This design comes from an exercise in tuning for a short achievable clock period and few clock cycles on the open sky130 flow, not from production work.
At most, simulation tests tie the RTL to the original design; equivalence was not proved.
The series may have gaps, and a smaller design here may also do less where the tests do not look.
Only the layout flow was run in run 4; the RTL was not checked for function there.

**design.v**
```verilog
`timescale 1ns/100ps
module pfx_add #(parameter W = 32, parameter L = 5) (a, b, cin, sum, cout);
  input  [W-1:0] a, b;
  input          cin;
  output [W-1:0] sum;
  output         cout;
  wire [W-1:0] p0 = a ^ b;
  wire [W-1:0] g0 = a & b;
  wire [W-1:0] G [0:L];
  wire [W-1:0] P [0:L];
  assign G[0] = {g0[W-1:1], g0[0] | (p0[0] & cin)};
  assign P[0] = p0;
  genvar l, i;
  generate
    for (l = 0; l < L; l = l + 1) begin : lv
      for (i = 0; i < W; i = i + 1) begin : bt
        if (i >= (1 << l)) begin : c
          assign G[l+1][i] = G[l][i] | (P[l][i] & G[l][i-(1<<l)]);
          assign P[l+1][i] = P[l][i] & P[l][i-(1<<l)];
        end else begin : n
          assign G[l+1][i] = G[l][i];
          assign P[l+1][i] = P[l][i];
        end
      end
    end
  endgenerate
  assign sum  = p0 ^ {G[L][W-2:0], cin};
  assign cout = G[L][W-1];
endmodule
module pfx_pg #(parameter W = 32, parameter L = 5) (p, g, cin, sum, cout);
  input  [W-1:0] p, g;
  input          cin;
  output [W-1:0] sum;
  output         cout;
  wire [W-1:0] G [0:L];
  wire [W-1:0] P [0:L];
  assign G[0] = g;
  assign P[0] = p;
  genvar l, i;
  generate
    for (l = 0; l < L; l = l + 1) begin : lv
      for (i = 0; i < W; i = i + 1) begin : bt
        if (i >= (1 << l)) begin : c
          assign G[l+1][i] = G[l][i] | (P[l][i] & G[l][i-(1<<l)]);
          assign P[l+1][i] = P[l][i] & P[l][i-(1<<l)];
        end else begin : n
          assign G[l+1][i] = G[l][i];
          assign P[l+1][i] = P[l][i];
        end
      end
    end
  endgenerate
  assign sum  = p ^ {G[L][W-2:0], cin};
  assign cout = G[L][W-1];
endmodule
module alu (p, g, cin, a31, b31, fsb, sum, stat);
  input  [31:0] p, g;
  input         cin;
  input         a31, b31, fsb;
  output [31:0] sum;
  output [3:0]  stat;     
  wire cout;
  pfx_pg #(32, 5) add (.p (p), .g (g), .cin (cin), .sum (sum), .cout (cout));
  wire [31:0] zt = p ^ {p[30:0] | g[30:0], cin};
  assign stat[3] = cin ? ~cout : cout;
  assign stat[2] = (~(fsb ^ a31 ^ b31)) & (fsb ^ b31 ^ sum[31]);
  assign stat[1] = sum[31];
  assign stat[0] = ~|zt;
endmodule
module alu_log (a, b, funct, log_out);
  input  [31:0] a, b;
  input  [3:0]  funct;
  output [31:0] log_out;
  reg [31:0] lo;
  always @(*)
    case (funct[1:0])
      2'b00: lo = ~a;
      2'b01: lo = a | b;
      2'b10: lo = a & b;
      default: lo = a ^ b;
    endcase
  assign log_out = lo;
endmodule
module shf (a, b, funct, shf_out);
  input  [31:0] a;
  input  [31:0] b;
  input  [3:0]  funct;
  output [31:0] shf_out;
  reg [31:0] so;
  reg [63:0] rot;
  always @(*) begin
    rot = 64'h0;
    case (funct[1:0])
      2'b10: so = a >> b;
      2'b11: so = a << b;
      2'b00: begin
        rot = {a, a} >> b[4:0];
        so = rot[31:0];
      end
      default: begin
        rot = {a, a} << b[4:0];
        so = rot[63:32];
      end
    endcase
  end
  assign shf_out = so;
endmodule
`timescale 1ns/100ps
module rf (clk, sa, sb, xa, xb, m1, m2, rdata_a, rdata_b, we1, d1, we2, d2);
  input         clk;
  input  [15:0] sa, sb;
  input  [3:0]  xa, xb;
  input  [31:0] m1, m2;
  output [31:0] rdata_a, rdata_b;
  input  [15:0] we1, we2;
  input  [31:0] d1, d2;
  wire [31:0] oa [0:15];
  wire [31:0] ob [0:15];
  assign oa[0] = ({32{xa[0]}} & m1) | ({32{xa[1]}} & m2) | ({32{xa[2]}} & d1) | ({32{xa[3]}} & d2);
  assign ob[0] = ({32{xb[0]}} & m1) | ({32{xb[1]}} & m2) | ({32{xb[2]}} & d1) | ({32{xb[3]}} & d2);
  genvar i;
  generate
    for (i = 1; i < 16; i = i + 1) begin : r
      reg [31:0] q;
      always @(posedge clk)
        if (we1[i])
          q <= d1;
        else if (we2[i])
          q <= d2;
      assign oa[i] = oa[i-1] | ({32{sa[i]}} & q);
      assign ob[i] = ob[i-1] | ({32{sb[i]}} & q);
    end
  endgenerate
  assign rdata_a = oa[15];
  assign rdata_b = ob[15];
endmodule
`timescale 1ns/100ps
module sisc (clk, rst_f, imem_addr, imem_rdata, dmem_addr, dmem_wdata, dmem_we, dmem_rdata, halted);
  input         clk, rst_f;
  output [15:0] imem_addr;
  input  [31:0] imem_rdata;
  output [15:0] dmem_addr;
  output [31:0] dmem_wdata;
  output        dmem_we;
  input  [31:0] dmem_rdata;
  output        halted;
  localparam LOD = 4'd1, STR = 4'd2, SWAP = 4'd3, BRA = 4'd4, BRR = 4'd5, BNE = 4'd6,
             ALU = 4'd8, HLT = 4'd15;
  reg  [15:0] pc;
  reg  [3:0]  stat;           
  reg         halt_q;
  reg         d_valid;
  reg  [3:0]  d_mm;
  reg  [15:0] d_imm;
  reg  [15:0] d_rsoh, d_rtoh;  
  reg         d_rda, d_rdb;   
  reg  [15:0] d_sa, d_sb;     
  reg  [3:0]  d_xa, d_xb;     
  reg         d_ha, d_hb;     
  reg  [15:0] d_pc;           
  reg         d_br;           
  reg         d_brr;          
  reg         d_pred;         
  reg         d_inv;          
  reg         d_hlt;
  reg         d_lod, d_str, d_swp, d_immf, d_sub, d_wfl;
  reg  [15:0] d_w1;           
  reg  [15:0] d_w2;           
  reg         d_sel_add, d_sel_log, d_sel_shf;
  reg  [31:0] e_a, e_b;
  reg  [31:0] e_p, e_g;       
  reg  [31:0] e_pre;          
  reg         e_cin, e_fsb;
  reg  [3:0]  e_funct;
  reg         e_fl;           
  reg         e_lod, e_str;   
  reg         e_hlt;          
  reg  [15:0] e_we1, e_we2;   
  reg         e_sel_add, e_sel_pre, e_sel_shf;
  reg         e_chk;          
  reg  [3:0]  e_mm;
  reg         e_inv;
  reg  [15:0] e_alt;
  reg  [31:0] m_res, m_b;
  reg         m_lod, m_str;
  reg  [15:0] m_we1, m_we2;
  reg  [15:0] w_we1, w_we2;
  reg  [31:0] w_d1, w_d2;
  assign dmem_addr  = m_res[15:0];
  assign dmem_wdata = m_b;
  assign dmem_we    = m_str;
  assign imem_addr  = pc;
  assign halted     = halt_q;
  wire [31:0] m_d1 = m_lod ? dmem_rdata : m_res;
  wire [31:0] sum, sh_out;
  wire [3:0]  e_stat;
  alu my_alu (.p (e_p), .g (e_g), .cin (e_cin), .a31 (e_a[31]), .b31 (e_b[31]), .fsb (e_fsb),
              .sum (sum), .stat (e_stat));
  shf my_shf (.a (e_a), .b (e_b), .funct (e_funct), .shf_out (sh_out));
  wire [31:0] e_res = ({32{e_sel_add}} & sum)
                    | ({32{e_sel_shf}} & sh_out)
                    | ({32{e_sel_pre}} & e_pre);
  wire       e_redirect = e_chk & (|(e_mm & stat) ^ e_inv);
  wire [31:0] rf_a, rf_b;
  rf my_rf (.clk (clk), .sa (d_sa), .sb (d_sb), .xa (d_xa), .xb (d_xb),
            .m1 (m_d1), .m2 (m_b), .rdata_a (rf_a), .rdata_b (rf_b),
            .we1 (w_we1), .d1 (w_d1), .we2 (w_we2), .d2 (w_d2));
  wire [31:0] d_y = (d_immf | d_lod | d_str) ? {{16{d_imm[15]}}, d_imm} : d_sub ? ~rf_b : rf_b;
  wire [31:0] d_p = rf_a ^ d_y;
  wire [31:0] d_g = rf_a & d_y;
  wire [31:0] d_log;
  alu_log my_log (.a (rf_a), .b (rf_b), .funct (d_imm[3:0]), .log_out (d_log));
  wire        d_stall = d_valid & ((d_ha & d_rda) | (d_hb & d_rdb));
  wire [15:0] d_pc1, d_rel;
  wire        d_pc1_co, d_rel_co;
  pfx_add #(16, 4) inc1 (.a (d_pc), .b (16'h0000), .cin (1'b1), .sum (d_pc1), .cout (d_pc1_co));
  pfx_add #(16, 4) radd (.a (d_pc), .b (d_imm), .cin (1'b1), .sum (d_rel), .cout (d_rel_co));
  wire [15:0] d_alt = d_pred ? d_pc1 : d_brr ? d_rel : d_imm;
  wire       d_fast = ~e_fl | (d_mm[3:1] == 3'b000);
  wire       d_cond = e_fl ? (d_mm[0] & e_stat[0]) : |(d_mm & stat);
  wire       d_redirect = d_valid & d_br & d_fast & (d_cond ^ d_inv);
  wire       d_halt = d_valid & d_hlt & ~e_redirect;
  wire       d_go = d_valid & ~d_hlt & ~d_stall & ~halt_q & ~e_redirect;    
  wire [31:0] f_ir = imem_rdata;
  wire [3:0]  f_op = f_ir[31:28];
  wire [3:0]  f_mm = f_ir[27:24];
  wire [3:0]  f_rs = f_ir[23:20];
  wire [3:0]  f_rt = f_ir[19:16];
  wire [3:0]  f_rd = f_ir[15:12];
  wire [15:0] f_imm = f_ir[15:0];
  wire [3:0]  f_fn = f_ir[3:0];
  wire        f_immm = (f_mm == 4'd8);
  wire        f_lod = (f_op == LOD);
  wire        f_str = (f_op == STR);
  wire        f_swp = (f_op == SWAP);
  wire        f_alu = (f_op == ALU);
  wire        f_bne = (f_op == BNE);
  wire        f_brr = (f_op == BRR);
  wire        f_is_br = (f_op == BRA) | f_brr | f_bne;
  wire        f_hlt = (f_op == HLT);
  wire        f_flw = f_alu & ((f_fn == 4'd1) | (f_fn == 4'd2));
  wire        f_stable = ~(d_valid & d_wfl) & ~e_fl;
  wire        f_cond = |(f_mm & stat);
  wire        f_exact = f_bne ? ~f_cond : f_cond;
  wire [15:0] pc_inc;
  wire        pc_inc_co;
  pfx_add #(16, 4) inc  (.a (pc), .b (16'h0000), .cin (1'b1), .sum (pc_inc), .cout (pc_inc_co));
  wire        f_pred = f_is_br & ~f_brr & (f_stable ? f_exact : f_bne);
  wire [15:0] f_next = f_pred ? f_imm : pc_inc;
  wire [3:0]  f_dst = (f_alu & ~f_immm) ? f_rd : f_rt;
  wire        f_w1 = (f_alu | f_lod | f_swp) & (f_dst != 4'd0);
  wire        f_w2 = f_swp & (f_rs != 4'd0);
  wire        f_absa = (f_lod | f_str) & f_immm;      
  wire        f_rda = f_alu | f_swp | ((f_lod | f_str) & ~f_immm);
  wire        f_rdb = (f_alu & (~f_immm | f_flw)) | f_swp | f_str;
  function [15:0] onehot (input [3:0] x);
    onehot = 16'h0001 << x;
  endfunction
  wire [15:0] f_rsoh = f_absa ? 16'h0000 : (onehot(f_rs) & 16'hFFFE);
  wire [15:0] f_rtoh = onehot(f_rt) & 16'hFFFE;
  wire [15:0] n_rsoh = d_stall ? d_rsoh : f_rsoh;
  wire [15:0] n_rtoh = d_stall ? d_rtoh : f_rtoh;
  wire [15:0] e_pend = e_we1 | e_we2;
  wire [15:0] wv1 = m_we1 & ~e_pend;
  wire [15:0] wv2 = m_we2 & ~e_pend;
  wire [15:0] pend = e_pend | m_we1 | m_we2;
  wire [3:0]  n_xa = {|(wv2 & n_rsoh), |(wv1 & n_rsoh), |(e_we2 & n_rsoh), |(e_we1 & n_rsoh)};
  wire [3:0]  n_xb = {|(wv2 & n_rtoh), |(wv1 & n_rtoh), |(e_we2 & n_rtoh), |(e_we1 & n_rtoh)};
  wire [15:0] d_wr = d_w1 | d_w2;
  always @(posedge clk or negedge rst_f)
    if (!rst_f) begin
      pc      <= 16'h0000;
      d_valid <= 1'b0;
      halt_q  <= 1'b0;
      stat    <= 4'b0000;
      e_lod   <= 1'b0;
      e_str   <= 1'b0;
      e_hlt   <= 1'b0;
      e_chk   <= 1'b0;
      e_fl    <= 1'b0;
      e_we1   <= 16'h0000;
      e_we2   <= 16'h0000;
      m_lod   <= 1'b0;
      m_str   <= 1'b0;
      m_we1   <= 16'h0000;
      m_we2   <= 16'h0000;
      w_we1   <= 16'h0000;
      w_we2   <= 16'h0000;
    end else begin
      if (e_fl)
        stat <= e_stat;
      if (e_hlt)
        halt_q <= 1'b1;
      if (e_redirect)
        pc <= e_alt;
      else if (d_redirect)
        pc <= d_alt;
      else if (!d_stall)
        pc <= f_next;
      d_valid <= ~halt_q & ~e_hlt & ~d_halt & ~e_redirect & ~d_redirect;
      e_chk   <= d_go & d_br & ~d_fast;
      e_lod   <= d_go & d_lod;
      e_str   <= d_go & d_str;
      e_hlt   <= d_halt;
      e_fl    <= d_go & d_wfl;
      e_we1   <= d_go ? d_w1 : 16'h0000;
      e_we2   <= d_go ? d_w2 : 16'h0000;
      m_lod   <= e_lod;
      m_str   <= e_str;
      m_we1   <= e_we1;
      m_we2   <= e_we2;
      w_we1   <= m_we1;
      w_we2   <= m_we2;
    end
  always @(posedge clk) begin
    if (!d_stall) begin
      d_mm       <= f_mm;
      d_imm      <= f_imm;
      d_rsoh     <= f_rsoh;
      d_rtoh     <= f_rtoh;
      d_rda      <= f_rda;
      d_rdb      <= f_rdb;
      d_pc       <= pc;
      d_br       <= f_is_br;
      d_brr      <= f_brr;
      d_pred     <= f_pred;
      d_inv      <= f_bne ^ f_pred;
      d_hlt      <= f_hlt;
      d_lod      <= f_lod;
      d_str      <= f_str;
      d_swp      <= f_swp;
      d_immf     <= f_alu & f_immm;
      d_sub      <= f_alu & ~f_immm & (f_fn == 4'd2);
      d_wfl      <= f_flw;
      d_w1       <= f_w1 ? onehot(f_dst) : 16'h0000;
      d_w2       <= f_w2 ? onehot(f_rs) : 16'h0000;
      d_sel_add  <= (f_alu & (f_immm | (f_fn[3:2] == 2'b00))) | f_lod | f_str;
      d_sel_log  <= f_alu & ~f_immm & (f_fn[3:2] == 2'b01);
      d_sel_shf  <= f_alu & ~f_immm & (f_fn[3:2] == 2'b10);
    end
    d_xa <= n_xa;
    d_xb <= n_xb;
    d_sa <= n_rsoh & ~pend;
    d_sb <= n_rtoh & ~pend;
    d_ha <= ~d_stall & d_valid & |(d_wr & f_rsoh);
    d_hb <= ~d_stall & d_valid & |(d_wr & f_rtoh);
    e_a       <= rf_a;
    e_b       <= rf_b;
    e_p       <= d_p;
    e_g       <= {d_g[31:1], d_g[0] | (d_p[0] & d_sub)};
    e_pre     <= d_swp ? rf_a : d_log;
    e_cin     <= d_sub;
    e_fsb     <= d_imm[3:0] == 4'd2;
    e_funct   <= d_imm[3:0];
    e_sel_add <= d_sel_add;
    e_sel_pre <= d_sel_log | d_swp;
    e_sel_shf <= d_sel_shf;
    e_mm      <= d_mm;
    e_inv     <= d_inv;
    e_alt     <= d_alt;
    m_res     <= e_res;
    m_b       <= e_b;
    w_d1      <= m_d1;
    w_d2      <= m_b;
  end
endmodule
```
**run.sh**
```bash
#!/bin/bash
# synth_recipe.tcl (not shown) runs the flow's synth.tcl, then flattens the netlist and writes it again
# the make line also repeats each setting of config.mk as NAME=value (left out here)
make -C /OpenROAD-flow-scripts/flow DESIGN_CONFIG=/design/flow/config.mk WORK_HOME=/design/flow/orfs CLKGATE_MAP_FILE= SYNTH_SCRIPT=/design/flow/synth_recipe.tcl finish
```
**config.mk**
```make
export PLATFORM = sky130hd
export DESIGN_NAME = sisc
export DESIGN_NICKNAME = sisc
export VERILOG_FILES = /design/flow/design.v
export SDC_FILE = /design/flow/constraint.sdc
export NUM_CORES = 4
export LEC_CHECK = 0
export ABC_CLOCK_PERIOD_IN_PS = 2500
export CAP_MARGIN = 20
export CORE_MARGIN = 2
export CORE_UTILIZATION = 35
export PLACE_DENSITY = 0.5
export SETUP_SLACK_MARGIN = 4.5
export SLEW_MARGIN = 20
```
**constraint.sdc**
```tcl
create_clock -name core_clock -period 7.0 [get_ports {clk}]
set_input_delay 1.4000 -clock core_clock [delete_from_list [all_inputs] [get_ports {clk}]]
set_output_delay 1.4000 -clock core_clock [all_outputs]
set_load 0.01 [all_outputs]
```
Figure 1. Register map, names as in the netlist (run 1).
Other sequential cells in the stronger grey, the rest of the logic in the fainter grey.
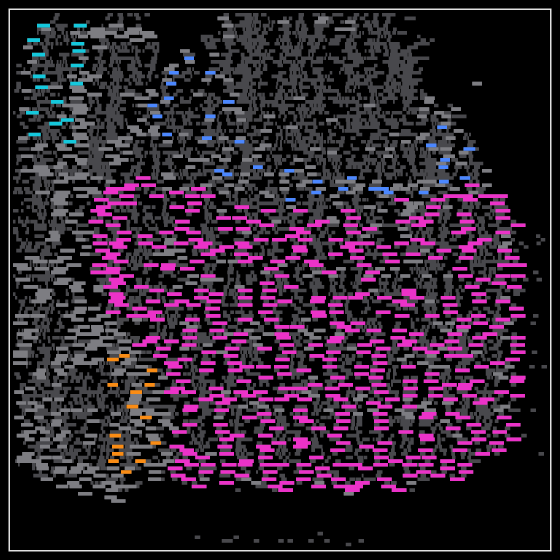
Cyan stands for pc, flops 16, where upper left. Orange stands for d_sb, flops 15, where lower left. Magenta stands for my_rf.r.q, flops 480. Blue stands for e_g, flops 32.
final core utilization: 44.5%
Sequential Area: 28200 um2
sequential share of cell area: 39.6%

Figure 2. I/O nets highlighted (run 1).
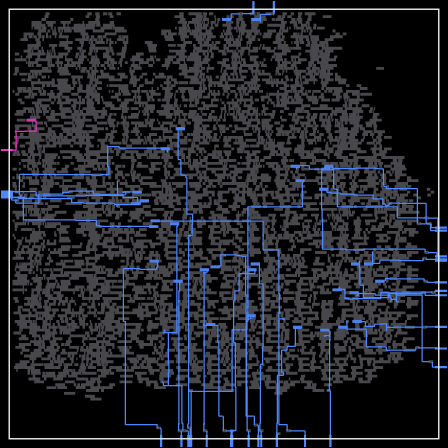
Magenta stands for halted, bits 1, direction output, end cells 1, buffers 1, wire 51.4 um. Blue stands for dmem_wdata, bits 32, direction output, end cells 32, buffers 32, wire 5170 um.
# IOs: 132
# port buffers: 131

Figure 3. Placed cells, one colour a class (run 1).
Fill, decap, tap and diode cells in grey.
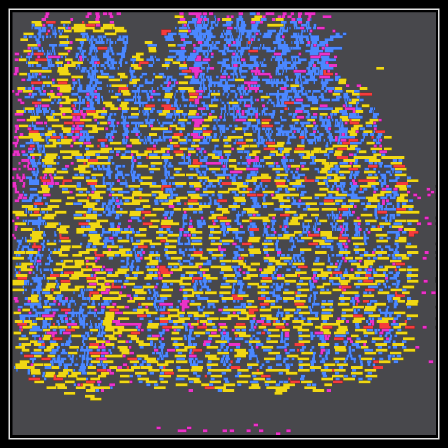
Yellow stands for flip-flops, cells 1075, share of their area 41%. Blue stands for all other logic, cells 3575, share of their area 44%. Magenta stands for other buffers and delay cells, cells 589, share of their area 8.9%. Red stands for clock drivers and dummy loads, cells 242, share of their area 6.3%.
post-route cell area: 71100 um2
row count: 147

Figure 4. Routing congestion map (run 1).
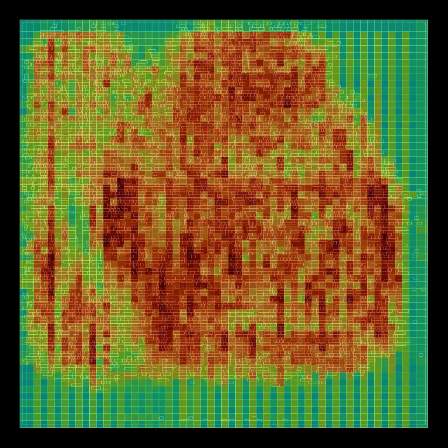
met3 usage: 8.04%
routed wire length per instance: 36.7 um
met2 Resource Use GR: 47.5%
total track usage: 32.4%
GR Layer Usage met1: 44.3%

run 1: through the flow:
| stage | worst slack [ns] | area (um2) | instances | util, % |
|---|---|---|---|---|
| 5_1_grt | 4.10 | 71100 | 7568 | 44.4 |
| 4_1_cts | 4.15 | 68800 | 7466 | 43.0 |
| 2_1_floorplan | 3.83 | 57100 | 5092 | - |
| 3_5_place_dp | 2.56 | 60000 | 6952 | 37.5 |
| 3_3_place_gp | 2.53 | 60000 | 6951 | 37.5 |
| 6_report | 4.11 | 71100 | 7575 | 44.5 |
run 1: critical path, cell delays in order, from the launching register on:
cell and delay (ns):
dfxtp_4 0.34, or3_4 0.38, a211o_1 0.28, o2111ai_4 0.33, nand3_4 0.17, o31ai_4 0.35, mux2i_4 0.44, nand2_2 0.15
mux2_4 0.32
run 1: registers in the layout, indices dropped and copies added (netlist names), 32 cells and up:
| register | flops |
|---|---|
| w_d1 | 32 |
| e_a | 32 |
| w_d2 | 32 |
| e_pre | 32 |
| e_g | 32 |
| e_b | 32 |
| m_b | 32 |
| my_rf.r.q | 480 |
| e_p | 32 |
| m_res | 32 |
==> impl_metrics.env, run 1 <==
export IMPL_final_nets=5520
export IMPL_required_ns=7.64
export IMPL_grt_busiest_layer="met2"
export IMPL_yosysTopAreaCell="edfxtp_1"
export IMPL_rrSetupSlack_ns=4.11
export IMPL_maxSlewHeadroom_pct=19.9
export IMPL_hold_depth=0
export IMPL_slew_viol_final=0
export IMPL_diodes=8
export IMPL_critical_path_class="reg2reg"
export IMPL_worst_setup_path_end_kind="flop"
export IMPL_hold_end="m_lod"
export IMPL_clock_sinks=1075
export IMPL_root_buffer="clkbuf_16"
export IMPL_synth_most_common_cell="a22oi_1"
export IMPL_synthXorXnorAreaFrac_pct=1.56
export IMPL_startpoint="e_g[5]"
export IMPL_finalSetupViolCount=0
export IMPL_met1_length_um=109000
export IMPL_synthTopCellsByArea="edfxtp_1, dfxtp_1, mux2_2"
export IMPL_synth_top_family_by_area="compound AO/OA/AOI/OAI gates"
export IMPL_area_growth_pct=26.6
export IMPL_worstHoldStart="e_lod"
export IMPL_ys_top_cells_by_count="a22oi_1, edfxtp_1, mux2_2, dfxtp_1, clkbuf_1"
export IMPL_syn_area_um2=56200
export IMPL_status="no timing/DRC/antenna violations"
export IMPL_nMultiInputCombCells=3510
export IMPL_firstDrtPassIters=7
export IMPL_synth_async_sr_flop_share_pct=11.4
export IMPL_syn_area_per_cell_um2=11.0
export IMPL_cap_violations=0
export IMPL_ys_flop_type="edfxtp_1"
export IMPL_cp_start_kind="flop"
export IMPL_reg2reg_depth=8
export IMPL_wl_met3_um=34200
export IMPL_nFlopsAndLatches=1075
export IMPL_die_w_um=405
export IMPL_hpwl_um=157000
export IMPL_reg2reg_from="e_g[5]"
export IMPL_grt_pass1_wl_um=377000
export IMPL_dr_first_iter_drc_count=7532
export IMPL_fp_coreArea_um2=160000
export IMPL_final_hold_violation_count=0
export IMPL_hold_worst_slack_ns=0.348
export IMPL_die_area_um2=164000
export IMPL_postCtsSetupBuffers=255
export IMPL_multi_input_area_um2=29700
export IMPL_multi_input_area_share_pct=41.7
export IMPL_start_util_pct=35.1
export IMPL_cts_tree="done"
export IMPL_synth_seq_area_share_pct=49.4
export IMPL_vias=50300
export IMPL_nFillCells=14900
export IMPL_yosys_register_bits=1075
export IMPL_layout_common_cells="a22oi_1, edfxtp_1, mux2_2, nor2_1, buf_4"
export IMPL_post_route_period_util_pct=41.3
export IMPL_vias_per_cell=6.64
export IMPL_dieHeight_um=405
export IMPL_clock_fmax_mhz=346
export IMPL_antenna_left=0
export IMPL_worst_slew_pin_slew_ns=1.20
export IMPL_synthCells=5091
export IMPL_antenna_found_initial=5
export IMPL_place_congestion=0.977
export IMPL_num_clock_buffers=194
export IMPL_drc=0
export IMPL_synth_mux_area_share_pct=15.3
export IMPL_hold_buffers=0
Testbench counts for the RTL of run 1, summed over its fixed seeds: cycles 34,887.
==> inputs of run 2 (changes only) <==
--- a/config.mk
+++ b/config.mk
@@ -11,4 +11,4 @@
 export CORE_UTILIZATION = 35
 export PLACE_DENSITY = 0.5
-export SETUP_SLACK_MARGIN = 4.5
+export SETUP_SLACK_MARGIN = 4.8
 export SLEW_MARGIN = 20
Figure 5. Placed cells, one colour a class (run 2).
Fill, decap, tap and diode cells in grey.
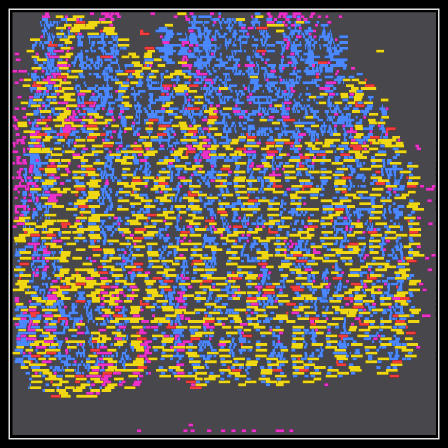
Blue stands for all other logic, cells 3581, share of their area 44%. Magenta stands for other buffers and delay cells, cells 661, share of their area 11%. Red stands for clock drivers and dummy loads, cells 224, share of their area 5.6%. Yellow stands for flip-flops, cells 1075, share of their area 40%.
final core utilization: 45.5%
post-route cell area: 72800 um2
core box area: 160000 um2

Figure 6. Register map, names as in the netlist (run 2).
Other sequential cells in the stronger grey, the rest of the logic in the fainter grey.
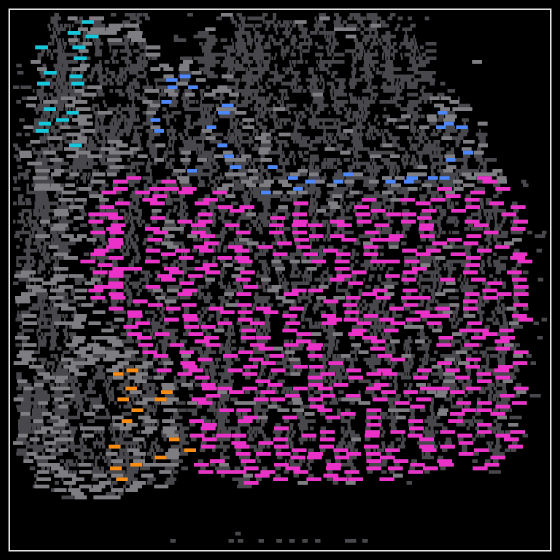
Blue stands for e_g, flops 32. Orange stands for d_sb, flops 15, where lower left. Cyan stands for pc, flops 16, where upper left. Magenta stands for my_rf.r.q, flops 480.

Figure 7. I/O nets highlighted (run 2).
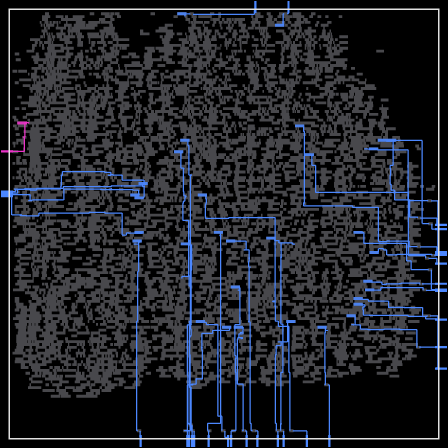
Blue stands for dmem_wdata, bits 32, direction output, end cells 32, buffers 32, wire 4990 um. Magenta stands for halted, bits 1, direction output, end cells 1, buffers 1, wire 46.3 um.

==> run 2 against run 1 <==
Compared with the run above: die area did not move; highest routed layer unchanged; still clean on timing, DRC and antenna; via count rose by 1.6%; largest cell class unchanged; area after synthesis did not move; core utilization rose by 1.0 points; setup slack got worse by 0.058 ns; count of clock-buffer cells in the layout fell by 33; flip-flop and latch count did not move; global-route usage rose by 1.4 points.
==> impl_metrics.env, run 2 <==
export IMPL_slew_viol_final=0
export IMPL_drc=0
export IMPL_root_buffer="clkbuf_16"
export IMPL_dp_cells=6937
export IMPL_required_ns=7.60
export IMPL_reg2reg_to="m_res[2]"
export IMPL_synthTopCellsByArea="edfxtp_1, dfxtp_1, mux2_2"
export IMPL_die_w_um=405
export IMPL_crit_top_cell="buf_12"
export IMPL_ys_top_cells_by_count="a22oi_1, edfxtp_1, mux2_2, dfxtp_1, clkbuf_1"
export IMPL_cp_slowest_cell="mux4_2"
export IMPL_synth_edff_count=564
export IMPL_pre_cts_ws_ns=2.10
export IMPL_synth_most_common_cell="a22oi_1"
export IMPL_die_area_um2=164000
export IMPL_ioPinCount=132
export IMPL_vias=51100
export IMPL_hold_buffers=0
export IMPL_worstHoldStart="d_sel_shf"
export IMPL_reg2reg_depth=9
export IMPL_worst_setup_path_end_kind="flop"
export IMPL_layout_common_cells="a22oi_1, edfxtp_1, mux2_2, nor2_1, buf_4"
export IMPL_regMostFlops="my_rf.r.q"
export IMPL_grt_overflow=0
export IMPL_largest_reg_flops=480
export IMPL_grt_util_all_layers_pct=33.9
export IMPL_grt_start_max_net_pins=69
export IMPL_post_route_period_util_pct=42.2
export IMPL_syn_area_per_cell_um2=11.0
export IMPL_synth_async_sr_flop_share_pct=11.4
export IMPL_fin_skew_ns=0.0750
export IMPL_start_util_pct=35.1
export IMPL_yosys_warnings=6
export IMPL_ys_flop_type="edfxtp_1"
export IMPL_crit_end="m_res[2]"
export IMPL_place_congestion=0.983
export IMPL_finalSetupViolCount=0
export IMPL_critPathMaxStageDelay_ns=0.63
export IMPL_multi_input_area_um2=30200
export IMPL_wl_per_cell_um=37.9
export IMPL_portBuffers=131
export IMPL_hpwl_um=156000
export IMPL_startpoint="e_b[0]"
export IMPL_hold_depth=0
export IMPL_clock_sinks=1075
export IMPL_htreeDepth=3
export IMPL_synth_compound_area_share_pct=17.2
export IMPL_clock_fmax_mhz=339
export IMPL_setup_ws_ns=4.05
export IMPL_synth_seq_area_share_pct=49.4
export IMPL_crit_chain="buf_12 -> buf_12 -> mux4_2 -> mux2_4 -> mux2i_4 -> mux2i_1 -> a21oi_1 -> o211ai_1 -> a221o_1"
export IMPL_regArea_um2=28200
export IMPL_path_max_fanout=8
export IMPL_yosys_register_bits=1075
export IMPL_worst_slew_pin_slew_ns=1.43
export IMPL_antenna_left=0
export IMPL_final_nets=5585
export IMPL_final_hold_violation_count=0
export IMPL_yosysTopAreaCell="edfxtp_1"
export IMPL_synth_top_family_by_area="compound AO/OA/AOI/OAI gates"
export IMPL_synthXorXnorAreaFrac_pct=1.56
export IMPL_rows=147
export IMPL_area_growth_pct=29.5
export IMPL_grt_pass1_wl_um=389000
export IMPL_dr_first_iter_drc_count=7985
export IMPL_cap_violations=0
export IMPL_syn_area_um2=56200
export IMPL_setup_tns_ns=0
export IMPL_antenna_found_initial=6
export IMPL_cp_start_kind="flop"
export IMPL_status="no timing/DRC/antenna violations"
export IMPL_synthCells=5091
export IMPL_cts_tree="done"
export IMPL_reg2reg_from="e_b[0]"
export IMPL_placed_area_um2=60300
export IMPL_maxSlewHeadroom_pct=4.42
export IMPL_hold_worst_slack_ns=0.340
export IMPL_hold_end="e_sel_shf"
export IMPL_rrSetupSlack_ns=4.05
export IMPL_vias_per_cell=6.69
export IMPL_layout_cells_non_filler=7637
export IMPL_dieHeight_um=405
export IMPL_firstDrtPassIters=7
export IMPL_critical_path_class="reg2reg"
export IMPL_nFillCells=14800
export IMPL_synth_mux_area_share_pct=15.3
[run 2: logic make-up (layout without fill, tap and decap cells)]
group	Yosys count	after routing
adder cells (fa/ha/maj)	83	83
buffers and inverters	509	952
XOR/XNOR	100	100
multiplexers	694	694
AND/OR/NAND/NOR	1257	1263
other	1	12
flip-flops	1075	1075
AO/OA/AOI/OAI	1372	1372
[run 2: final cells by class]
type                    count  area share (%)
multi-input cells        3514            41.5
flip-flops and latches   1075            38.8
repair buffers            661            10.2
clock buffers             161            4.46
well taps                2086            3.59
clock inverters            63           0.946
inverters                  65           0.447
repair inverters            2          0.0344
diodes                     10          0.0344
[run 2: metal layers]
metal / track usage, % / wire length (um) / up-vias
li1: - / - / 20400
met4: 19.4 / 21700 / 8
met1: 45.2 / 110000 / 25800
met2: 49.0 / 121000 / 3904
met3: 9.50 / 36600 / 984
met5: 0 / 49 / -
[run 2: worst max-delay path, delay by kind of cell (launching register included)]
kind / cells / cell delay (ns)
buf+inv: 2 / 0.28
compound gates: 3 / 0.90
mux: 4 / 1.22
flops: 1 / 0.37
[run 2: what timing repair did]
action,in CTS,in global routing
endpoints found under the setup margin,907,309
cloned,25,8
resized for setup,1115,307
pin swaps,298,264
setup buffers,331,102
==> inputs of run 3 (changes only) <==
--- a/config.mk
+++ b/config.mk
@@ -9,6 +9,6 @@
 export CAP_MARGIN = 20
 export CORE_MARGIN = 2
-export CORE_UTILIZATION = 35
-export PLACE_DENSITY = 0.5
-export SETUP_SLACK_MARGIN = 4.8
+export CORE_UTILIZATION = 30
+export PLACE_DENSITY = 0.4
+export SETUP_SLACK_MARGIN = 4.5
 export SLEW_MARGIN = 20
Figure 8. Routing congestion map (run 3).
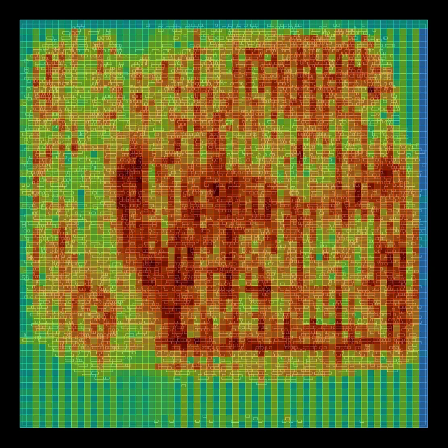
met3 usage: 6.69%
gr busiest metal: met2
routed wire length per instance: 37.3 um

Figure 9. Placed cells, one colour a class (run 3).
Fill, decap, tap and diode cells in grey.
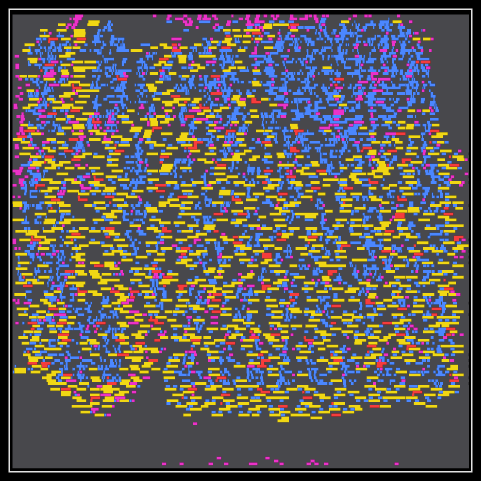
Red stands for clock drivers and dummy loads, cells 245, share of their area 6.3%. Magenta stands for other buffers and delay cells, cells 605, share of their area 9.0%. Blue stands for all other logic, cells 3576, share of their area 44%. Yellow stands for flip-flops, cells 1075, share of their area 41%.

Figure 10. Register map, names as in the netlist (run 3).
Other sequential cells in the stronger grey, the rest of the logic in the fainter grey.
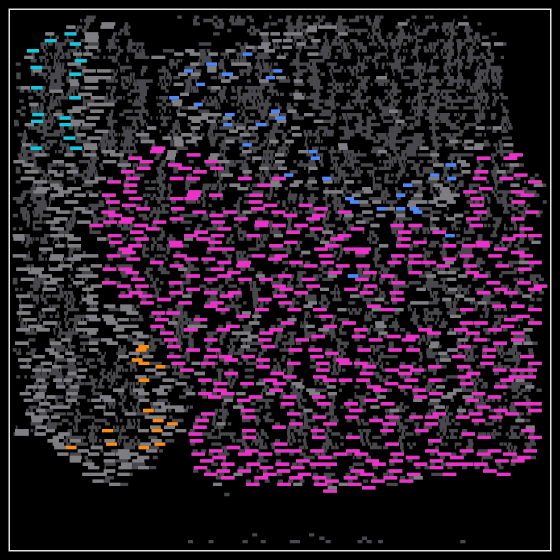
Cyan stands for pc, flops 16, where upper left. Blue stands for e_g, flops 32. Orange stands for d_sb, flops 15, where lower left. Magenta stands for my_rf.r.q, flops 480.
Another 532 sequential cells are not coloured.

==> run 3 against run 2 <==
Compared with the run above: worst hold slack got worse by 0.0030 ns; non-clock buffer count decreased by 56; register-to-register slack got worse by 0.07 ns; via count decreased by 3.3%.
==> impl_metrics.env, run 3 <==
export IMPL_crit_chain="buf_4 -> buf_8 -> mux4_2 -> buf_4 -> mux4_2 -> nor2_4 -> o21ai_1 -> a211oi_4 -> o21ai_2"
export IMPL_fin_skew_ns=0.0322
export IMPL_maxSlewHeadroom_pct=20.6
export IMPL_ys_flop_type="edfxtp_1"
export IMPL_critPathBufInv=3
export IMPL_seq_share_pct=39.2
export IMPL_synth_top_family_by_area="compound AO/OA/AOI/OAI gates"
export IMPL_grt_overflow=0
export IMPL_setup_ws_ns=3.98
export IMPL_multi_input_area_um2=29700
export IMPL_largest_reg_flops=480
export IMPL_status="no timing/DRC/antenna violations"
export IMPL_start_util_pct=30.2
export IMPL_syn_area_um2=56200
export IMPL_hold_worst_slack_ns=0.337
export IMPL_nFlopsAndLatches=1075
export IMPL_required_ns=7.66
export IMPL_worst_slew_pin_slew_ns=1.19
export IMPL_regMostFlops="my_rf.r.q"
export IMPL_largest_class="multi-input gates"
export IMPL_diodes=3
export IMPL_hpwl_um=174000
export IMPL_clock_sinks=1075
export IMPL_yosysTopAreaCell="edfxtp_1"
export IMPL_syn_area_per_cell_um2=11.0
export IMPL_cp_start_kind="flop"
export IMPL_final_nets=5539
export IMPL_grt_start_max_net_pins=73
export IMPL_nFillCells=18200
export IMPL_synth_seq_area_share_pct=49.4
export IMPL_vias_per_cell=6.19
export IMPL_pre_cts_ws_ns=2.00
export IMPL_critical_path_class="reg2reg"
export IMPL_postCtsSetupBuffers=280
export IMPL_dr_first_iter_drc_count=6201
export IMPL_antenna_left=0
export IMPL_vias=49400
export IMPL_yosys_register_bits=1075
export IMPL_synth_compound_area_share_pct=17.2
export IMPL_finalSetupViolCount=0
export IMPL_drc=0
export IMPL_cts_tree="done"
export IMPL_hold_buffers=0
export IMPL_dieHeight_um=437
export IMPL_cap_violations=0
export IMPL_critPathTopFamily="multiplexers"
export IMPL_synthCells=5091
export IMPL_synth_async_sr_flop_share_pct=11.4
export IMPL_place_congestion=0.929
export IMPL_regArea_um2=28200
export IMPL_die_w_um=437
export IMPL_setup_tns_ns=0
export IMPL_layout_common_cells="a22oi_1, edfxtp_1, mux2_2, buf_4, nor2_1"
export IMPL_synth_mux_area_share_pct=15.3
export IMPL_fp_coreArea_um2=186000
export IMPL_worst_setup_path_end_kind="flop"
export IMPL_multi_input_area_share_pct=41.4
export IMPL_nonClkBufAreaFrac_pct=8.64
export IMPL_die_area_um2=191000
export IMPL_ys_top_cells_by_count="a22oi_1, edfxtp_1, mux2_2, dfxtp_1, clkbuf_1"
export IMPL_clk_share_pct=6.06
export IMPL_synthXorXnorAreaFrac_pct=1.56
export IMPL_firstDrtPassIters=8
export IMPL_root_buffer="clkbuf_16"
export IMPL_post_route_period_util_pct=43.2
export IMPL_post_route_util_pct=38.7
export IMPL_critPathMaxStageDelay_ns=0.63
export IMPL_nMultiInputCombCells=3511
export IMPL_slew_viol_final=0
export IMPL_synth_edff_count=564
export IMPL_num_clock_buffers=198
-- run 3: cell count changes in the layout (fill, tap and decap cells not counted), sizes merged, moves of 2 or more --
cell,delta
buf,-60
clkbuf,+29
clkinv,-25
dlygate4sd2,+15
inv,+9
diode,-7
clkdlybuf4s15,-5
bufinv,-4
clkdlybuf4s50,+4
dlymetal6s2s,-3
clkinvlp,+2
or2,-2
-- run 3: final timing paths --
| path | startpoint | end | depth (start not counted) |
|---|---|---|---|
| min reg2reg | d_sel_shf | e_sel_shf | 0 |
| max in group asynchronous | rst_f | w_we1[9] | 2 |
| max | e_b[0] | m_res[6] | 9 |
| min | d_sel_shf | e_sel_shf | 0 |
| min in group asynchronous | rst_f | pc[8] | 1 |
| max reg2reg | e_b[0] | m_res[6] | 9 |
-- run 3: metrics by stage --
step	area [um2]	cells
floorplan	57100	5092
global placement	60600	7360
detailed placement	60600	7360
CTS	70100	7903
global route	71900	7981
finish	71900	7984
-- run 3: layer usage --
metal  global-route usage, %  wire [um]  vias up
met4                    15.6      19100        8
met5                       0        104        -
met3                    6.69      28300      691
met1                    39.3     121000    25300
met2                    45.2     130000     3024
li1                        -          -    20400
## Run 4: files that changed since run 3, shown whole
==> design.v <==
`timescale 1ns/100ps
module pfx_add #(parameter W = 32) (a, b, cin, sum, cout);
  input  [W-1:0] a, b;
  input          cin;
  output [W-1:0] sum;
  output         cout;
  localparam L = $clog2(W);
  wire [W-1:0] p0 = a ^ b;
  wire [W-1:0] g0 = a & b;
  wire [W-1:0] G [0:L];
  wire [W-1:0] P [0:L];
  assign G[0] = {g0[W-1:1], g0[0] | (p0[0] & cin)};
  assign P[0] = p0;
  genvar l, i;
  generate
    for (l = 0; l < L; l = l + 1) begin : lv
      for (i = 0; i < W; i = i + 1) begin : bt
        if (i >= (1 << l)) begin : c
          assign G[l+1][i] = G[l][i] | (P[l][i] & G[l][i-(1<<l)]);
          assign P[l+1][i] = P[l][i] & P[l][i-(1<<l)];
        end else begin : n
          assign G[l+1][i] = G[l][i];
          assign P[l+1][i] = P[l][i];
        end
      end
    end
  endgenerate
  assign sum  = p0 ^ {G[L][W-2:0], cin};
  assign cout = G[L][W-1];
endmodule
module alu (a, b, y, cin, funct, sum, log_out, stat);
  input  [31:0] a;
  input  [31:0] b;
  input  [31:0] y;
  input         cin;
  input  [3:0]  funct;
  output [31:0] sum;
  output [31:0] log_out;
  output [3:0]  stat;     
  wire cout;
  pfx_add #(32) add (.a (a), .b (y), .cin (cin), .sum (sum), .cout (cout));
  wire [31:0] zt = (a ^ y) ^ {a[30:0] | y[30:0], cin};
  wire fsb = (funct == 4'd2);
  assign stat[3] = cin ? ~cout : cout;
  assign stat[2] = (~(fsb ^ a[31] ^ b[31])) & (fsb ^ b[31] ^ sum[31]);
  assign stat[1] = sum[31];
  assign stat[0] = ~|zt;
  reg [31:0] lo;
  always @(*)
    case (funct[1:0])
      2'b00: lo = ~a;
      2'b01: lo = a | b;
      2'b10: lo = a & b;
      default: lo = a ^ b;
    endcase
  assign log_out = lo;
endmodule
module shf (a, b, funct, shf_out);
  input  [31:0] a;
  input  [31:0] b;
  input  [3:0]  funct;
  output [31:0] shf_out;
  reg [31:0] so;
  reg [63:0] rot;
  always @(*) begin
    rot = 64'h0;
    case (funct[1:0])
      2'b10: so = a >> b;
      2'b11: so = a << b;
      2'b00: begin
        rot = {a, a} >> b[4:0];
        so = rot[31:0];
      end
      default: begin
        rot = {a, a} << b[4:0];
        so = rot[63:32];
      end
    endcase
  end
  assign shf_out = so;
endmodule
`timescale 1ns/100ps
module rf (clk, sa, sb, xa, xb, m1, m2, rdata_a, rdata_b, we1, d1, we2, d2);
  input         clk;
  input  [15:0] sa, sb;
  input  [3:0]  xa, xb;
  input  [31:0] m1, m2;
  output [31:0] rdata_a, rdata_b;
  input  [15:0] we1, we2;
  input  [31:0] d1, d2;
  wire [31:0] oa [0:15];
  wire [31:0] ob [0:15];
  assign oa[0] = ({32{xa[0]}} & m1) | ({32{xa[1]}} & m2) | ({32{xa[2]}} & d1) | ({32{xa[3]}} & d2);
  assign ob[0] = ({32{xb[0]}} & m1) | ({32{xb[1]}} & m2) | ({32{xb[2]}} & d1) | ({32{xb[3]}} & d2);
  genvar i;
  generate
    for (i = 1; i < 16; i = i + 1) begin : r
      reg [31:0] q;
      always @(posedge clk)
        if (we1[i])
          q <= d1;
        else if (we2[i])
          q <= d2;
      assign oa[i] = oa[i-1] | ({32{sa[i]}} & q);
      assign ob[i] = ob[i-1] | ({32{sb[i]}} & q);
    end
  endgenerate
  assign rdata_a = oa[15];
  assign rdata_b = ob[15];
endmodule
`timescale 1ns/100ps
module sisc (clk, rst_f, imem_addr, imem_rdata, dmem_addr, dmem_wdata, dmem_we, dmem_rdata, halted);
  input         clk, rst_f;
  output [15:0] imem_addr;
  input  [31:0] imem_rdata;
  output [15:0] dmem_addr;
  output [31:0] dmem_wdata;
  output        dmem_we;
  input  [31:0] dmem_rdata;
  output        halted;
  localparam LOD = 4'd1, STR = 4'd2, SWAP = 4'd3, BRA = 4'd4, BRR = 4'd5, BNE = 4'd6,
             ALU = 4'd8, HLT = 4'd15;
  reg  [15:0] pc;
  reg  [3:0]  stat;           
  reg         halt_q;
  reg         d_valid;
  reg  [3:0]  d_mm;
  reg  [15:0] d_imm;
  reg  [15:0] d_rsoh, d_rtoh;  
  reg         d_rda, d_rdb;   
  reg  [15:0] d_sa, d_sb;     
  reg  [3:0]  d_xa, d_xb;     
  reg         d_ha, d_hb;     
  reg  [15:0] d_pc;           
  reg         d_br;           
  reg         d_brr;          
  reg         d_pred;         
  reg         d_inv;          
  reg         d_hlt;
  reg         d_lod, d_str, d_swp, d_immf, d_sub, d_wfl;
  reg  [15:0] d_w1;           
  reg  [15:0] d_w2;           
  reg         d_sel_add, d_sel_log, d_sel_shf;
  reg  [31:0] e_a, e_b, e_y;
  reg         e_cin;
  reg  [3:0]  e_funct;
  reg         e_fl;           
  reg         e_lod, e_str;   
  reg         e_hlt;          
  reg  [15:0] e_we1, e_we2;   
  reg         e_sel_add, e_sel_log, e_sel_shf, e_sel_swp;
  reg         e_chk;          
  reg  [3:0]  e_mm;
  reg         e_inv;
  reg  [15:0] e_alt;
  reg  [31:0] m_res, m_b;
  reg         m_lod, m_str;
  reg  [15:0] m_we1, m_we2;
  reg  [15:0] w_we1, w_we2;
  reg  [31:0] w_d1, w_d2;
  assign dmem_addr  = m_res[15:0];
  assign dmem_wdata = m_b;
  assign dmem_we    = m_str;
  assign imem_addr  = pc;
  assign halted     = halt_q;
  wire [31:0] m_d1 = m_lod ? dmem_rdata : m_res;
  wire [31:0] sum, log_out, sh_out;
  wire [3:0]  e_stat;
  alu my_alu (.a (e_a), .b (e_b), .y (e_y), .cin (e_cin), .funct (e_funct),
              .sum (sum), .log_out (log_out), .stat (e_stat));
  shf my_shf (.a (e_a), .b (e_b), .funct (e_funct), .shf_out (sh_out));
  wire [31:0] e_res = ({32{e_sel_add}} & sum)
                    | ({32{e_sel_log}} & log_out)
                    | ({32{e_sel_shf}} & sh_out)
                    | ({32{e_sel_swp}} & e_a);
  wire       e_redirect = e_chk & (|(e_mm & stat) ^ e_inv);
  wire [31:0] rf_a, rf_b;
  rf my_rf (.clk (clk), .sa (d_sa), .sb (d_sb), .xa (d_xa), .xb (d_xb),
            .m1 (m_d1), .m2 (m_b), .rdata_a (rf_a), .rdata_b (rf_b),
            .we1 (w_we1), .d1 (w_d1), .we2 (w_we2), .d2 (w_d2));
  wire [31:0] d_y = (d_immf | d_lod | d_str) ? {{16{d_imm[15]}}, d_imm} : d_sub ? ~rf_b : rf_b;
  wire        d_stall = d_valid & ((d_ha & d_rda) | (d_hb & d_rdb));
  wire [15:0] d_pc1, d_rel;
  wire        d_pc1_co, d_rel_co;
  pfx_add #(16) inc1 (.a (d_pc), .b (16'h0000), .cin (1'b1), .sum (d_pc1), .cout (d_pc1_co));
  pfx_add #(16) radd (.a (d_pc), .b (d_imm), .cin (1'b1), .sum (d_rel), .cout (d_rel_co));
  wire [15:0] d_alt = d_pred ? d_pc1 : d_brr ? d_rel : d_imm;
  wire       d_fast = ~e_fl | (d_mm[3:1] == 3'b000);
  wire       d_cond = e_fl ? (d_mm[0] & e_stat[0]) : |(d_mm & stat);
  wire       d_redirect = d_valid & d_br & d_fast & (d_cond ^ d_inv);
  wire       d_halt = d_valid & d_hlt & ~e_redirect;
  wire       d_go = d_valid & ~d_hlt & ~d_stall & ~halt_q & ~e_redirect;    
  wire [31:0] f_ir = imem_rdata;
  wire [3:0]  f_op = f_ir[31:28];
  wire [3:0]  f_mm = f_ir[27:24];
  wire [3:0]  f_rs = f_ir[23:20];
  wire [3:0]  f_rt = f_ir[19:16];
  wire [3:0]  f_rd = f_ir[15:12];
  wire [15:0] f_imm = f_ir[15:0];
  wire [3:0]  f_fn = f_ir[3:0];
  wire        f_immm = (f_mm == 4'd8);
  wire        f_lod = (f_op == LOD);
  wire        f_str = (f_op == STR);
  wire        f_swp = (f_op == SWAP);
  wire        f_alu = (f_op == ALU);
  wire        f_bne = (f_op == BNE);
  wire        f_brr = (f_op == BRR);
  wire        f_is_br = (f_op == BRA) | f_brr | f_bne;
  wire        f_hlt = (f_op == HLT);
  wire        f_flw = f_alu & ((f_fn == 4'd1) | (f_fn == 4'd2));
  wire        f_stable = ~(d_valid & d_wfl) & ~e_fl;
  wire        f_cond = |(f_mm & stat);
  wire        f_exact = f_bne ? ~f_cond : f_cond;
  wire [15:0] pc_inc;
  wire        pc_inc_co;
  pfx_add #(16) inc  (.a (pc), .b (16'h0000), .cin (1'b1), .sum (pc_inc), .cout (pc_inc_co));
  wire        f_pred = f_is_br & ~f_brr & (f_stable ? f_exact : f_bne);
  wire [15:0] f_next = f_pred ? f_imm : pc_inc;
  wire [3:0]  f_dst = (f_alu & ~f_immm) ? f_rd : f_rt;
  wire        f_w1 = (f_alu | f_lod | f_swp) & (f_dst != 4'd0);
  wire        f_w2 = f_swp & (f_rs != 4'd0);
  wire        f_absa = (f_lod | f_str) & f_immm;      
  wire        f_rda = f_alu | f_swp | ((f_lod | f_str) & ~f_immm);
  wire        f_rdb = (f_alu & (~f_immm | f_flw)) | f_swp | f_str;
  function [15:0] onehot (input [3:0] x);
    onehot = 16'h0001 << x;
  endfunction
  wire [15:0] f_rsoh = f_absa ? 16'h0000 : (onehot(f_rs) & 16'hFFFE);
  wire [15:0] f_rtoh = onehot(f_rt) & 16'hFFFE;
  wire [15:0] n_rsoh = d_stall ? d_rsoh : f_rsoh;
  wire [15:0] n_rtoh = d_stall ? d_rtoh : f_rtoh;
  wire        n_am1 = |(e_we1 & n_rsoh);
  wire        n_am2 = |(e_we2 & n_rsoh);
  wire        n_aw1 = |(m_we1 & n_rsoh);
  wire        n_aw2 = |(m_we2 & n_rsoh);
  wire        n_bm1 = |(e_we1 & n_rtoh);
  wire        n_bm2 = |(e_we2 & n_rtoh);
  wire        n_bw1 = |(m_we1 & n_rtoh);
  wire        n_bw2 = |(m_we2 & n_rtoh);
  wire [3:0]  n_xa = {~n_am1 & ~n_am2 & ~n_aw1 & n_aw2, ~n_am1 & ~n_am2 & n_aw1, ~n_am1 & n_am2, n_am1};
  wire [3:0]  n_xb = {~n_bm1 & ~n_bm2 & ~n_bw1 & n_bw2, ~n_bm1 & ~n_bm2 & n_bw1, ~n_bm1 & n_bm2, n_bm1};
  wire [15:0] d_wr = d_w1 | d_w2;
  always @(posedge clk or negedge rst_f)
    if (!rst_f) begin
      pc      <= 16'h0000;
      d_valid <= 1'b0;
      halt_q  <= 1'b0;
      stat    <= 4'b0000;
      e_lod   <= 1'b0;
      e_str   <= 1'b0;
      e_hlt   <= 1'b0;
      e_chk   <= 1'b0;
      e_fl    <= 1'b0;
      e_we1   <= 16'h0000;
      e_we2   <= 16'h0000;
      m_lod   <= 1'b0;
      m_str   <= 1'b0;
      m_we1   <= 16'h0000;
      m_we2   <= 16'h0000;
      w_we1   <= 16'h0000;
      w_we2   <= 16'h0000;
    end else begin
      if (e_fl)
        stat <= e_stat;
      if (e_hlt)
        halt_q <= 1'b1;
      if (e_redirect)
        pc <= e_alt;
      else if (d_redirect)
        pc <= d_alt;
      else if (!d_stall)
        pc <= f_next;
      d_valid <= ~halt_q & ~e_hlt & ~d_halt & ~e_redirect & ~d_redirect;
      e_chk   <= d_go & d_br & ~d_fast;
      e_lod   <= d_go & d_lod;
      e_str   <= d_go & d_str;
      e_hlt   <= d_halt;
      e_fl    <= d_go & d_wfl;
      e_we1   <= d_go ? d_w1 : 16'h0000;
      e_we2   <= d_go ? d_w2 : 16'h0000;
      m_lod   <= e_lod;
      m_str   <= e_str;
      m_we1   <= e_we1;
      m_we2   <= e_we2;
      w_we1   <= m_we1;
      w_we2   <= m_we2;
    end
  always @(posedge clk) begin
    if (!d_stall) begin
      d_mm       <= f_mm;
      d_imm      <= f_imm;
      d_rsoh     <= f_rsoh;
      d_rtoh     <= f_rtoh;
      d_rda      <= f_rda;
      d_rdb      <= f_rdb;
      d_pc       <= pc;
      d_br       <= f_is_br;
      d_brr      <= f_brr;
      d_pred     <= f_pred;
      d_inv      <= f_bne ^ f_pred;
      d_hlt      <= f_hlt;
      d_lod      <= f_lod;
      d_str      <= f_str;
      d_swp      <= f_swp;
      d_immf     <= f_alu & f_immm;
      d_sub      <= f_alu & ~f_immm & (f_fn == 4'd2);
      d_wfl      <= f_flw;
      d_w1       <= f_w1 ? onehot(f_dst) : 16'h0000;
      d_w2       <= f_w2 ? onehot(f_rs) : 16'h0000;
      d_sel_add  <= (f_alu & (f_immm | (f_fn[3:2] == 2'b00))) | f_lod | f_str;
      d_sel_log  <= f_alu & ~f_immm & (f_fn[3:2] == 2'b01);
      d_sel_shf  <= f_alu & ~f_immm & (f_fn[3:2] == 2'b10);
    end
    d_xa <= n_xa;
    d_xb <= n_xb;
    d_sa <= (n_am1 | n_am2 | n_aw1 | n_aw2) ? 16'h0000 : n_rsoh;
    d_sb <= (n_bm1 | n_bm2 | n_bw1 | n_bw2) ? 16'h0000 : n_rtoh;
    d_ha <= ~d_stall & d_valid & |(d_wr & f_rsoh);
    d_hb <= ~d_stall & d_valid & |(d_wr & f_rtoh);
    e_a       <= rf_a;
    e_b       <= rf_b;
    e_y       <= d_y;
    e_cin     <= d_sub;
    e_funct   <= d_imm[3:0];
    e_sel_add <= d_sel_add;
    e_sel_log <= d_sel_log;
    e_sel_shf <= d_sel_shf;
    e_sel_swp <= d_swp;
    e_mm      <= d_mm;
    e_inv     <= d_inv;
    e_alt     <= d_alt;
    m_res     <= e_res;
    m_b       <= e_b;
    w_d1      <= m_d1;
    w_d2      <= m_b;
  end
endmodule
==> config.mk <==
export PLATFORM = sky130hd
export DESIGN_NAME = sisc
export DESIGN_NICKNAME = sisc
export VERILOG_FILES = /design/flow/design.v
export SDC_FILE = /design/flow/constraint.sdc
export NUM_CORES = 4
export LEC_CHECK = 0
export ABC_CLOCK_PERIOD_IN_PS = 2500
export CAP_MARGIN = 20
export CORE_MARGIN = 2
export CORE_UTILIZATION = 35
export PLACE_DENSITY = 0.5
export SETUP_SLACK_MARGIN = 4.5
export SLEW_MARGIN = 20
Figure 11. I/O nets highlighted (run 4).
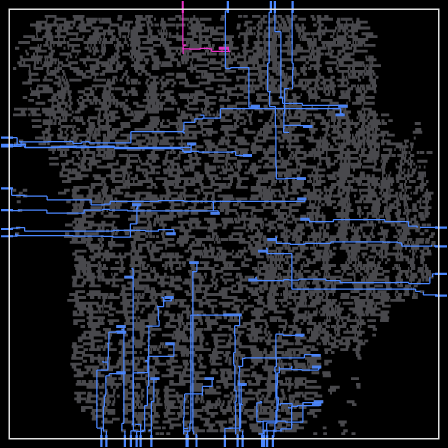
Blue stands for dmem_wdata, bits 32, direction output, end cells 32, buffers 32, wire 5090 um. Magenta stands for halted, bits 1, direction output, end cells 1, buffers 1, wire 95.5 um.

Figure 12. Placed cells, one colour a class (run 4).
Fill, decap, tap and diode cells in grey.
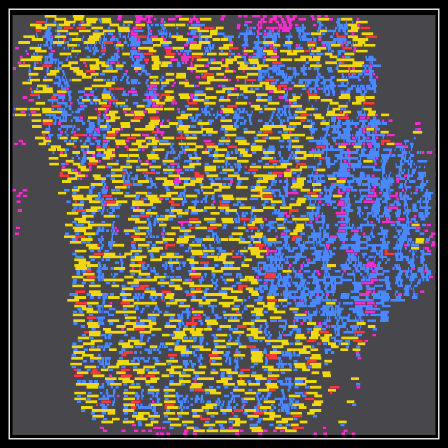
Magenta stands for other buffers and delay cells, cells 491, share of their area 7.6%. Red stands for clock drivers and dummy loads, cells 216, share of their area 5.8%. Yellow stands for flip-flops, cells 1013, share of their area 41%. Blue stands for all other logic, cells 3458, share of their area 46%.
row count: 145
final core utilization: 43.9%

Figure 13. Register map, names as in the netlist (run 4).
Other sequential cells in the stronger grey, the rest of the logic in the fainter grey.
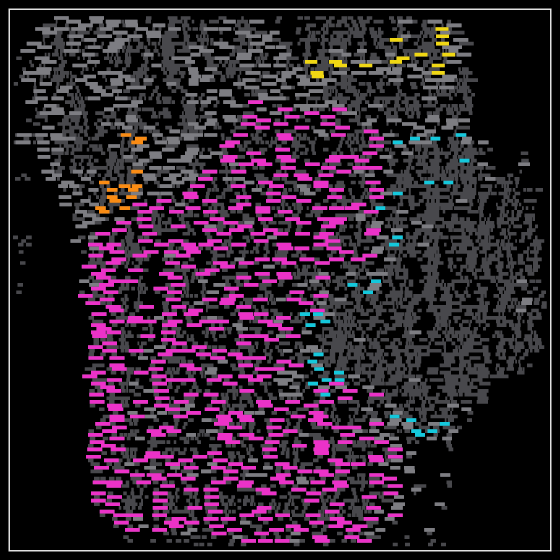
Yellow stands for pc, flops 16, where upper right. Orange stands for d_sb, flops 15. Magenta stands for my_rf.r.q, flops 480. Cyan stands for e_y, flops 32.

==> run 4 against run 3 <==
Compared with the run above: count of clock-buffer cells in the layout shrank 30; critical path depth grew 2; final cell count shrank 9.3%; flip-flop and latch count shrank 62; critical endpoint is now stat[3]; largest cell class unchanged.
==> impl_metrics.env, run 4 <==
export IMPL_grt_overflow=0
export IMPL_hold_buffers=0
export IMPL_critPathMaxStageDelay_ns=0.50
export IMPL_clock_fmax_mhz=318
export IMPL_layout_cells_non_filler=7244
export IMPL_ys_flop_type="edfxtp_1"
export IMPL_portBuffers=131
export IMPL_synth_async_sr_flop_share_pct=12.1
export IMPL_area_growth_pct=24.1
export IMPL_n_all_buffers=491
export IMPL_status="no timing/DRC/antenna violations"
export IMPL_clock_sinks=1013
export IMPL_n_tap_cell=2058
export IMPL_path_max_fanout=3
export IMPL_post_route_period_util_pct=44.9
export IMPL_seq_share_pct=39.3
export IMPL_antenna_left=0
export IMPL_multi_input_area_um2=29600
export IMPL_drc=0
export IMPL_root_buffer="clkbuf_16"
export IMPL_setup_ws_ns=3.86
export IMPL_synthCells=4884
export IMPL_yosys_register_bits=1013
export IMPL_die_area_um2=161000
export IMPL_hold_depth=0
export IMPL_nonClkBufAreaFrac_pct=7.28
export IMPL_synthTopCellsByArea="edfxtp_1, dfxtp_1, mux2_2"
export IMPL_vias=47800
export IMPL_num_clock_buffers=168
export IMPL_finalSetupViolCount=0
export IMPL_synth_top_family_by_area="multiplexers"
export IMPL_hpwl_um=154000
export IMPL_worst_setup_path_end_kind="flop"
export IMPL_syn_area_um2=55400
export IMPL_nMultiInputCombCells=3286
export IMPL_multi_input_area_share_pct=43.1
export IMPL_firstDrtPassIters=9
export IMPL_rrSetupSlack_ns=3.86
export IMPL_nFillCells=14400
export IMPL_synth_mux_area_share_pct=17.0
export IMPL_dr_first_iter_drc_count=7145
export IMPL_synth_most_common_cell="a22oi_1"
export IMPL_synth_seq_area_share_pct=47.9
export IMPL_cap_violations=0
export IMPL_ioPinCount=132
export IMPL_yosysTopAreaCell="edfxtp_1"
export IMPL_regArea_um2=27000
export IMPL_reg2reg_from="e_y[0]"
export IMPL_grt_util_all_layers_pct=32.0
export IMPL_grt_start_max_net_pins=80
export IMPL_die_w_um=402
export IMPL_worst_slew_pin_slew_ns=1.07
export IMPL_fp_coreArea_um2=157000
export IMPL_grt_pass1_wl_um=368000
export IMPL_critPathBufInv=1
export IMPL_wl_per_cell_um=36.9
export IMPL_largest_class="multi-input gates"
export IMPL_place_congestion=0.968
export IMPL_syn_area_per_cell_um2=11.3
export IMPL_reg2reg_depth=11
export IMPL_hold_end="e_sel_log"
export IMPL_htreeDepth=3
export IMPL_cp_slowest_cell="or4_4"
export IMPL_synth_edff_count=564
export IMPL_inv_count=172
export IMPL_hold_worst_slack_ns=0.346
export IMPL_start_util_pct=35.4
export IMPL_crit_chain="fa_2 -> inv_2 -> fa_2 -> nor2b_4 -> o31ai_4 -> a311o_2 -> a21oi_4 -> o2111ai_4 -> a211oi_2 -> or4_4 -> a31o_4"
==> run 4: cell count changes in the layout (fill, tap and decap cells not counted), moves of 51 or more <==
cell	previous run	this run
nor2_1	302	204
dfxtp_1	260	195
nand2_1	283	209
buf_4	326	265
o21ai_0	77	128
ha_1	45	108
inv_1	46	155
==> run 4: per-layer routing <==
layer / share of wire [%] / vias up / GRT usage, %
li1: - / 19200 / -
met1: 39 / 24100 / 42.1
met2: 43 / 3471 / 47.9
met3: 12 / 970 / 8.78
met4: 6.2 / 4 / 16.4
met5: 0.028 / - / 0.0595
==> run 4: repair_timing <==
| item | in CTS | in global routing |
|---|---|---|
| endpoints found under the setup margin | 388 | 183 |
| resized for setup | 1064 | 200 |
| pin swaps | 149 | 115 |
| setup buffers | 199 | 50 |
| cloned | 14 | 3 |
## Run 5: files that changed since run 4, shown whole
==> design.v <==
`timescale 1ns/100ps
module pfx_add #(parameter W = 32, parameter L = 5) (a, b, cin, sum, cout);
  input  [W-1:0] a, b;
  input          cin;
  output [W-1:0] sum;
  output         cout;
  wire [W-1:0] p0 = a ^ b;
  wire [W-1:0] g0 = a & b;
  wire [W-1:0] G [0:L];
  wire [W-1:0] P [0:L];
  assign G[0] = {g0[W-1:1], g0[0] | (p0[0] & cin)};
  assign P[0] = p0;
  genvar l, i;
  generate
    for (l = 0; l < L; l = l + 1) begin : lv
      for (i = 0; i < W; i = i + 1) begin : bt
        if (i >= (1 << l)) begin : c
          assign G[l+1][i] = G[l][i] | (P[l][i] & G[l][i-(1<<l)]);
          assign P[l+1][i] = P[l][i] & P[l][i-(1<<l)];
        end else begin : n
          assign G[l+1][i] = G[l][i];
          assign P[l+1][i] = P[l][i];
        end
      end
    end
  endgenerate
  assign sum  = p0 ^ {G[L][W-2:0], cin};
  assign cout = G[L][W-1];
endmodule
module pfx_pg #(parameter W = 32, parameter L = 5) (p, g, cin, sum, cout);
  input  [W-1:0] p, g;
  input          cin;
  output [W-1:0] sum;
  output         cout;
  wire [W-1:0] G [0:L];
  wire [W-1:0] P [0:L];
  assign G[0] = g;
  assign P[0] = p;
  genvar l, i;
  generate
    for (l = 0; l < L; l = l + 1) begin : lv
      for (i = 0; i < W; i = i + 1) begin : bt
        if (i >= (1 << l)) begin : c
          assign G[l+1][i] = G[l][i] | (P[l][i] & G[l][i-(1<<l)]);
          assign P[l+1][i] = P[l][i] & P[l][i-(1<<l)];
        end else begin : n
          assign G[l+1][i] = G[l][i];
          assign P[l+1][i] = P[l][i];
        end
      end
    end
  endgenerate
  assign sum  = p ^ {G[L][W-2:0], cin};
  assign cout = G[L][W-1];
endmodule
module alu (p, g, zt, cin, a31, b31, fsb, sum, stat);
  input  [31:0] p, g, zt;
  input         cin;
  input         a31, b31, fsb;
  output [31:0] sum;
  output [3:0]  stat;     
  wire cout;
  pfx_pg #(32, 5) add (.p (p), .g (g), .cin (cin), .sum (sum), .cout (cout));
  assign stat[3] = cin ? ~cout : cout;
  assign stat[2] = (~(fsb ^ a31 ^ b31)) & (fsb ^ b31 ^ sum[31]);
  assign stat[1] = sum[31];
  assign stat[0] = ~|zt;
endmodule
module alu_log (a, b, funct, log_out);
  input  [31:0] a, b;
  input  [3:0]  funct;
  output [31:0] log_out;
  reg [31:0] lo;
  always @(*)
    case (funct[1:0])
      2'b00: lo = ~a;
      2'b01: lo = a | b;
      2'b10: lo = a & b;
      default: lo = a ^ b;
    endcase
  assign log_out = lo;
endmodule
module zero_test (p, g, cin, zt);
  input  [31:0] p, g;
  input         cin;
  output [31:0] zt;
  assign zt = p ^ {p[30:0] | g[30:0], cin};
endmodule
module shf_ctl (b, funct, amt, big);
  input  [31:0] b;
  input  [3:0]  funct;
  output [4:0]  amt;
  output        big;
  wire [4:0] nb = 5'd0 - b[4:0];
  assign amt = funct[0] ? nb : b[4:0];
  assign big = |b[31:5];
endmodule
module shf_rot (a, b, funct, amt, big, shf_out);
  input  [31:0] a;
  input  [4:0]  b;
  input  [3:0]  funct;
  input  [4:0]  amt;
  input         big;
  output [31:0] shf_out;
  wire [31:0] ones = 32'hFFFFFFFF;
  wire [31:0] mr = ones >> b;
  wire [31:0] ml = ones << b;
  wire [31:0] mask = ~funct[1] ? ones : big ? 32'h00000000 : funct[0] ? ml : mr;
  wire [63:0] rot = {a, a} >> amt;
  assign shf_out = rot[31:0] & mask;
endmodule
`timescale 1ns/100ps
module rf (clk, sa, sb, xa, xb, m1, m2, rdata_a, rdata_b, we1, d1, we2, d2);
  input         clk;
  input  [15:0] sa, sb;
  input  [3:0]  xa, xb;
  input  [31:0] m1, m2;
  output [31:0] rdata_a, rdata_b;
  input  [15:0] we1, we2;
  input  [31:0] d1, d2;
  wire [31:0] oa [0:15];
  wire [31:0] ob [0:15];
  assign oa[0] = ({32{xa[0]}} & m1) | ({32{xa[1]}} & m2) | ({32{xa[2]}} & d1) | ({32{xa[3]}} & d2);
  assign ob[0] = ({32{xb[0]}} & m1) | ({32{xb[1]}} & m2) | ({32{xb[2]}} & d1) | ({32{xb[3]}} & d2);
  genvar i;
  generate
    for (i = 1; i < 16; i = i + 1) begin : r
      reg [31:0] q;
      always @(posedge clk)
        if (we1[i])
          q <= d1;
        else if (we2[i])
          q <= d2;
      assign oa[i] = oa[i-1] | ({32{sa[i]}} & q);
      assign ob[i] = ob[i-1] | ({32{sb[i]}} & q);
    end
  endgenerate
  assign rdata_a = oa[15];
  assign rdata_b = ob[15];
endmodule
`timescale 1ns/100ps
module sisc (clk, rst_f, imem_addr, imem_rdata, dmem_addr, dmem_wdata, dmem_we, dmem_rdata, halted);
  input         clk, rst_f;
  output [15:0] imem_addr;
  input  [31:0] imem_rdata;
  output [15:0] dmem_addr;
  output [31:0] dmem_wdata;
  output        dmem_we;
  input  [31:0] dmem_rdata;
  output        halted;
  localparam LOD = 4'd1, STR = 4'd2, SWAP = 4'd3, BRA = 4'd4, BRR = 4'd5, BNE = 4'd6,
             ALU = 4'd8, HLT = 4'd15;
  reg  [15:0] pc;
  reg  [3:0]  stat_q;         
  reg         halt_q;
  reg         d_valid;
  reg  [3:0]  d_mm;
  reg  [15:0] d_imm;
  reg  [15:0] d_rsoh, d_rtoh;  
  reg         d_rda, d_rdb;   
  reg  [15:0] d_sa, d_sb;     
  reg  [3:0]  d_xa, d_xb;     
  reg         d_ha, d_hb;     
  reg  [15:0] d_pc1;          
  reg  [7:0]  d_rel_lo;       
  reg         d_rel_c;        
  reg  [7:0]  d_rel_h0, d_rel_h1;
  reg         d_absa;         
  reg         d_br;           
  reg         d_brr;          
  reg         d_pred;         
  reg         d_inv;          
  reg         d_hlt;
  reg         d_lod, d_str, d_swp, d_immf, d_sub, d_wfl;
  reg  [15:0] d_w1;           
  reg  [15:0] d_w2;           
  reg         d_sel_add, d_sel_log, d_sel_shf;
  reg  [31:0] e_a, e_b;
  reg  [31:0] e_p, e_g;       
  reg  [31:0] e_zt;           
  reg  [4:0]  e_amt;          
  reg         e_big;          
  reg  [31:0] e_pre;          
  reg         e_cin, e_fsb;
  reg  [3:0]  e_funct;
  reg         e_fl;           
  reg         e_lod, e_str;   
  reg         e_hlt;          
  reg  [15:0] e_we1, e_we2;   
  reg         e_sel_add, e_sel_pre, e_sel_shf;
  reg         e_chk;          
  reg  [3:0]  e_mm;
  reg         e_inv;
  reg  [15:0] e_alt;
  reg  [31:0] m_res, m_b;
  reg         m_lod, m_str;
  reg         m_fl;           
  reg  [3:0]  m_stat;
  reg  [15:0] m_we1, m_we2;
  reg  [15:0] w_we1, w_we2;
  reg  [31:0] w_d1, w_d2;
  assign dmem_addr  = m_res[15:0];
  assign dmem_wdata = m_b;
  assign dmem_we    = m_str;
  assign imem_addr  = pc;
  assign halted     = halt_q;
  wire [31:0] m_d1 = m_lod ? dmem_rdata : m_res;
  wire [3:0]  stat = m_fl ? m_stat : stat_q;
  wire [31:0] sum, sh_out;
  wire [3:0]  e_stat;
  alu my_alu (.p (e_p), .g (e_g), .zt (e_zt), .cin (e_cin), .a31 (e_a[31]), .b31 (e_b[31]),
              .fsb (e_fsb), .sum (sum), .stat (e_stat));
  shf_rot my_rot (.a (e_a), .b (e_b[4:0]), .funct (e_funct), .amt (e_amt), .big (e_big),
                  .shf_out (sh_out));
  wire [31:0] e_res = ({32{e_sel_add}} & sum)
                    | ({32{e_sel_shf}} & sh_out)
                    | ({32{e_sel_pre}} & e_pre);
  wire       e_redirect = e_chk & (|(e_mm & stat) ^ e_inv);
  wire [31:0] rf_a, rf_b;
  rf my_rf (.clk (clk), .sa (d_sa), .sb (d_sb), .xa (d_xa), .xb (d_xb),
            .m1 (m_res), .m2 (m_b), .rdata_a (rf_a), .rdata_b (rf_b),
            .we1 (w_we1), .d1 (w_d1), .we2 (w_we2), .d2 (w_d2));
  wire [31:0] d_y = (d_immf | d_lod | d_str) ? {{16{d_imm[15]}}, d_imm} : d_sub ? ~rf_b : rf_b;
  wire [31:0] d_p = rf_a ^ d_y;
  wire [31:0] d_g = rf_a & d_y;
  wire [31:0] d_log;
  alu_log my_log (.a (rf_a), .b (rf_b), .funct (d_imm[3:0]), .log_out (d_log));
  wire [31:0] d_zt;
  zero_test my_zt (.p (d_p), .g (d_g), .cin (d_sub), .zt (d_zt));
  wire [4:0]  d_amt;
  wire        d_big;
  shf_ctl my_shc (.b (rf_b), .funct (d_imm[3:0]), .amt (d_amt), .big (d_big));
  wire        d_stall = d_valid & ((d_ha & d_rda) | (d_hb & d_rdb));
  wire [15:0] d_rel = {d_rel_c ? d_rel_h1 : d_rel_h0, d_rel_lo};
  wire [15:0] d_alt = d_pred ? d_pc1 : d_brr ? d_rel : d_imm;
  wire       d_fast = ~e_fl | (d_mm[3:1] == 3'b000);
  wire       d_cond = e_fl ? (d_mm[0] & e_stat[0]) : |(d_mm & stat);
  wire       d_redirect = d_valid & d_br & d_fast & (d_cond ^ d_inv);
  wire       d_halt = d_valid & d_hlt & ~e_redirect;
  wire       d_go = d_valid & ~d_hlt & ~d_stall & ~halt_q & ~e_redirect;    
  wire [31:0] f_ir = imem_rdata;
  wire [3:0]  f_op = f_ir[31:28];
  wire [3:0]  f_mm = f_ir[27:24];
  wire [3:0]  f_rs = f_ir[23:20];
  wire [3:0]  f_rt = f_ir[19:16];
  wire [3:0]  f_rd = f_ir[15:12];
  wire [15:0] f_imm = f_ir[15:0];
  wire [3:0]  f_fn = f_ir[3:0];
  wire        f_immm = (f_mm == 4'd8);
  wire        f_lod = (f_op == LOD);
  wire        f_str = (f_op == STR);
  wire        f_swp = (f_op == SWAP);
  wire        f_alu = (f_op == ALU);
  wire        f_bne = (f_op == BNE);
  wire        f_brr = (f_op == BRR);
  wire        f_is_br = (f_op == BRA) | f_brr | f_bne;
  wire        f_hlt = (f_op == HLT);
  wire        f_flw = f_alu & ((f_fn == 4'd1) | (f_fn == 4'd2));
  wire        f_stable = ~(d_valid & d_wfl) & ~e_fl;
  wire        f_cond = |(f_mm & stat);
  wire        f_exact = f_bne ? ~f_cond : f_cond;
  wire [15:0] pc_inc;
  wire        pc_inc_co;
  pfx_add #(16, 4) inc  (.a (pc), .b (16'h0000), .cin (1'b1), .sum (pc_inc), .cout (pc_inc_co));
  wire [7:0]  f_rel_lo, f_rel_h0, f_rel_h1;
  wire        f_rel_c, f_rel_c0, f_rel_c1;
  pfx_add #(8, 3) radl (.a (pc_inc[7:0]), .b (f_imm[7:0]), .cin (1'b0), .sum (f_rel_lo), .cout (f_rel_c));
  pfx_add #(8, 3) rad0 (.a (pc_inc[15:8]), .b (f_imm[15:8]), .cin (1'b0), .sum (f_rel_h0), .cout (f_rel_c0));
  pfx_add #(8, 3) rad1 (.a (pc_inc[15:8]), .b (f_imm[15:8]), .cin (1'b1), .sum (f_rel_h1), .cout (f_rel_c1));
  wire        f_pred = f_is_br & ~f_brr & (f_stable ? f_exact : f_bne);
  wire [15:0] f_next = f_pred ? f_imm : pc_inc;
  wire [3:0]  f_dst = (f_alu & ~f_immm) ? f_rd : f_rt;
  wire        f_w1 = (f_alu | f_lod | f_swp) & (f_dst != 4'd0);
  wire        f_w2 = f_swp & (f_rs != 4'd0);
  wire        f_absa = (f_lod | f_str) & f_immm;      
  wire        f_rda = f_alu | f_swp | ((f_lod | f_str) & ~f_immm);
  wire        f_rdb = (f_alu & (~f_immm | f_flw)) | f_swp | f_str;
  function [15:0] onehot (input [3:0] x);
    onehot = 16'h0001 << x;
  endfunction
  wire [15:0] f_rsoh = onehot(f_rs) & 16'hFFFE;
  wire [15:0] f_rtoh = onehot(f_rt) & 16'hFFFE;
  wire [15:0] n_rsoh = d_stall ? d_rsoh : f_rsoh;
  wire [15:0] n_rtoh = d_stall ? d_rtoh : f_rtoh;
  wire [15:0] e_pend = e_we1 | e_we2;
  wire [15:0] wv1 = m_we1 & ~e_pend;
  wire [15:0] wv2 = m_we2 & ~e_pend;
  wire [15:0] pend = e_pend | m_we1 | m_we2;
  wire        n_am1 = |(e_we1 & n_rsoh);
  wire        n_bm1 = |(e_we1 & n_rtoh);
  wire [3:0]  n_xa = {|(wv2 & n_rsoh), |(wv1 & n_rsoh), |(e_we2 & n_rsoh), n_am1};
  wire [3:0]  n_xb = {|(wv2 & n_rtoh), |(wv1 & n_rtoh), |(e_we2 & n_rtoh), n_bm1};
  wire [15:0] d_wr = d_w1 | d_w2;
  always @(posedge clk or negedge rst_f)
    if (!rst_f) begin
      pc      <= 16'h0000;
      d_valid <= 1'b0;
      halt_q  <= 1'b0;
      stat_q  <= 4'b0000;
      m_fl    <= 1'b0;
      e_lod   <= 1'b0;
      e_str   <= 1'b0;
      e_hlt   <= 1'b0;
      e_chk   <= 1'b0;
      e_fl    <= 1'b0;
      e_we1   <= 16'h0000;
      e_we2   <= 16'h0000;
      m_lod   <= 1'b0;
      m_str   <= 1'b0;
      m_we1   <= 16'h0000;
      m_we2   <= 16'h0000;
      w_we1   <= 16'h0000;
      w_we2   <= 16'h0000;
    end else begin
      stat_q  <= stat;
      m_fl    <= e_fl;
      if (e_hlt)
        halt_q <= 1'b1;
      if (e_redirect)
        pc <= e_alt;
      else if (d_redirect)
        pc <= d_alt;
      else if (!d_stall)
        pc <= f_next;
      d_valid <= ~halt_q & ~e_hlt & ~d_halt & ~e_redirect & ~d_redirect;
      e_chk   <= d_go & d_br & ~d_fast;
      e_lod   <= d_go & d_lod;
      e_str   <= d_go & d_str;
      e_hlt   <= d_halt;
      e_fl    <= d_go & d_wfl;
      e_we1   <= d_go ? d_w1 : 16'h0000;
      e_we2   <= d_go ? d_w2 : 16'h0000;
      m_lod   <= e_lod;
      m_str   <= e_str;
      m_we1   <= e_we1;
      m_we2   <= e_we2;
      w_we1   <= m_we1;
      w_we2   <= m_we2;
    end
  always @(posedge clk) begin
    if (!d_stall) begin
      d_mm       <= f_mm;
      d_imm      <= f_imm;
      d_rsoh     <= f_rsoh;
      d_rtoh     <= f_rtoh;
      d_rda      <= f_rda;
      d_rdb      <= f_rdb;
      d_pc1      <= pc_inc;
      d_rel_lo   <= f_rel_lo;
      d_rel_c    <= f_rel_c;
      d_rel_h0   <= f_rel_h0;
      d_rel_h1   <= f_rel_h1;
      d_absa     <= f_absa;
      d_br       <= f_is_br;
      d_brr      <= f_brr;
      d_pred     <= f_pred;
      d_inv      <= f_bne ^ f_pred;
      d_hlt      <= f_hlt;
      d_lod      <= f_lod;
      d_str      <= f_str;
      d_swp      <= f_swp;
      d_immf     <= f_alu & f_immm;
      d_sub      <= f_alu & ~f_immm & (f_fn == 4'd2);
      d_wfl      <= f_flw;
      d_w1       <= f_w1 ? onehot(f_dst) : 16'h0000;
      d_w2       <= f_w2 ? onehot(f_rs) : 16'h0000;
      d_sel_add  <= (f_alu & (f_immm | (f_fn[3:2] == 2'b00))) | ((f_lod | f_str) & ~f_immm);
      d_sel_log  <= f_alu & ~f_immm & (f_fn[3:2] == 2'b01);
      d_sel_shf  <= f_alu & ~f_immm & (f_fn[3:2] == 2'b10);
    end
    d_xa <= n_xa;
    d_xb <= n_xb;
    d_sa <= n_rsoh & ~pend;
    d_sb <= n_rtoh & ~pend;
    d_ha <= (~d_stall & d_valid & |(d_wr & f_rsoh)) | (e_lod & n_am1);
    d_hb <= (~d_stall & d_valid & |(d_wr & f_rtoh)) | (e_lod & n_bm1);
    e_a       <= rf_a;
    e_b       <= rf_b;
    e_p       <= d_p;
    e_zt      <= d_zt;
    e_amt     <= d_amt;
    e_big     <= d_big;
    e_g       <= {d_g[31:1], d_g[0] | (d_p[0] & d_sub)};
    e_pre     <= d_swp ? rf_a : d_absa ? {16'h0000, d_imm} : d_log;
    e_cin     <= d_sub;
    e_fsb     <= d_imm[3:0] == 4'd2;
    e_funct   <= d_imm[3:0];
    e_sel_add <= d_sel_add;
    e_sel_pre <= d_sel_log | d_swp | d_absa;
    e_sel_shf <= d_sel_shf;
    e_mm      <= d_mm;
    e_inv     <= d_inv;
    e_alt     <= d_alt;
    m_res     <= e_res;
    m_stat    <= e_stat;
    m_b       <= e_b;
    w_d1      <= m_d1;
    w_d2      <= m_b;
  end
endmodule
Figure 14. I/O nets highlighted (run 5).
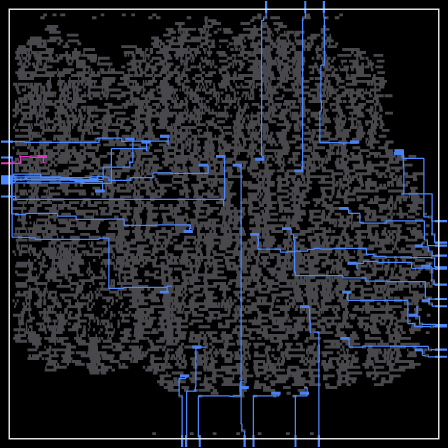
Magenta stands for halted, bits 1, direction output, end cells 1, buffers 1, wire 47.6 um. Blue stands for dmem_wdata, bits 32, direction output, end cells 32, buffers 32, wire 4090 um.

Figure 15. Routing congestion map (run 5).
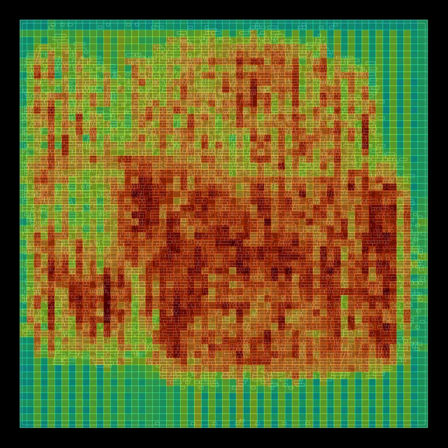
met2 Resource Use GR: 45.3%
total track usage: 31.4%
met3 usage: 9.47%
final core utilization: 46.2%

Figure 16. Placed cells, one colour a class (run 5).
Fill, decap, tap and diode cells in grey.
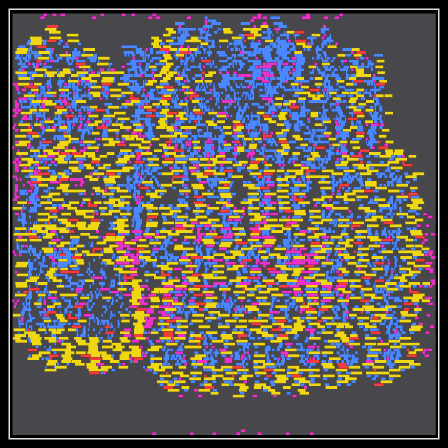
Blue stands for all other logic, cells 3236, share of their area 41%. Red stands for clock drivers and dummy loads, cells 243, share of their area 6.3%. Yellow stands for flip-flops, cells 1143, share of their area 42%. Magenta stands for other buffers and delay cells, cells 660, share of their area 11%.
post-route cell area: 73100 um2
sequential share of cell area: 40.8%
row count: 146
core box area: 158000 um2

==> run 5 against run 4 <==
Compared with the run above: count of clock-buffer cells in the layout is 15 higher; area after synthesis is 0.69% higher; maximum frequency is 14% higher; flip-flop and latch count is 130 higher; first-iteration DRC count is 6.4% higher; non-clock buffer count is 169 higher; core utilization is 2.4 points higher; worst hold slack worse by 0.034 ns; largest cell class is now sequential cells; cell area is 6.5% higher; die area is 0.68% higher.
==> impl_metrics.env, run 5 <==
export IMPL_status="no timing/DRC/antenna violations"
export IMPL_synth_edff_count=590
export IMPL_synth_async_sr_flop_share_pct=10.8
export IMPL_firstDrtPassIters=7
export IMPL_wl_met3_um=34500
export IMPL_place_congestion=0.939
export IMPL_final_hold_violation_count=0
export IMPL_portBuffers=131
export IMPL_ioPinCount=132
export IMPL_critPathTopFamily="multiplexers"
export IMPL_worst_setup_path_end_kind="flop"
export IMPL_grt_busiest_layer="met2"
export IMPL_die_area_um2=162000
export IMPL_synthCells=4778
export IMPL_cts_tree="done"
export IMPL_post_route_period_util_pct=39.4
export IMPL_yosysTopAreaCell="edfxtp_1"
export IMPL_rrSetupSlack_ns=4.24
export IMPL_crit_end="m_res[30]"
export IMPL_root_buffer="clkbuf_16"
export IMPL_vias=47400
export IMPL_critPathMaxStageDelay_ns=0.57
export IMPL_hold_end="m_b[21]"
export IMPL_dieHeight_um=403
export IMPL_met1_length_um=103000
export IMPL_crit_top_cell="mux4_2"
export IMPL_cap_violations=0
export IMPL_reg2reg_depth=7
export IMPL_grt_overflow=0
export IMPL_fin_skew_ns=0.0350
export IMPL_dr_first_iter_drc_count=7601
export IMPL_htreeDepth=4
export IMPL_clock_fmax_mhz=362
export IMPL_layout_cells_non_filler=7364
export IMPL_slew_viol_final=0
export IMPL_die_w_um=403
export IMPL_wl_per_cell_um=36.4
export IMPL_vias_per_cell=6.44
export IMPL_crit_chain="buf_12 -> buf_16 -> mux4_2 -> mux4_2 -> buf_4 -> o2111ai_2 -> o211ai_1"
export IMPL_worstHoldStart="e_b[21]"
export IMPL_grt_pass1_wl_um=359000
export IMPL_antenna_left=0
export IMPL_use_met1_pct=41.9
export IMPL_worst_slew_pin_slew_ns=1.31
export IMPL_critical_path_class="reg2reg"
export IMPL_grt_start_max_net_pins=80
export IMPL_hold_worst_slack_ns=0.312
export IMPL_syn_area_um2=55700
export IMPL_setup_ws_ns=4.24
export IMPL_hpwl_um=140000
Testbench counts for the RTL of run 5, summed over its fixed seeds: cycles 35,075.
-- run 5: cell count changes in the layout (fill, tap and decap cells not counted), moves of 45 or more --
cell and delta:
ha_1 -60, nor2_1 -48, buf_4 +82, ha_4 +45, buf_12 +53, dfxtp_1 +124
nand3_1 +55, a22o_1 +48, a222oi_1 +47, a22oi_1 -246, nand4_1 -72, inv_1 -66
nand2_1 +59, mux4_2 -46
-- run 5: repair_timing --
action,CTS,global route
resized for setup,1056,423
setup endpoints to repair,439,293
gates cloned,35,14
pin swaps,148,228
buffers inserted,274,128
-- run 5: final cells by class --
type / instances / area [um2]
fillers: 14400 / 85100
flip-flops and latches: 1143 / 29800
multi-input cells: 3099 / 28200
repair buffers: 660 / 7520
clock buffers: 183 / 3840
well taps: 2072 / 2590
clock inverters: 60 / 591
inverters: 135 / 557
diodes: 10 / 25.0
repair inverters: 2 / 13.8
-- run 5: kinds of logic after synthesis --
group / after synthesis / share of synthesized area [%]
AOI/OAI and AO/OA: 1132 / 14.8
xor gates and xnor gates: 127 / 2.00
adders and majority gates: 132 / 3.02
buffers and inverters: 539 / 3.80
DFF: 1143 / 52.8
muxes: 689 / 14.8
other: 1 / 0.00673
and+or+nand+nor: 1015 / 8.86
==> inputs of run 6 (changes only) <==
--- a/design.v
+++ b/design.v
@@ -265,7 +265,7 @@
   wire [7:0]  f_rel_lo, f_rel_h0, f_rel_h1;
   wire        f_rel_c, f_rel_c0, f_rel_c1;
-  pfx_add #(8, 3) radl (.a (pc_inc[7:0]), .b (f_imm[7:0]), .cin (1'b0), .sum (f_rel_lo), .cout (f_rel_c));
-  pfx_add #(8, 3) rad0 (.a (pc_inc[15:8]), .b (f_imm[15:8]), .cin (1'b0), .sum (f_rel_h0), .cout (f_rel_c0));
-  pfx_add #(8, 3) rad1 (.a (pc_inc[15:8]), .b (f_imm[15:8]), .cin (1'b1), .sum (f_rel_h1), .cout (f_rel_c1));
+  pfx_add #(8, 3) radl (.a (pc[7:0]), .b (f_imm[7:0]), .cin (1'b1), .sum (f_rel_lo), .cout (f_rel_c));
+  pfx_add #(8, 3) rad0 (.a (pc[15:8]), .b (f_imm[15:8]), .cin (1'b0), .sum (f_rel_h0), .cout (f_rel_c0));
+  pfx_add #(8, 3) rad1 (.a (pc[15:8]), .b (f_imm[15:8]), .cin (1'b1), .sum (f_rel_h1), .cout (f_rel_c1));
   wire        f_pred = f_is_br & ~f_brr & (f_stable ? f_exact : f_bne);
   wire [15:0] f_next = f_pred ? f_imm : pc_inc;
@@ -315,5 +315,5 @@
       stat_q  <= stat;
       m_fl    <= e_fl;
-      if (e_hlt)
+      if (e_hlt | (d_halt & ~e_str))
         halt_q <= 1'b1;
       if (e_redirect)
--- a/config.mk
+++ b/config.mk
@@ -11,4 +11,4 @@
 export CORE_UTILIZATION = 35
 export PLACE_DENSITY = 0.5
-export SETUP_SLACK_MARGIN = 4.5
+export SETUP_SLACK_MARGIN = 4.3
 export SLEW_MARGIN = 20
Figure 17. Placed cells, one colour a class (run 6).
Fill, decap, tap and diode cells in grey.
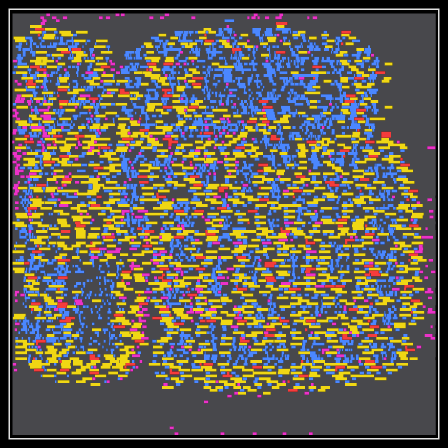
Yellow stands for flip-flops, cells 1143, share of their area 46%. Red stands for clock drivers and dummy loads, cells 245, share of their area 7.0%. Magenta stands for other buffers and delay cells, cells 432, share of their area 6.9%. Blue stands for all other logic, cells 3238, share of their area 40%.

Figure 18. Routing congestion map (run 6).
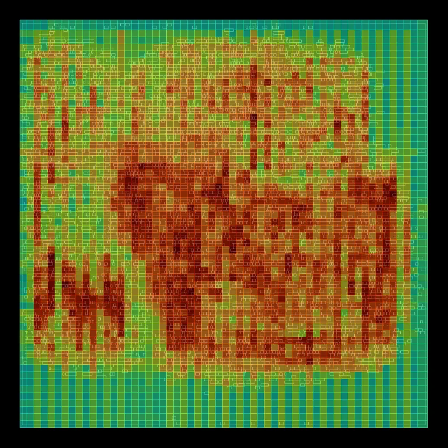
routed wire length per instance: 35.4 um
met3 usage: 7.22%
total track usage: 29.9%

Figure 19. Register map, names as in the netlist (run 6).
Other sequential cells in the stronger grey, the rest of the logic in the fainter grey.
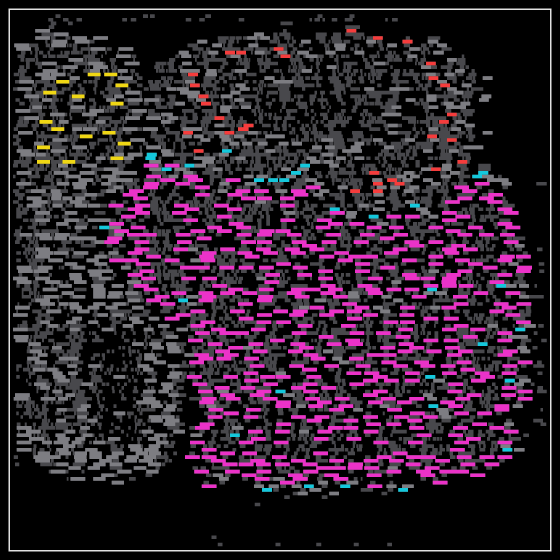
Magenta stands for my_rf.r.q, flops 480. Yellow stands for pc, flops 16, where upper left. Red stands for e_g, flops 32. Cyan stands for e_b, flops 31.
Another 584 sequential cells are not coloured.
Sequential Area: 29800 um2
sequential share of cell area: 44.0%
final core utilization: 42.8%

==> run 6 against run 5 <==
Compared with the run above: area after synthesis barely moved; global-route usage fell by 1.6 points; worst hold slack improved by 0.0059 ns; flip-flop and latch count did not move; die area barely moved; final cell count fell by 3.1%; core utilization fell by 3.5 points; non-clock buffer count fell by 228; sequential share of layout area rose by 3.3 points; highest routed layer unchanged; clock skew fell by 0.0033 ns.
==> impl_metrics.env, run 6 <==
export IMPL_status="no timing/DRC/antenna violations"
export IMPL_finalSetupViolCount=0
export IMPL_worst_slew_pin_slew_ns=1.06
export IMPL_required_ns=7.66
export IMPL_reg2reg_depth=12
export IMPL_vias_per_cell=6.31
export IMPL_critical_path_class="in2reg"
export IMPL_final_common_cell="edfxtp_1"
export IMPL_worst_setup_path_end_kind="flop"
export IMPL_reg2reg_from="e_zt[17]"
export IMPL_htreeDepth=4
export IMPL_cap_violations=0
export IMPL_ioPinCount=132
export IMPL_cts_resized=701
export IMPL_cts_buffer_depth=3
export IMPL_grt_pass1_vias=43700
export IMPL_yosys_warnings=6
export IMPL_dieHeight_um=403
export IMPL_slew_viol_final=0
export IMPL_path_clk_slew_ns=0.06
export IMPL_synth_async_sr_flop_share_pct=10.8
export IMPL_critical_path_arrival_ns=3.46
export IMPL_rsz0062_at_grt="true"
export IMPL_yosys_register_bits=1143
export IMPL_synth_top_family_by_area="multiplexers"
export IMPL_firstDrtPassIters=10
export IMPL_hold_depth=0
export IMPL_synth_mux_area_share_pct=14.9
export IMPL_crit_end="pc[1]"
export IMPL_period_needed_ns=2.80
export IMPL_maxSlewHeadroom_pct=29.5
export IMPL_hold_buffers=0
export IMPL_yosys_area_share_simple_pct=9.12
export IMPL_antenna_left=0
export IMPL_cts_tree="done"
export IMPL_area_growth_pct=21.3
export IMPL_startpoint="imem_rdata[27]"
export IMPL_start_util_pct=35.2
export IMPL_layout_common_cells="edfxtp_1, mux2_2, a22oi_1, dfxtp_1, nand2_1"
export IMPL_postCtsSetupBuffers=141
export IMPL_synth_seq_area_share_pct=52.8
export IMPL_synth_compound_area_share_pct=14.5
export IMPL_synth_edff_count=590
export IMPL_critPathMaxStageDelay_ns=0.52
export IMPL_grt_start_max_net_pins=75
export IMPL_cp_num_cells=10
export IMPL_synthXorXnorAreaFrac_pct=1.96
export IMPL_drc=0
export IMPL_hpwl_um=144000
export IMPL_syn_area_per_cell_um2=11.7
export IMPL_synth_most_common_cell="edfxtp_1"
export IMPL_die_w_um=403
export IMPL_numCtsBuffers=133
export IMPL_die_area_um2=162000
export IMPL_cp_slowest_cell="clkdlybuf4s50_1"
export IMPL_layout_cells_non_filler=7137
export IMPL_reg2reg_to="pc[13]"
export IMPL_root_buffer="clkbuf_16"
export IMPL_grt_overflow=0
export IMPL_layout_drive_gt1_share_pct=31.1
export IMPL_syn_area_um2=55700
export IMPL_antenna_found_initial=9
export IMPL_clock_fmax_mhz=357
export IMPL_crit_chain="clkdlybuf4s50_1 -> a22oi_2 -> a221oi_2 -> xnor2_1 -> or3_4 -> buf_12 -> inv_12 -> mux2_4 -> nor2_1 -> a211oi_1"
export IMPL_hp_class="reg2reg"
export IMPL_fp_coreArea_um2=158000
export IMPL_synthTopCellsByArea="edfxtp_1, dfxtp_1, mux2_2"
export IMPL_final_nets=5146
export IMPL_regMostFlops="my_rf.r.q"
export IMPL_setup_tns_ns=0
export IMPL_dr_first_iter_drc_count=7034
export IMPL_critPathTopFamily="buffers and inverters"
export IMPL_nFillCells=14900
export IMPL_dp_cells=6667
export IMPL_synthCells=4766
export IMPL_clock_sinks=1143
export IMPL_rrSetupSlack_ns=4.22
export IMPL_synth_cell_types=99
export IMPL_rows=146
export IMPL_grt_pass1_wl_um=343000
export IMPL_yosysTopAreaCell="edfxtp_1"
export IMPL_portBuffers=131
export IMPL_path_max_fanout=8
export IMPL_post_route_period_util_pct=40.0
export IMPL_placed_area_um2=59000
export IMPL_largest_reg_flops=480
export IMPL_worstHoldStart="e_b[6]"
export IMPL_fin_skew_ns=0.0318
export IMPL_critPathBufInv=3
export IMPL_hold_end="m_b[6]"
export IMPL_final_hold_violation_count=0
export IMPL_routed_wl_um=252000
export IMPL_place_congestion=0.917
export IMPL_ys_top_cells_by_count="edfxtp_1, mux2_2, a22oi_1, dfxtp_1, nand2_1"
export IMPL_clock_latency_ns=0.79
export IMPL_postLayoutCellArea_um2=67600
export IMPL_vias=45000
export IMPL_cp_start_kind="primary input"
export IMPL_yosys_area_top_type_share_pct=31.8
export IMPL_ys_flop_type="edfxtp_1"
export IMPL_synth_fa_ha_area_share_pct=3.02
Testbench counts for the RTL of run 6, summed over its fixed seeds: cycles 35,069.
## run 6: metal layers
layer / routed length, um / GRT usage [%] / up-vias
li1: - / - / 18600
met1: 99400 / 40.0 / 22600
met2: 107000 / 44.0 / 3123
met3: 29100 / 7.22 / 768
met4: 16700 / 17.1 / 12
met5: 92 / 0 / -
## run 6: area by class of cell
type	count	area (um2)	share of cell area, %
sequential	1143	29800	44.0
clock inverter	47	454	0.672
tap	2072	2590	3.83
inverter	145	602	0.890
clock buffer	198	4080	6.04
timing repair inverter	2	11.3	0.0166
antenna	7	17.5	0.0259
multi-input combinational	3091	25600	37.8
timing repair buffer	432	4520	6.68
## run 6: cells by family (layout without fill, tap and decap cells)
group                    Yosys count  in the layout
XOR/XNOR                         125            125
other                              1              9
multiplexers                     695            695
buffers and inverters            533            824
AND/OR/NAND/NOR                 1039           1039
flip-flops                      1143           1143
AO/OA/AOI/OAI                   1098           1098
adder cells (fa/ha/maj)          132            132
## run 6: through the flow
step / setup slack, ns / hold WS, ns
2_1_floorplan: 4.08 / 0.310
3_3_place_gp: 2.95 / 0.310
3_5_place_dp: 2.88 / 0.312
4_1_cts: 4.19 / 0.316
5_1_grt: 4.04 / 0.328
6_report: 4.20 / 0.318
==> inputs of run 7 (changes only) <==
--- a/config.mk
+++ b/config.mk
@@ -11,4 +11,4 @@
 export CORE_UTILIZATION = 35
 export PLACE_DENSITY = 0.5
-export SETUP_SLACK_MARGIN = 4.3
+export SETUP_SLACK_MARGIN = 4.5
 export SLEW_MARGIN = 20
Figure 20. Placed cells, one colour a class (run 7).
Fill, decap, tap and diode cells in grey.
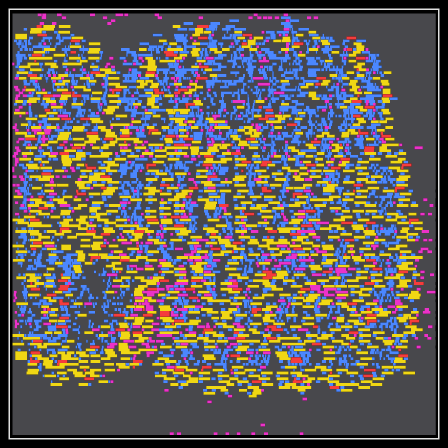
Yellow stands for flip-flops, cells 1143, share of their area 43%. Magenta stands for other buffers and delay cells, cells 641, share of their area 10%. Red stands for clock drivers and dummy loads, cells 246, share of their area 6.6%. Blue stands for all other logic, cells 3237, share of their area 41%.

Figure 21. Register map, names as in the netlist (run 7).
Other sequential cells in the stronger grey, the rest of the logic in the fainter grey.
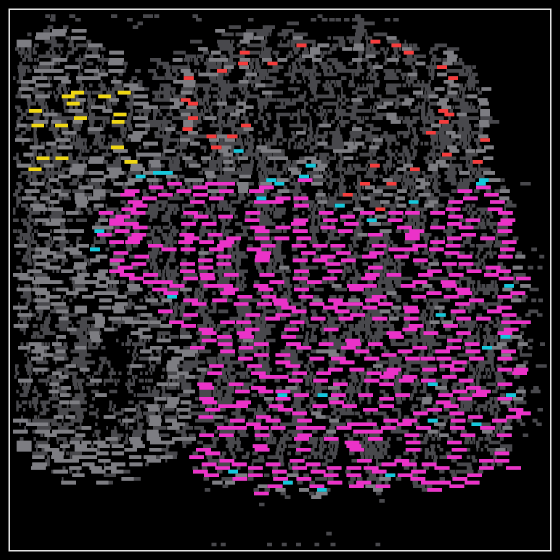
Yellow stands for pc, flops 16, where upper left. Cyan stands for e_b, flops 31. Red stands for e_g, flops 32. Magenta stands for my_rf.r.q, flops 480.
Another 584 sequential cells are not coloured.
Sequential Area: 29800 um2
final core utilization: 45.8%
sequential share of cell area: 41.1%

Figure 22. I/O nets highlighted (run 7).
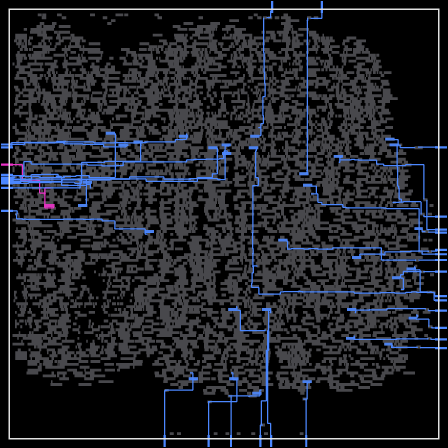
Magenta stands for halted, bits 1, direction output, end cells 1, buffers 1, wire 94.7 um. Blue stands for dmem_wdata, bits 32, direction output, end cells 32, buffers 32, wire 4060 um.

==> run 7 against run 6 <==
Compared with the run above: core utilization up 3.0 points; flip-flop and latch count unchanged; setup slack better by 0.027 ns; synthesized cell count unchanged; register-to-register slack better by 0.02 ns; maximum frequency up 0.96%; die area unchanged; critical path type is now reg2out; highest routed layer unchanged.
==> impl_metrics.env, run 7 <==
export IMPL_worst_setup_path_end_kind="output pin"
export IMPL_yosys_area_top_type_share_pct=31.8
export IMPL_clock_fmax_mhz=361
export IMPL_hold_depth=0
export IMPL_crit_chain="buf_6"
export IMPL_met1_length_um=103000
export IMPL_routed_wl_um=265000
export IMPL_portBuffers=131
export IMPL_setup_tns_ns=0
export IMPL_status="no timing/DRC/antenna violations"
export IMPL_final_nets=5354
export IMPL_grt_use_met3_pct=8.59
export IMPL_grt_busiest_layer="met2"
export IMPL_grt_util_all_layers_pct=31.5
export IMPL_nFillCells=14400
export IMPL_wl_per_cell_um=36.1
export IMPL_synth_cell_types=99
export IMPL_clock_latency_ns=0.79
export IMPL_use_met2_pct=46.2
export IMPL_clock_sinks=1143
export IMPL_synthTopCellsByArea="edfxtp_1, dfxtp_1, mux2_2"
export IMPL_grt_overflow=0
export IMPL_path_max_fanout=3
export IMPL_dr_max_layer_used="met5"
export IMPL_post_route_period_util_pct=39.6
export IMPL_die_w_um=403
export IMPL_syn_area_per_cell_um2=11.7
export IMPL_die_area_um2=162000
export IMPL_postLayoutCellArea_um2=72400
export IMPL_start_util_pct=35.2
export IMPL_syn_area_um2=55700
export IMPL_ys_top_cells_by_count="edfxtp_1, mux2_2, a22oi_1, dfxtp_1, nand2_1"
export IMPL_multi_input_area_um2=27700
export IMPL_yosysTopAreaCell="edfxtp_1"
export IMPL_vias_per_cell=6.37
export IMPL_numCtsBuffers=133
export IMPL_rows=146
export IMPL_hold_worst_slack_ns=0.316
export IMPL_critPathTopFamily="flip-flops"
export IMPL_dr_first_iter_drc_count=6676
export IMPL_use_met1_pct=42.2
export IMPL_dp_cells=6669
export IMPL_critical_path_arrival_ns=1.37
export IMPL_worst_slew_pin_slew_ns=1.11
export IMPL_yosys_register_bits=1143
export IMPL_drc=0
export IMPL_hp_class="reg2reg"
export IMPL_htreeDepth=4
export IMPL_synth_most_common_cell="edfxtp_1"
export IMPL_layout_common_cells="edfxtp_1, mux2_2, a22oi_1, buf_4, dfxtp_1"
export IMPL_cts_buffer_depth=3
export IMPL_hpwl_um=144000
export IMPL_maxSlewHeadroom_pct=25.8
export IMPL_antenna_found_initial=7
export IMPL_placed_area_um2=59400
export IMPL_wl_met2_um=112000
## run 7: final cells by class
type / instances / area share (%)
antenna: 5 / 0.0173
timing repair buffer: 641 / 9.84
clock inverter: 52 / 0.793
sequential: 1143 / 41.1
tap: 2072 / 3.58
timing repair inverter: 1 / 0.0104
inverter: 145 / 0.872
multi-input combinational: 3091 / 38.2
clock buffer: 194 / 5.53
## run 7: logic make-up after synthesis
family	Yosys count	share of synthesized area (%)
mux	695	14.9
compound gates	1098	14.5
fa+ha+maj	132	3.02
buf+inv	533	3.77
other cells	1	0.00673
xor+xnor	125	1.96
flops	1143	52.8
simple gates	1039	9.12
## run 7: path summary, 6_finish.rpt
path / from / to / slack (ns)
worst max register to register: e_p[1] / m_stat[2] / 4.24
max in group asynchronous: rst_f / w_we1[2] / 5.28
min in group asynchronous: rst_f / e_lod / 0.56
worst min-delay path: e_b[11] / m_b[11] / 0.32
worst min register to register: e_b[11] / m_b[11] / 0.32
worst max-delay path: m_b[1] / dmem_wdata[1] / 4.23
## run 7: what timing repair did
item                                    in CTS  in global routing
hold buffers                                 0                  0
gates cloned                                26                  5
pin swaps                                  146                223
endpoints found under the setup margin     475                255
gates resized for setup                    979                387
buffers inserted                           288                104
==> inputs of run 8 (changes only) <==
--- a/config.mk
+++ b/config.mk
@@ -9,6 +9,6 @@
 export CAP_MARGIN = 20
 export CORE_MARGIN = 2
-export CORE_UTILIZATION = 35
-export PLACE_DENSITY = 0.5
+export CORE_UTILIZATION = 45
+export PLACE_DENSITY = 0.6
 export SETUP_SLACK_MARGIN = 4.5
 export SLEW_MARGIN = 20
Figure 23. Routing congestion map (run 8).
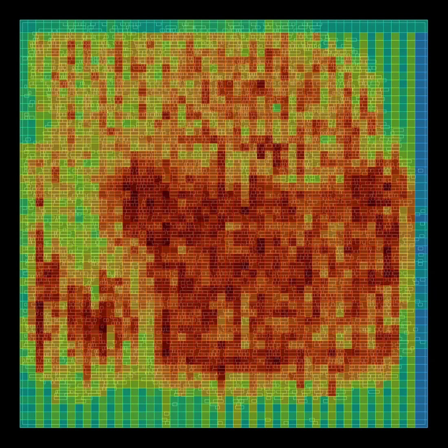
met2 Resource Use GR: 53.8%
met3 usage: 12.2%
final core utilization: 56.9%
total track usage: 37.0%

Figure 24. Placed cells, one colour a class (run 8).
Fill, decap, tap and diode cells in grey.
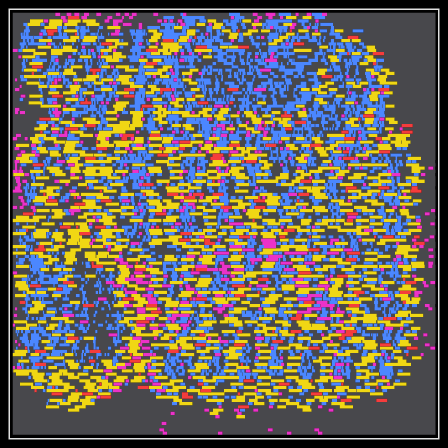
Red stands for clock drivers and dummy loads, cells 226, share of their area 5.8%. Blue stands for all other logic, cells 3238, share of their area 41%. Magenta stands for other buffers and delay cells, cells 560, share of their area 9.3%. Yellow stands for flip-flops, cells 1143, share of their area 44%.
core box area: 123000 um2
post-route cell area: 70200 um2
row count: 129
sequential share of cell area: 42.4%

Figure 25. Register map, names as in the netlist (run 8).
Other sequential cells in the stronger grey, the rest of the logic in the fainter grey.
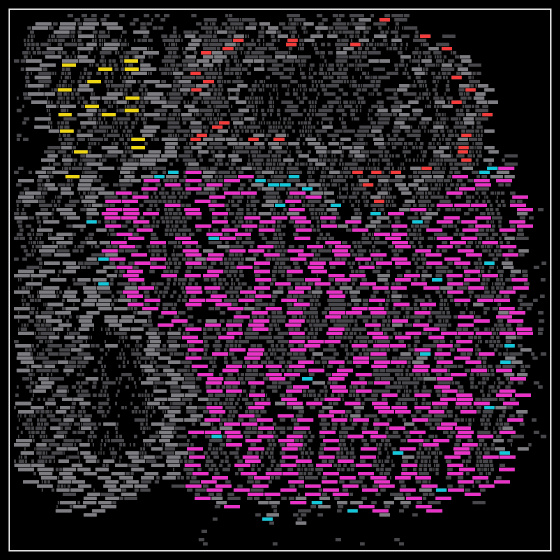
Magenta stands for my_rf.r.q, flops 480. Red stands for e_g, flops 32. Yellow stands for pc, flops 16, where upper left. Cyan stands for e_b, flops 31.
Another 584 sequential cells are not coloured.

==> run 8 against run 7 <==
Compared with the run above: first-iteration DRC count rose by 11%; register-to-register slack got worse by 0.02 ns; critical path depth rose by 8; die area fell by 22%; area after synthesis did not move; worst hold slack improved by 0.0084 ns; core utilization rose by 11 points; clock skew rose by 0.0043 ns; critical path type is now reg2reg.
==> impl_metrics.env, run 8 <==
export IMPL_wl_per_cell_um=36.0
export IMPL_place_congestion=0.965
export IMPL_area_growth_pct=25.9
export IMPL_vias_per_cell=6.82
export IMPL_grt_start_max_net_pins=71
export IMPL_worstHoldStart="e_b[12]"
export IMPL_routed_wl_um=245000
export IMPL_regMostFlops="my_rf.r.q"
export IMPL_critical_path_class="reg2reg"
export IMPL_root_buffer="clkbuf_16"
export IMPL_rrSetupSlack_ns=4.22
export IMPL_ioPinCount=132
export IMPL_met1_length_um=87700
export IMPL_hold_depth=0
export IMPL_critPathTopFamily="simple AND/OR/NAND/NOR gates"
export IMPL_num_clock_buffers=185
export IMPL_multi_input_area_um2=27400
export IMPL_yosys_area_top_type_share_pct=31.8
export IMPL_grt_pass1_wl_um=333000
export IMPL_clock_sinks=1143
export IMPL_yosysTopAreaCell="edfxtp_1"
export IMPL_dieHeight_um=356
export IMPL_grt_busiest_layer="met2"
export IMPL_path_clk_slew_ns=0.06
export IMPL_critPathMaxStageDelay_ns=0.60
export IMPL_syn_area_um2=55700
export IMPL_layout_common_cells="edfxtp_1, mux2_2, a22oi_1, dfxtp_1, buf_4"
export IMPL_synth_seq_area_share_pct=52.8
export IMPL_ys_flop_type="edfxtp_1"
export IMPL_crit_end="m_stat[2]"
export IMPL_inv_count=147
export IMPL_fin_skew_ns=0.0483
export IMPL_numCtsBuffers=120
export IMPL_dr_first_iter_drc_count=7395
export IMPL_hold_end="m_b[12]"
export IMPL_clock_fmax_mhz=360
export IMPL_cp_slowest_cell="or4_4"
export IMPL_firstDrtPassIters=10
export IMPL_nMultiInputCombCells=3091
export IMPL_startpoint="e_p[7]"
export IMPL_path_max_fanout=3
export IMPL_antenna_left=0
export IMPL_wl_met3_um=34600
export IMPL_worst_slew_pin_slew_ns=1.12
export IMPL_maxSlewHeadroom_pct=25.6
export IMPL_largest_class="sequential cells"
export IMPL_cts_buffer_depth=3
export IMPL_dr_max_layer_used="met5"
export IMPL_use_met1_pct=47.0
export IMPL_antenna_found_initial=9
export IMPL_synth_async_sr_flop_share_pct=10.8
export IMPL_hold_buffers=0
export IMPL_die_area_um2=127000
export IMPL_cts_resized=937
export IMPL_cts_tree="done"
export IMPL_postCtsSetupBuffers=212
export IMPL_slew_viol_final=0
export IMPL_nonClkBufAreaFrac_pct=9.05
export IMPL_post_route_period_util_pct=39.7
export IMPL_period_needed_ns=2.78
export IMPL_start_util_pct=45.2
export IMPL_synthTopCellsByArea="edfxtp_1, dfxtp_1, mux2_2"
export IMPL_n_all_buffers=560
export IMPL_synthCells=4766
export IMPL_grt_pass1_vias=44300
export IMPL_cp_start_kind="flop"
export IMPL_hpwl_um=130000
export IMPL_hold_worst_slack_ns=0.325
export IMPL_grt_overflow=0
export IMPL_required_ns=7.61
export IMPL_setup_tns_ns=0
export IMPL_layout_drive_gt1_share_pct=37.4
export IMPL_reg2reg_to="m_stat[2]"
export IMPL_die_w_um=356
export IMPL_cp_num_cells=9
export IMPL_drc=0
export IMPL_clk_share_pct=5.59
export IMPL_finalSetupViolCount=0
export IMPL_clock_latency_ns=0.77
export IMPL_ys_top_cells_by_count="edfxtp_1, mux2_2, a22oi_1, dfxtp_1, nand2_1"
export IMPL_largest_reg_flops=480
export IMPL_syn_area_per_cell_um2=11.7
export IMPL_critical_path_arrival_ns=3.39
export IMPL_hp_class="reg2reg"
export IMPL_portBuffers=131
export IMPL_yosys_register_bits=1143
export IMPL_diodes=13
export IMPL_final_common_cell="edfxtp_1"
export IMPL_nFlopsAndLatches=1143
export IMPL_final_hold_violation_count=0
export IMPL_crit_chain="a21o_1 -> a221oi_4 -> o211ai_4 -> or4_4 -> and3_4 -> o21ba_4 -> nor3_4 -> inv_2 -> mux2_4"
export IMPL_synth_cell_types=99
export IMPL_yosys_warnings=6
export IMPL_reg2reg_depth=9
export IMPL_htreeDepth=3
export IMPL_status="no timing/DRC/antenna violations"
export IMPL_synth_most_common_cell="edfxtp_1"
export IMPL_rsz0062_at_grt="true"
export IMPL_multi_input_area_share_pct=39.1
export IMPL_nFillCells=10100
export IMPL_final_nets=5261
export IMPL_worst_setup_path_end_kind="flop"
export IMPL_n_tap_cell=1637
export IMPL_reg2reg_from="e_p[7]"
export IMPL_synth_edff_count=590
export IMPL_wl_met2_um=102000
export IMPL_critPathBufInv=1
export IMPL_cap_violations=0
export IMPL_regArea_um2=29800
export IMPL_vias=46500
==> run 8: cell count changes in the layout (fill, tap and decap cells not counted), moves of 8 or more <==
cell       before  now
dfxtp_4        80   67
buf_8          16    5
buf_12         83   70
nand2_4        22   13
nor2_2         17    9
ha_1           47   59
diode_2         5   13
buf_4         346  290
dfxtp_2        31   42
clkbuf_16     149  137
==> run 8: per-stage QoR <==
stage / util [%] / setup WS [ns] / cell area [um2] / cells
final: 56.9 / 4.22 / 70200 / 6817
after global routing: 56.9 / 4.18 / 70100 / 6806
after CTS: 54.8 / 4.25 / 67600 / 6697
after detailed placement: 47.7 / 3.00 / 58800 / 6232
after global placement: 47.7 / 3.05 / 58800 / 6231
after floorplan: - / 4.08 / 56400 / 4767
==> run 8: logic make-up (layout without fill, tap and decap cells) <==
family	Yosys count	count (layout)	synth area share, %
other	1	15	0.00673
adder cells (fa/ha/maj)	132	132	3.02
AO/OA/AOI/OAI	1098	1098	14.5
flip-flops	1143	1143	52.8
XOR/XNOR	125	125	1.96
buffers and inverters	533	933	3.77
multiplexers	695	695	14.9
AND/OR/NAND/NOR	1039	1039	9.12
==> inputs of run 9 (changes only) <==
--- a/design.v
+++ b/design.v
@@ -151,7 +151,7 @@
   localparam LOD = 4'd1, STR = 4'd2, SWAP = 4'd3, BRA = 4'd4, BRR = 4'd5, BNE = 4'd6,
              ALU = 4'd8, HLT = 4'd15;
-  reg  [15:0] pc;
+  reg  [15:0] pc, pc_n;
   reg  [3:0]  stat_q;         
-  reg         halt_q;
+  reg         halt_q, halt_n;
   reg         d_valid;
   reg  [3:0]  d_mm;
@@ -193,5 +193,9 @@
   reg         e_inv;
   reg  [15:0] e_alt;
-  reg  [31:0] m_res, m_b;
+  reg  [15:0] m_ao;
+  reg  [31:0] m_bo;
+  reg  [31:0] m_res_n, m_b_n;
+  wire [31:0] m_res = ~m_res_n;
+  wire [31:0] m_b = ~m_b_n;
   reg         m_lod, m_str;
   reg         m_fl;           
@@ -200,9 +204,11 @@
   reg  [15:0] w_we1, w_we2;
   reg  [31:0] w_d1, w_d2;
-  assign dmem_addr  = m_res[15:0];
-  assign dmem_wdata = m_b;
+  assign dmem_addr  = m_ao;
+  assign dmem_wdata = m_bo;
   assign dmem_we    = m_str;
   assign imem_addr  = pc;
   assign halted     = halt_q;
+  wire [15:0] pc_i = ~pc_n;
+  wire        halt_i = ~halt_n;
   wire [31:0] m_d1 = m_lod ? dmem_rdata : m_res;
   wire [3:0]  stat = m_fl ? m_stat : stat_q;
@@ -238,5 +244,5 @@
   wire       d_redirect = d_valid & d_br & d_fast & (d_cond ^ d_inv);
   wire       d_halt = d_valid & d_hlt & ~e_redirect;
-  wire       d_go = d_valid & ~d_hlt & ~d_stall & ~halt_q & ~e_redirect;    
+  wire       d_go = d_valid & ~d_hlt & ~d_stall & ~halt_i & ~e_redirect;    
   wire [31:0] f_ir = imem_rdata;
   wire [3:0]  f_op = f_ir[31:28];
@@ -262,10 +268,10 @@
   wire [15:0] pc_inc;
   wire        pc_inc_co;
-  pfx_add #(16, 4) inc  (.a (pc), .b (16'h0000), .cin (1'b1), .sum (pc_inc), .cout (pc_inc_co));
+  pfx_add #(16, 4) inc  (.a (pc_i), .b (16'h0000), .cin (1'b1), .sum (pc_inc), .cout (pc_inc_co));
   wire [7:0]  f_rel_lo, f_rel_h0, f_rel_h1;
   wire        f_rel_c, f_rel_c0, f_rel_c1;
-  pfx_add #(8, 3) radl (.a (pc[7:0]), .b (f_imm[7:0]), .cin (1'b1), .sum (f_rel_lo), .cout (f_rel_c));
-  pfx_add #(8, 3) rad0 (.a (pc[15:8]), .b (f_imm[15:8]), .cin (1'b0), .sum (f_rel_h0), .cout (f_rel_c0));
-  pfx_add #(8, 3) rad1 (.a (pc[15:8]), .b (f_imm[15:8]), .cin (1'b1), .sum (f_rel_h1), .cout (f_rel_c1));
+  pfx_add #(8, 3) radl (.a (pc_i[7:0]), .b (f_imm[7:0]), .cin (1'b1), .sum (f_rel_lo), .cout (f_rel_c));
+  pfx_add #(8, 3) rad0 (.a (pc_i[15:8]), .b (f_imm[15:8]), .cin (1'b0), .sum (f_rel_h0), .cout (f_rel_c0));
+  pfx_add #(8, 3) rad1 (.a (pc_i[15:8]), .b (f_imm[15:8]), .cin (1'b1), .sum (f_rel_h1), .cout (f_rel_c1));
   wire        f_pred = f_is_br & ~f_brr & (f_stable ? f_exact : f_bne);
   wire [15:0] f_next = f_pred ? f_imm : pc_inc;
@@ -292,7 +298,10 @@
   wire [3:0]  n_xb = {|(wv2 & n_rtoh), |(wv1 & n_rtoh), |(e_we2 & n_rtoh), n_bm1};
   wire [15:0] d_wr = d_w1 | d_w2;
+  wire [15:0] pc_next = e_redirect ? e_alt : d_redirect ? d_alt : d_stall ? pc_i : f_next;
   always @(posedge clk or negedge rst_f)
     if (!rst_f) begin
       pc      <= 16'h0000;
+      pc_n    <= 16'hFFFF;
+      halt_n  <= 1'b1;
       d_valid <= 1'b0;
       halt_q  <= 1'b0;
@@ -316,12 +325,11 @@
       m_fl    <= e_fl;
       if (e_hlt | (d_halt & ~e_str))
-        halt_q <= 1'b1;
-      if (e_redirect)
-        pc <= e_alt;
-      else if (d_redirect)
-        pc <= d_alt;
-      else if (!d_stall)
-        pc <= f_next;
-      d_valid <= ~halt_q & ~e_hlt & ~d_halt & ~e_redirect & ~d_redirect;
+        begin
+          halt_q <= 1'b1;
+          halt_n <= 1'b0;
+        end
+      pc      <= pc_next;
+      pc_n    <= ~pc_next;
+      d_valid <= ~halt_i & ~e_hlt & ~d_halt & ~e_redirect & ~d_redirect;
       e_chk   <= d_go & d_br & ~d_fast;
       e_lod   <= d_go & d_lod;
@@ -392,7 +400,9 @@
     e_inv     <= d_inv;
     e_alt     <= d_alt;
-    m_res     <= e_res;
+    m_res_n   <= ~e_res;
+    m_ao      <= e_res[15:0];
     m_stat    <= e_stat;
-    m_b       <= e_b;
+    m_b_n     <= ~e_b;
+    m_bo      <= e_b;
     w_d1      <= m_d1;
     w_d2      <= m_b;
--- a/config.mk
+++ b/config.mk
@@ -9,6 +9,6 @@
 export CAP_MARGIN = 20
 export CORE_MARGIN = 2
-export CORE_UTILIZATION = 45
-export PLACE_DENSITY = 0.6
+export CORE_UTILIZATION = 35
+export PLACE_DENSITY = 0.5
 export SETUP_SLACK_MARGIN = 4.5
 export SLEW_MARGIN = 20
Figure 26. I/O nets highlighted (run 9).
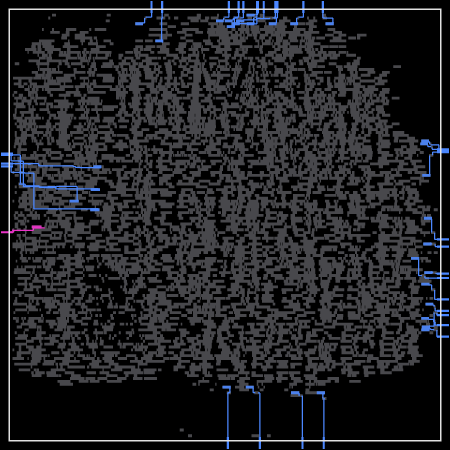
Magenta stands for halted, bits 1, direction output, end cells 1, buffers 1, wire 37.6 um. Blue stands for dmem_wdata, bits 32, direction output, end cells 32, buffers 32, wire 1090 um.

Figure 27. Placed cells, one colour a class (run 9).
Fill, decap, tap and diode cells in grey.
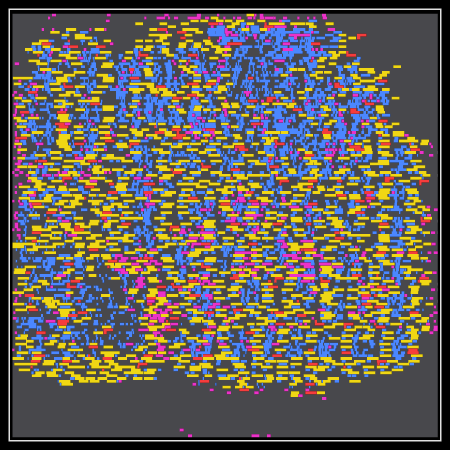
Magenta stands for other buffers and delay cells, cells 585, share of their area 9.1%. Red stands for clock drivers and dummy loads, cells 255, share of their area 6.5%. Yellow stands for flip-flops, cells 1208, share of their area 43%. Blue stands for all other logic, cells 3395, share of their area 42%.

Figure 28. Routing congestion map (run 9).
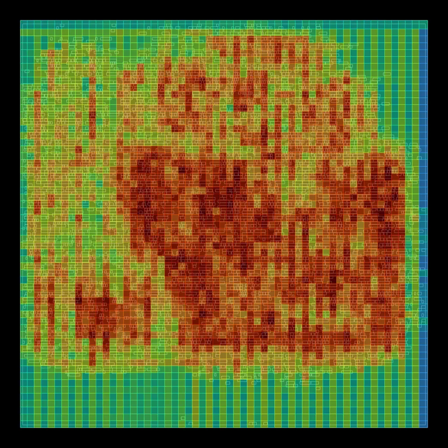
routed wire length per instance: 34.9 um
final core utilization: 46.1%
met3 usage: 7.84%
met2 Resource Use GR: 45.8%

==> run 9 against run 8 <==
Compared with the run above: setup slack got worse by 0.071 ns; non-clock buffer count increased by 25; synthesized cell count increased by 4.5%; die area increased by 32%; register-to-register slack got worse by 0.07 ns; largest cell class unchanged.
==> impl_metrics.env, run 9 <==
export IMPL_rows=148
export IMPL_grt_pass1_vias=46000
export IMPL_synth_edff_count=590
export IMPL_die_area_um2=167000
export IMPL_n_tap_cell=2175
export IMPL_grt_start_max_net_pins=63
export IMPL_hold_worst_slack_ns=0.342
export IMPL_maxSlewHeadroom_pct=25.3
export IMPL_layout_common_cells="edfxtp_1, mux2_2, dfxtp_1, a22oi_1, nand2_1"
export IMPL_ys_flop_type="edfxtp_1"
export IMPL_syn_area_um2=57400
export IMPL_synth_fa_ha_area_share_pct=2.89
export IMPL_critical_path_class="reg2reg"
export IMPL_n_all_buffers=585
export IMPL_nonClkBufAreaFrac_pct=8.76
export IMPL_synthXorXnorAreaFrac_pct=1.99
export IMPL_setup_ws_ns=4.15
export IMPL_hold_buffers=0
export IMPL_yosys_area_share_simple_pct=8.70
export IMPL_final_hold_violation_count=0
export IMPL_largest_class="sequential cells"
export IMPL_cts_tree="done"
export IMPL_synth_most_common_cell="edfxtp_1"
export IMPL_worst_slew_pin_slew_ns=1.12
export IMPL_synthCells=4981
export IMPL_seq_share_pct=41.4
export IMPL_worst_setup_path_end_kind="flop"
export IMPL_critical_path_arrival_ns=3.51
export IMPL_grt_pass1_wl_um=361000
export IMPL_finalSetupViolCount=0
export IMPL_nFillCells=14800
export IMPL_multi_input_area_um2=29100
export IMPL_period_needed_ns=2.85
export IMPL_synth_compound_area_share_pct=15.2
export IMPL_diodes=6
export IMPL_yosys_area_top_type_share_pct=30.9
export IMPL_setup_tns_ns=0
export IMPL_slew_viol_final=0
export IMPL_layout_cells_non_filler=7624
export IMPL_fp_coreArea_um2=163000
export IMPL_yosys_register_bits=1208
export IMPL_nFlopsAndLatches=1208
export IMPL_critPathBufInv=3
export IMPL_final_common_cell="edfxtp_1"
export IMPL_hpwl_um=140000
export IMPL_htreeDepth=4
export IMPL_grt_overflow=0
export IMPL_start_util_pct=35.2
export IMPL_cap_violations=0
export IMPL_pre_cts_ws_ns=2.26
export IMPL_fin_skew_ns=0.0370
export IMPL_post_route_period_util_pct=40.7
export IMPL_ioPinCount=132
export IMPL_regMostFlops="my_rf.r.q"
export IMPL_postCtsSetupBuffers=236
export IMPL_yosys_warnings=6
export IMPL_synthTopCellsByArea="edfxtp_1, dfxtp_1, mux2_2"
export IMPL_synth_top_family_by_area="compound AO/OA/AOI/OAI gates"
export IMPL_vias_per_cell=6.27
export IMPL_grt_util_all_layers_pct=30.4
export IMPL_required_ns=7.66
export IMPL_clk_share_pct=6.23
export IMPL_ys_top_cells_by_count="edfxtp_1, mux2_2, dfxtp_1, nand2_1, clkbuf_1"
export IMPL_synth_async_sr_flop_share_pct=11.7
export IMPL_status="no timing/DRC/antenna violations"
export IMPL_synth_mux_area_share_pct=13.5
export IMPL_rsz0062_at_grt="true"
export IMPL_cts_buffer_depth=3
export IMPL_dr_first_iter_drc_count=6720
export IMPL_final_nets=5524
export IMPL_yosysTopAreaCell="edfxtp_1"
export IMPL_postLayoutCellArea_um2=75100
export IMPL_firstDrtPassIters=10
export IMPL_synth_seq_area_share_pct=53.7
export IMPL_cts_resized=1039
export IMPL_cp_start_kind="flop"
export IMPL_vias=47800
export IMPL_portBuffers=131
export IMPL_area_growth_pct=30.9
export IMPL_die_w_um=409
export IMPL_hp_class="reg2reg"
export IMPL_syn_area_per_cell_um2=11.5
export IMPL_cp_slowest_cell="nand4_1"
export IMPL_synth_cell_types=83
export IMPL_critPathMaxStageDelay_ns=0.46
export IMPL_critPathTopFamily="simple AND/OR/NAND/NOR gates"
export IMPL_clock_latency_ns=0.80
export IMPL_clock_sinks=1208
export IMPL_root_buffer="clkbuf_16"
export IMPL_use_met1_pct=39.3
export IMPL_grt_busiest_layer="met2"
export IMPL_largest_reg_flops=480
export IMPL_antenna_left=0
export IMPL_regArea_um2=31100
export IMPL_routed_wl_um=266000
export IMPL_path_max_fanout=2
export IMPL_inv_count=222
export IMPL_nMultiInputCombCells=3173
export IMPL_path_clk_slew_ns=0.06
export IMPL_multi_input_area_share_pct=38.7
export IMPL_antenna_found_initial=7
export IMPL_dieHeight_um=409
export IMPL_numCtsBuffers=138
export IMPL_drc=0
export IMPL_crit_chain="nor4_4 -> nand4_1 -> nor2_4 -> buf_12 -> a31oi_4 -> xnor2_2 -> nand2_2 -> buf_6 -> buf_6 -> mux2_4 -> mux2_4"
export IMPL_dp_cells=6971
export IMPL_placed_area_um2=61300
export IMPL_num_clock_buffers=205
export IMPL_layout_drive_gt1_share_pct=39.8
export IMPL_clock_fmax_mhz=351
export IMPL_place_congestion=0.908
Testbench counts for the RTL of run 9, summed over its fixed seeds: cycles 35,069.
## run 9: cell types whose count changed in the layout (fill, tap and decap cells not counted), sizes merged, moves of 20 or more
| cell | delta |
|---|---|
| a221oi | +51 |
| a211oi | +35 |
| nand2 | +20 |
| buf | +41 |
| dfxtp | +48 |
| a21oi | +62 |
| o21ai | +68 |
| inv | +77 |
| a22oi | -138 |
## run 9: final timing paths
check,cells past startpoint,startpoint,slack [ns],end
worst max-delay path,11,e_zt[21],4.15,pc[0]
worst min-delay path,0,d_sel_add,0.34,e_sel_add
worst max register to register,11,e_zt[21],4.15,pc[0]
worst min register to register,0,d_sel_add,0.34,e_sel_add
max in group asynchronous,2,rst_f,5.16,w_we1[9]
min in group asynchronous,1,rst_f,0.57,pc[10]
## run 9: routing by layer
metal  vias up  share of wire, %
li1      19600                 -
met1     23800                38
met2      3421                43
met3       935                11
met4         6               7.5
met5         -             0.025

afterwards: timing with drivers on the ports:
In the flow no input, the clock included, has a driving cell. The finished layouts below were timed again as built, in two steps. Step 1 assumes that a clkbuf_16 drives the clock port and a buf_2 every other input. Step 2, shift: input delay + t, output delay - t, t = (earliest + latest rising clock arrival at the registers) / 2. This alone moves slack from input paths to output paths. Slacks: no drivers / after step 1 / after step 2; pairs: no drivers / after step 1.
| run | shift t [ns] | slack for setup (ns) | worst register clock-pin slew, ns |
|---|---|---|---|
| run 1 | 0.853 | 4.107 / 4.107 / 3.431 | 0.07 / 0.07 |
| run 2 | 0.827 | 4.048 / 4.048 / 3.479 | 0.07 / 0.07 |
| run 3 | 0.863 | 3.979 / 3.979 / 3.306 | 0.06 / 0.06 |
| run 4 | 0.826 | 3.856 / 3.856 / 3.152 | 0.08 / 0.08 |
| run 5 | 0.858 | 4.239 / 4.162 / 3.599 | 0.07 / 0.07 |
| run 6 | 0.857 | 4.200 / 4.162 / 3.397 | 0.07 / 0.07 |
| run 7 | 0.849 | 4.227 / 4.149 / 3.629 | 0.07 / 0.07 |
| run 8 | 0.823 | 4.220 / 4.195 / 3.748 | 0.07 / 0.07 |
| run 9 | 0.865 | 4.150 / 4.150 / 3.515 | 0.07 / 0.07 |
After both steps every run listed still meets setup and hold. For run 6, which loses most, drivers alone change the setup slack by -0.038 ns; drivers and shift together by -0.803 ns.
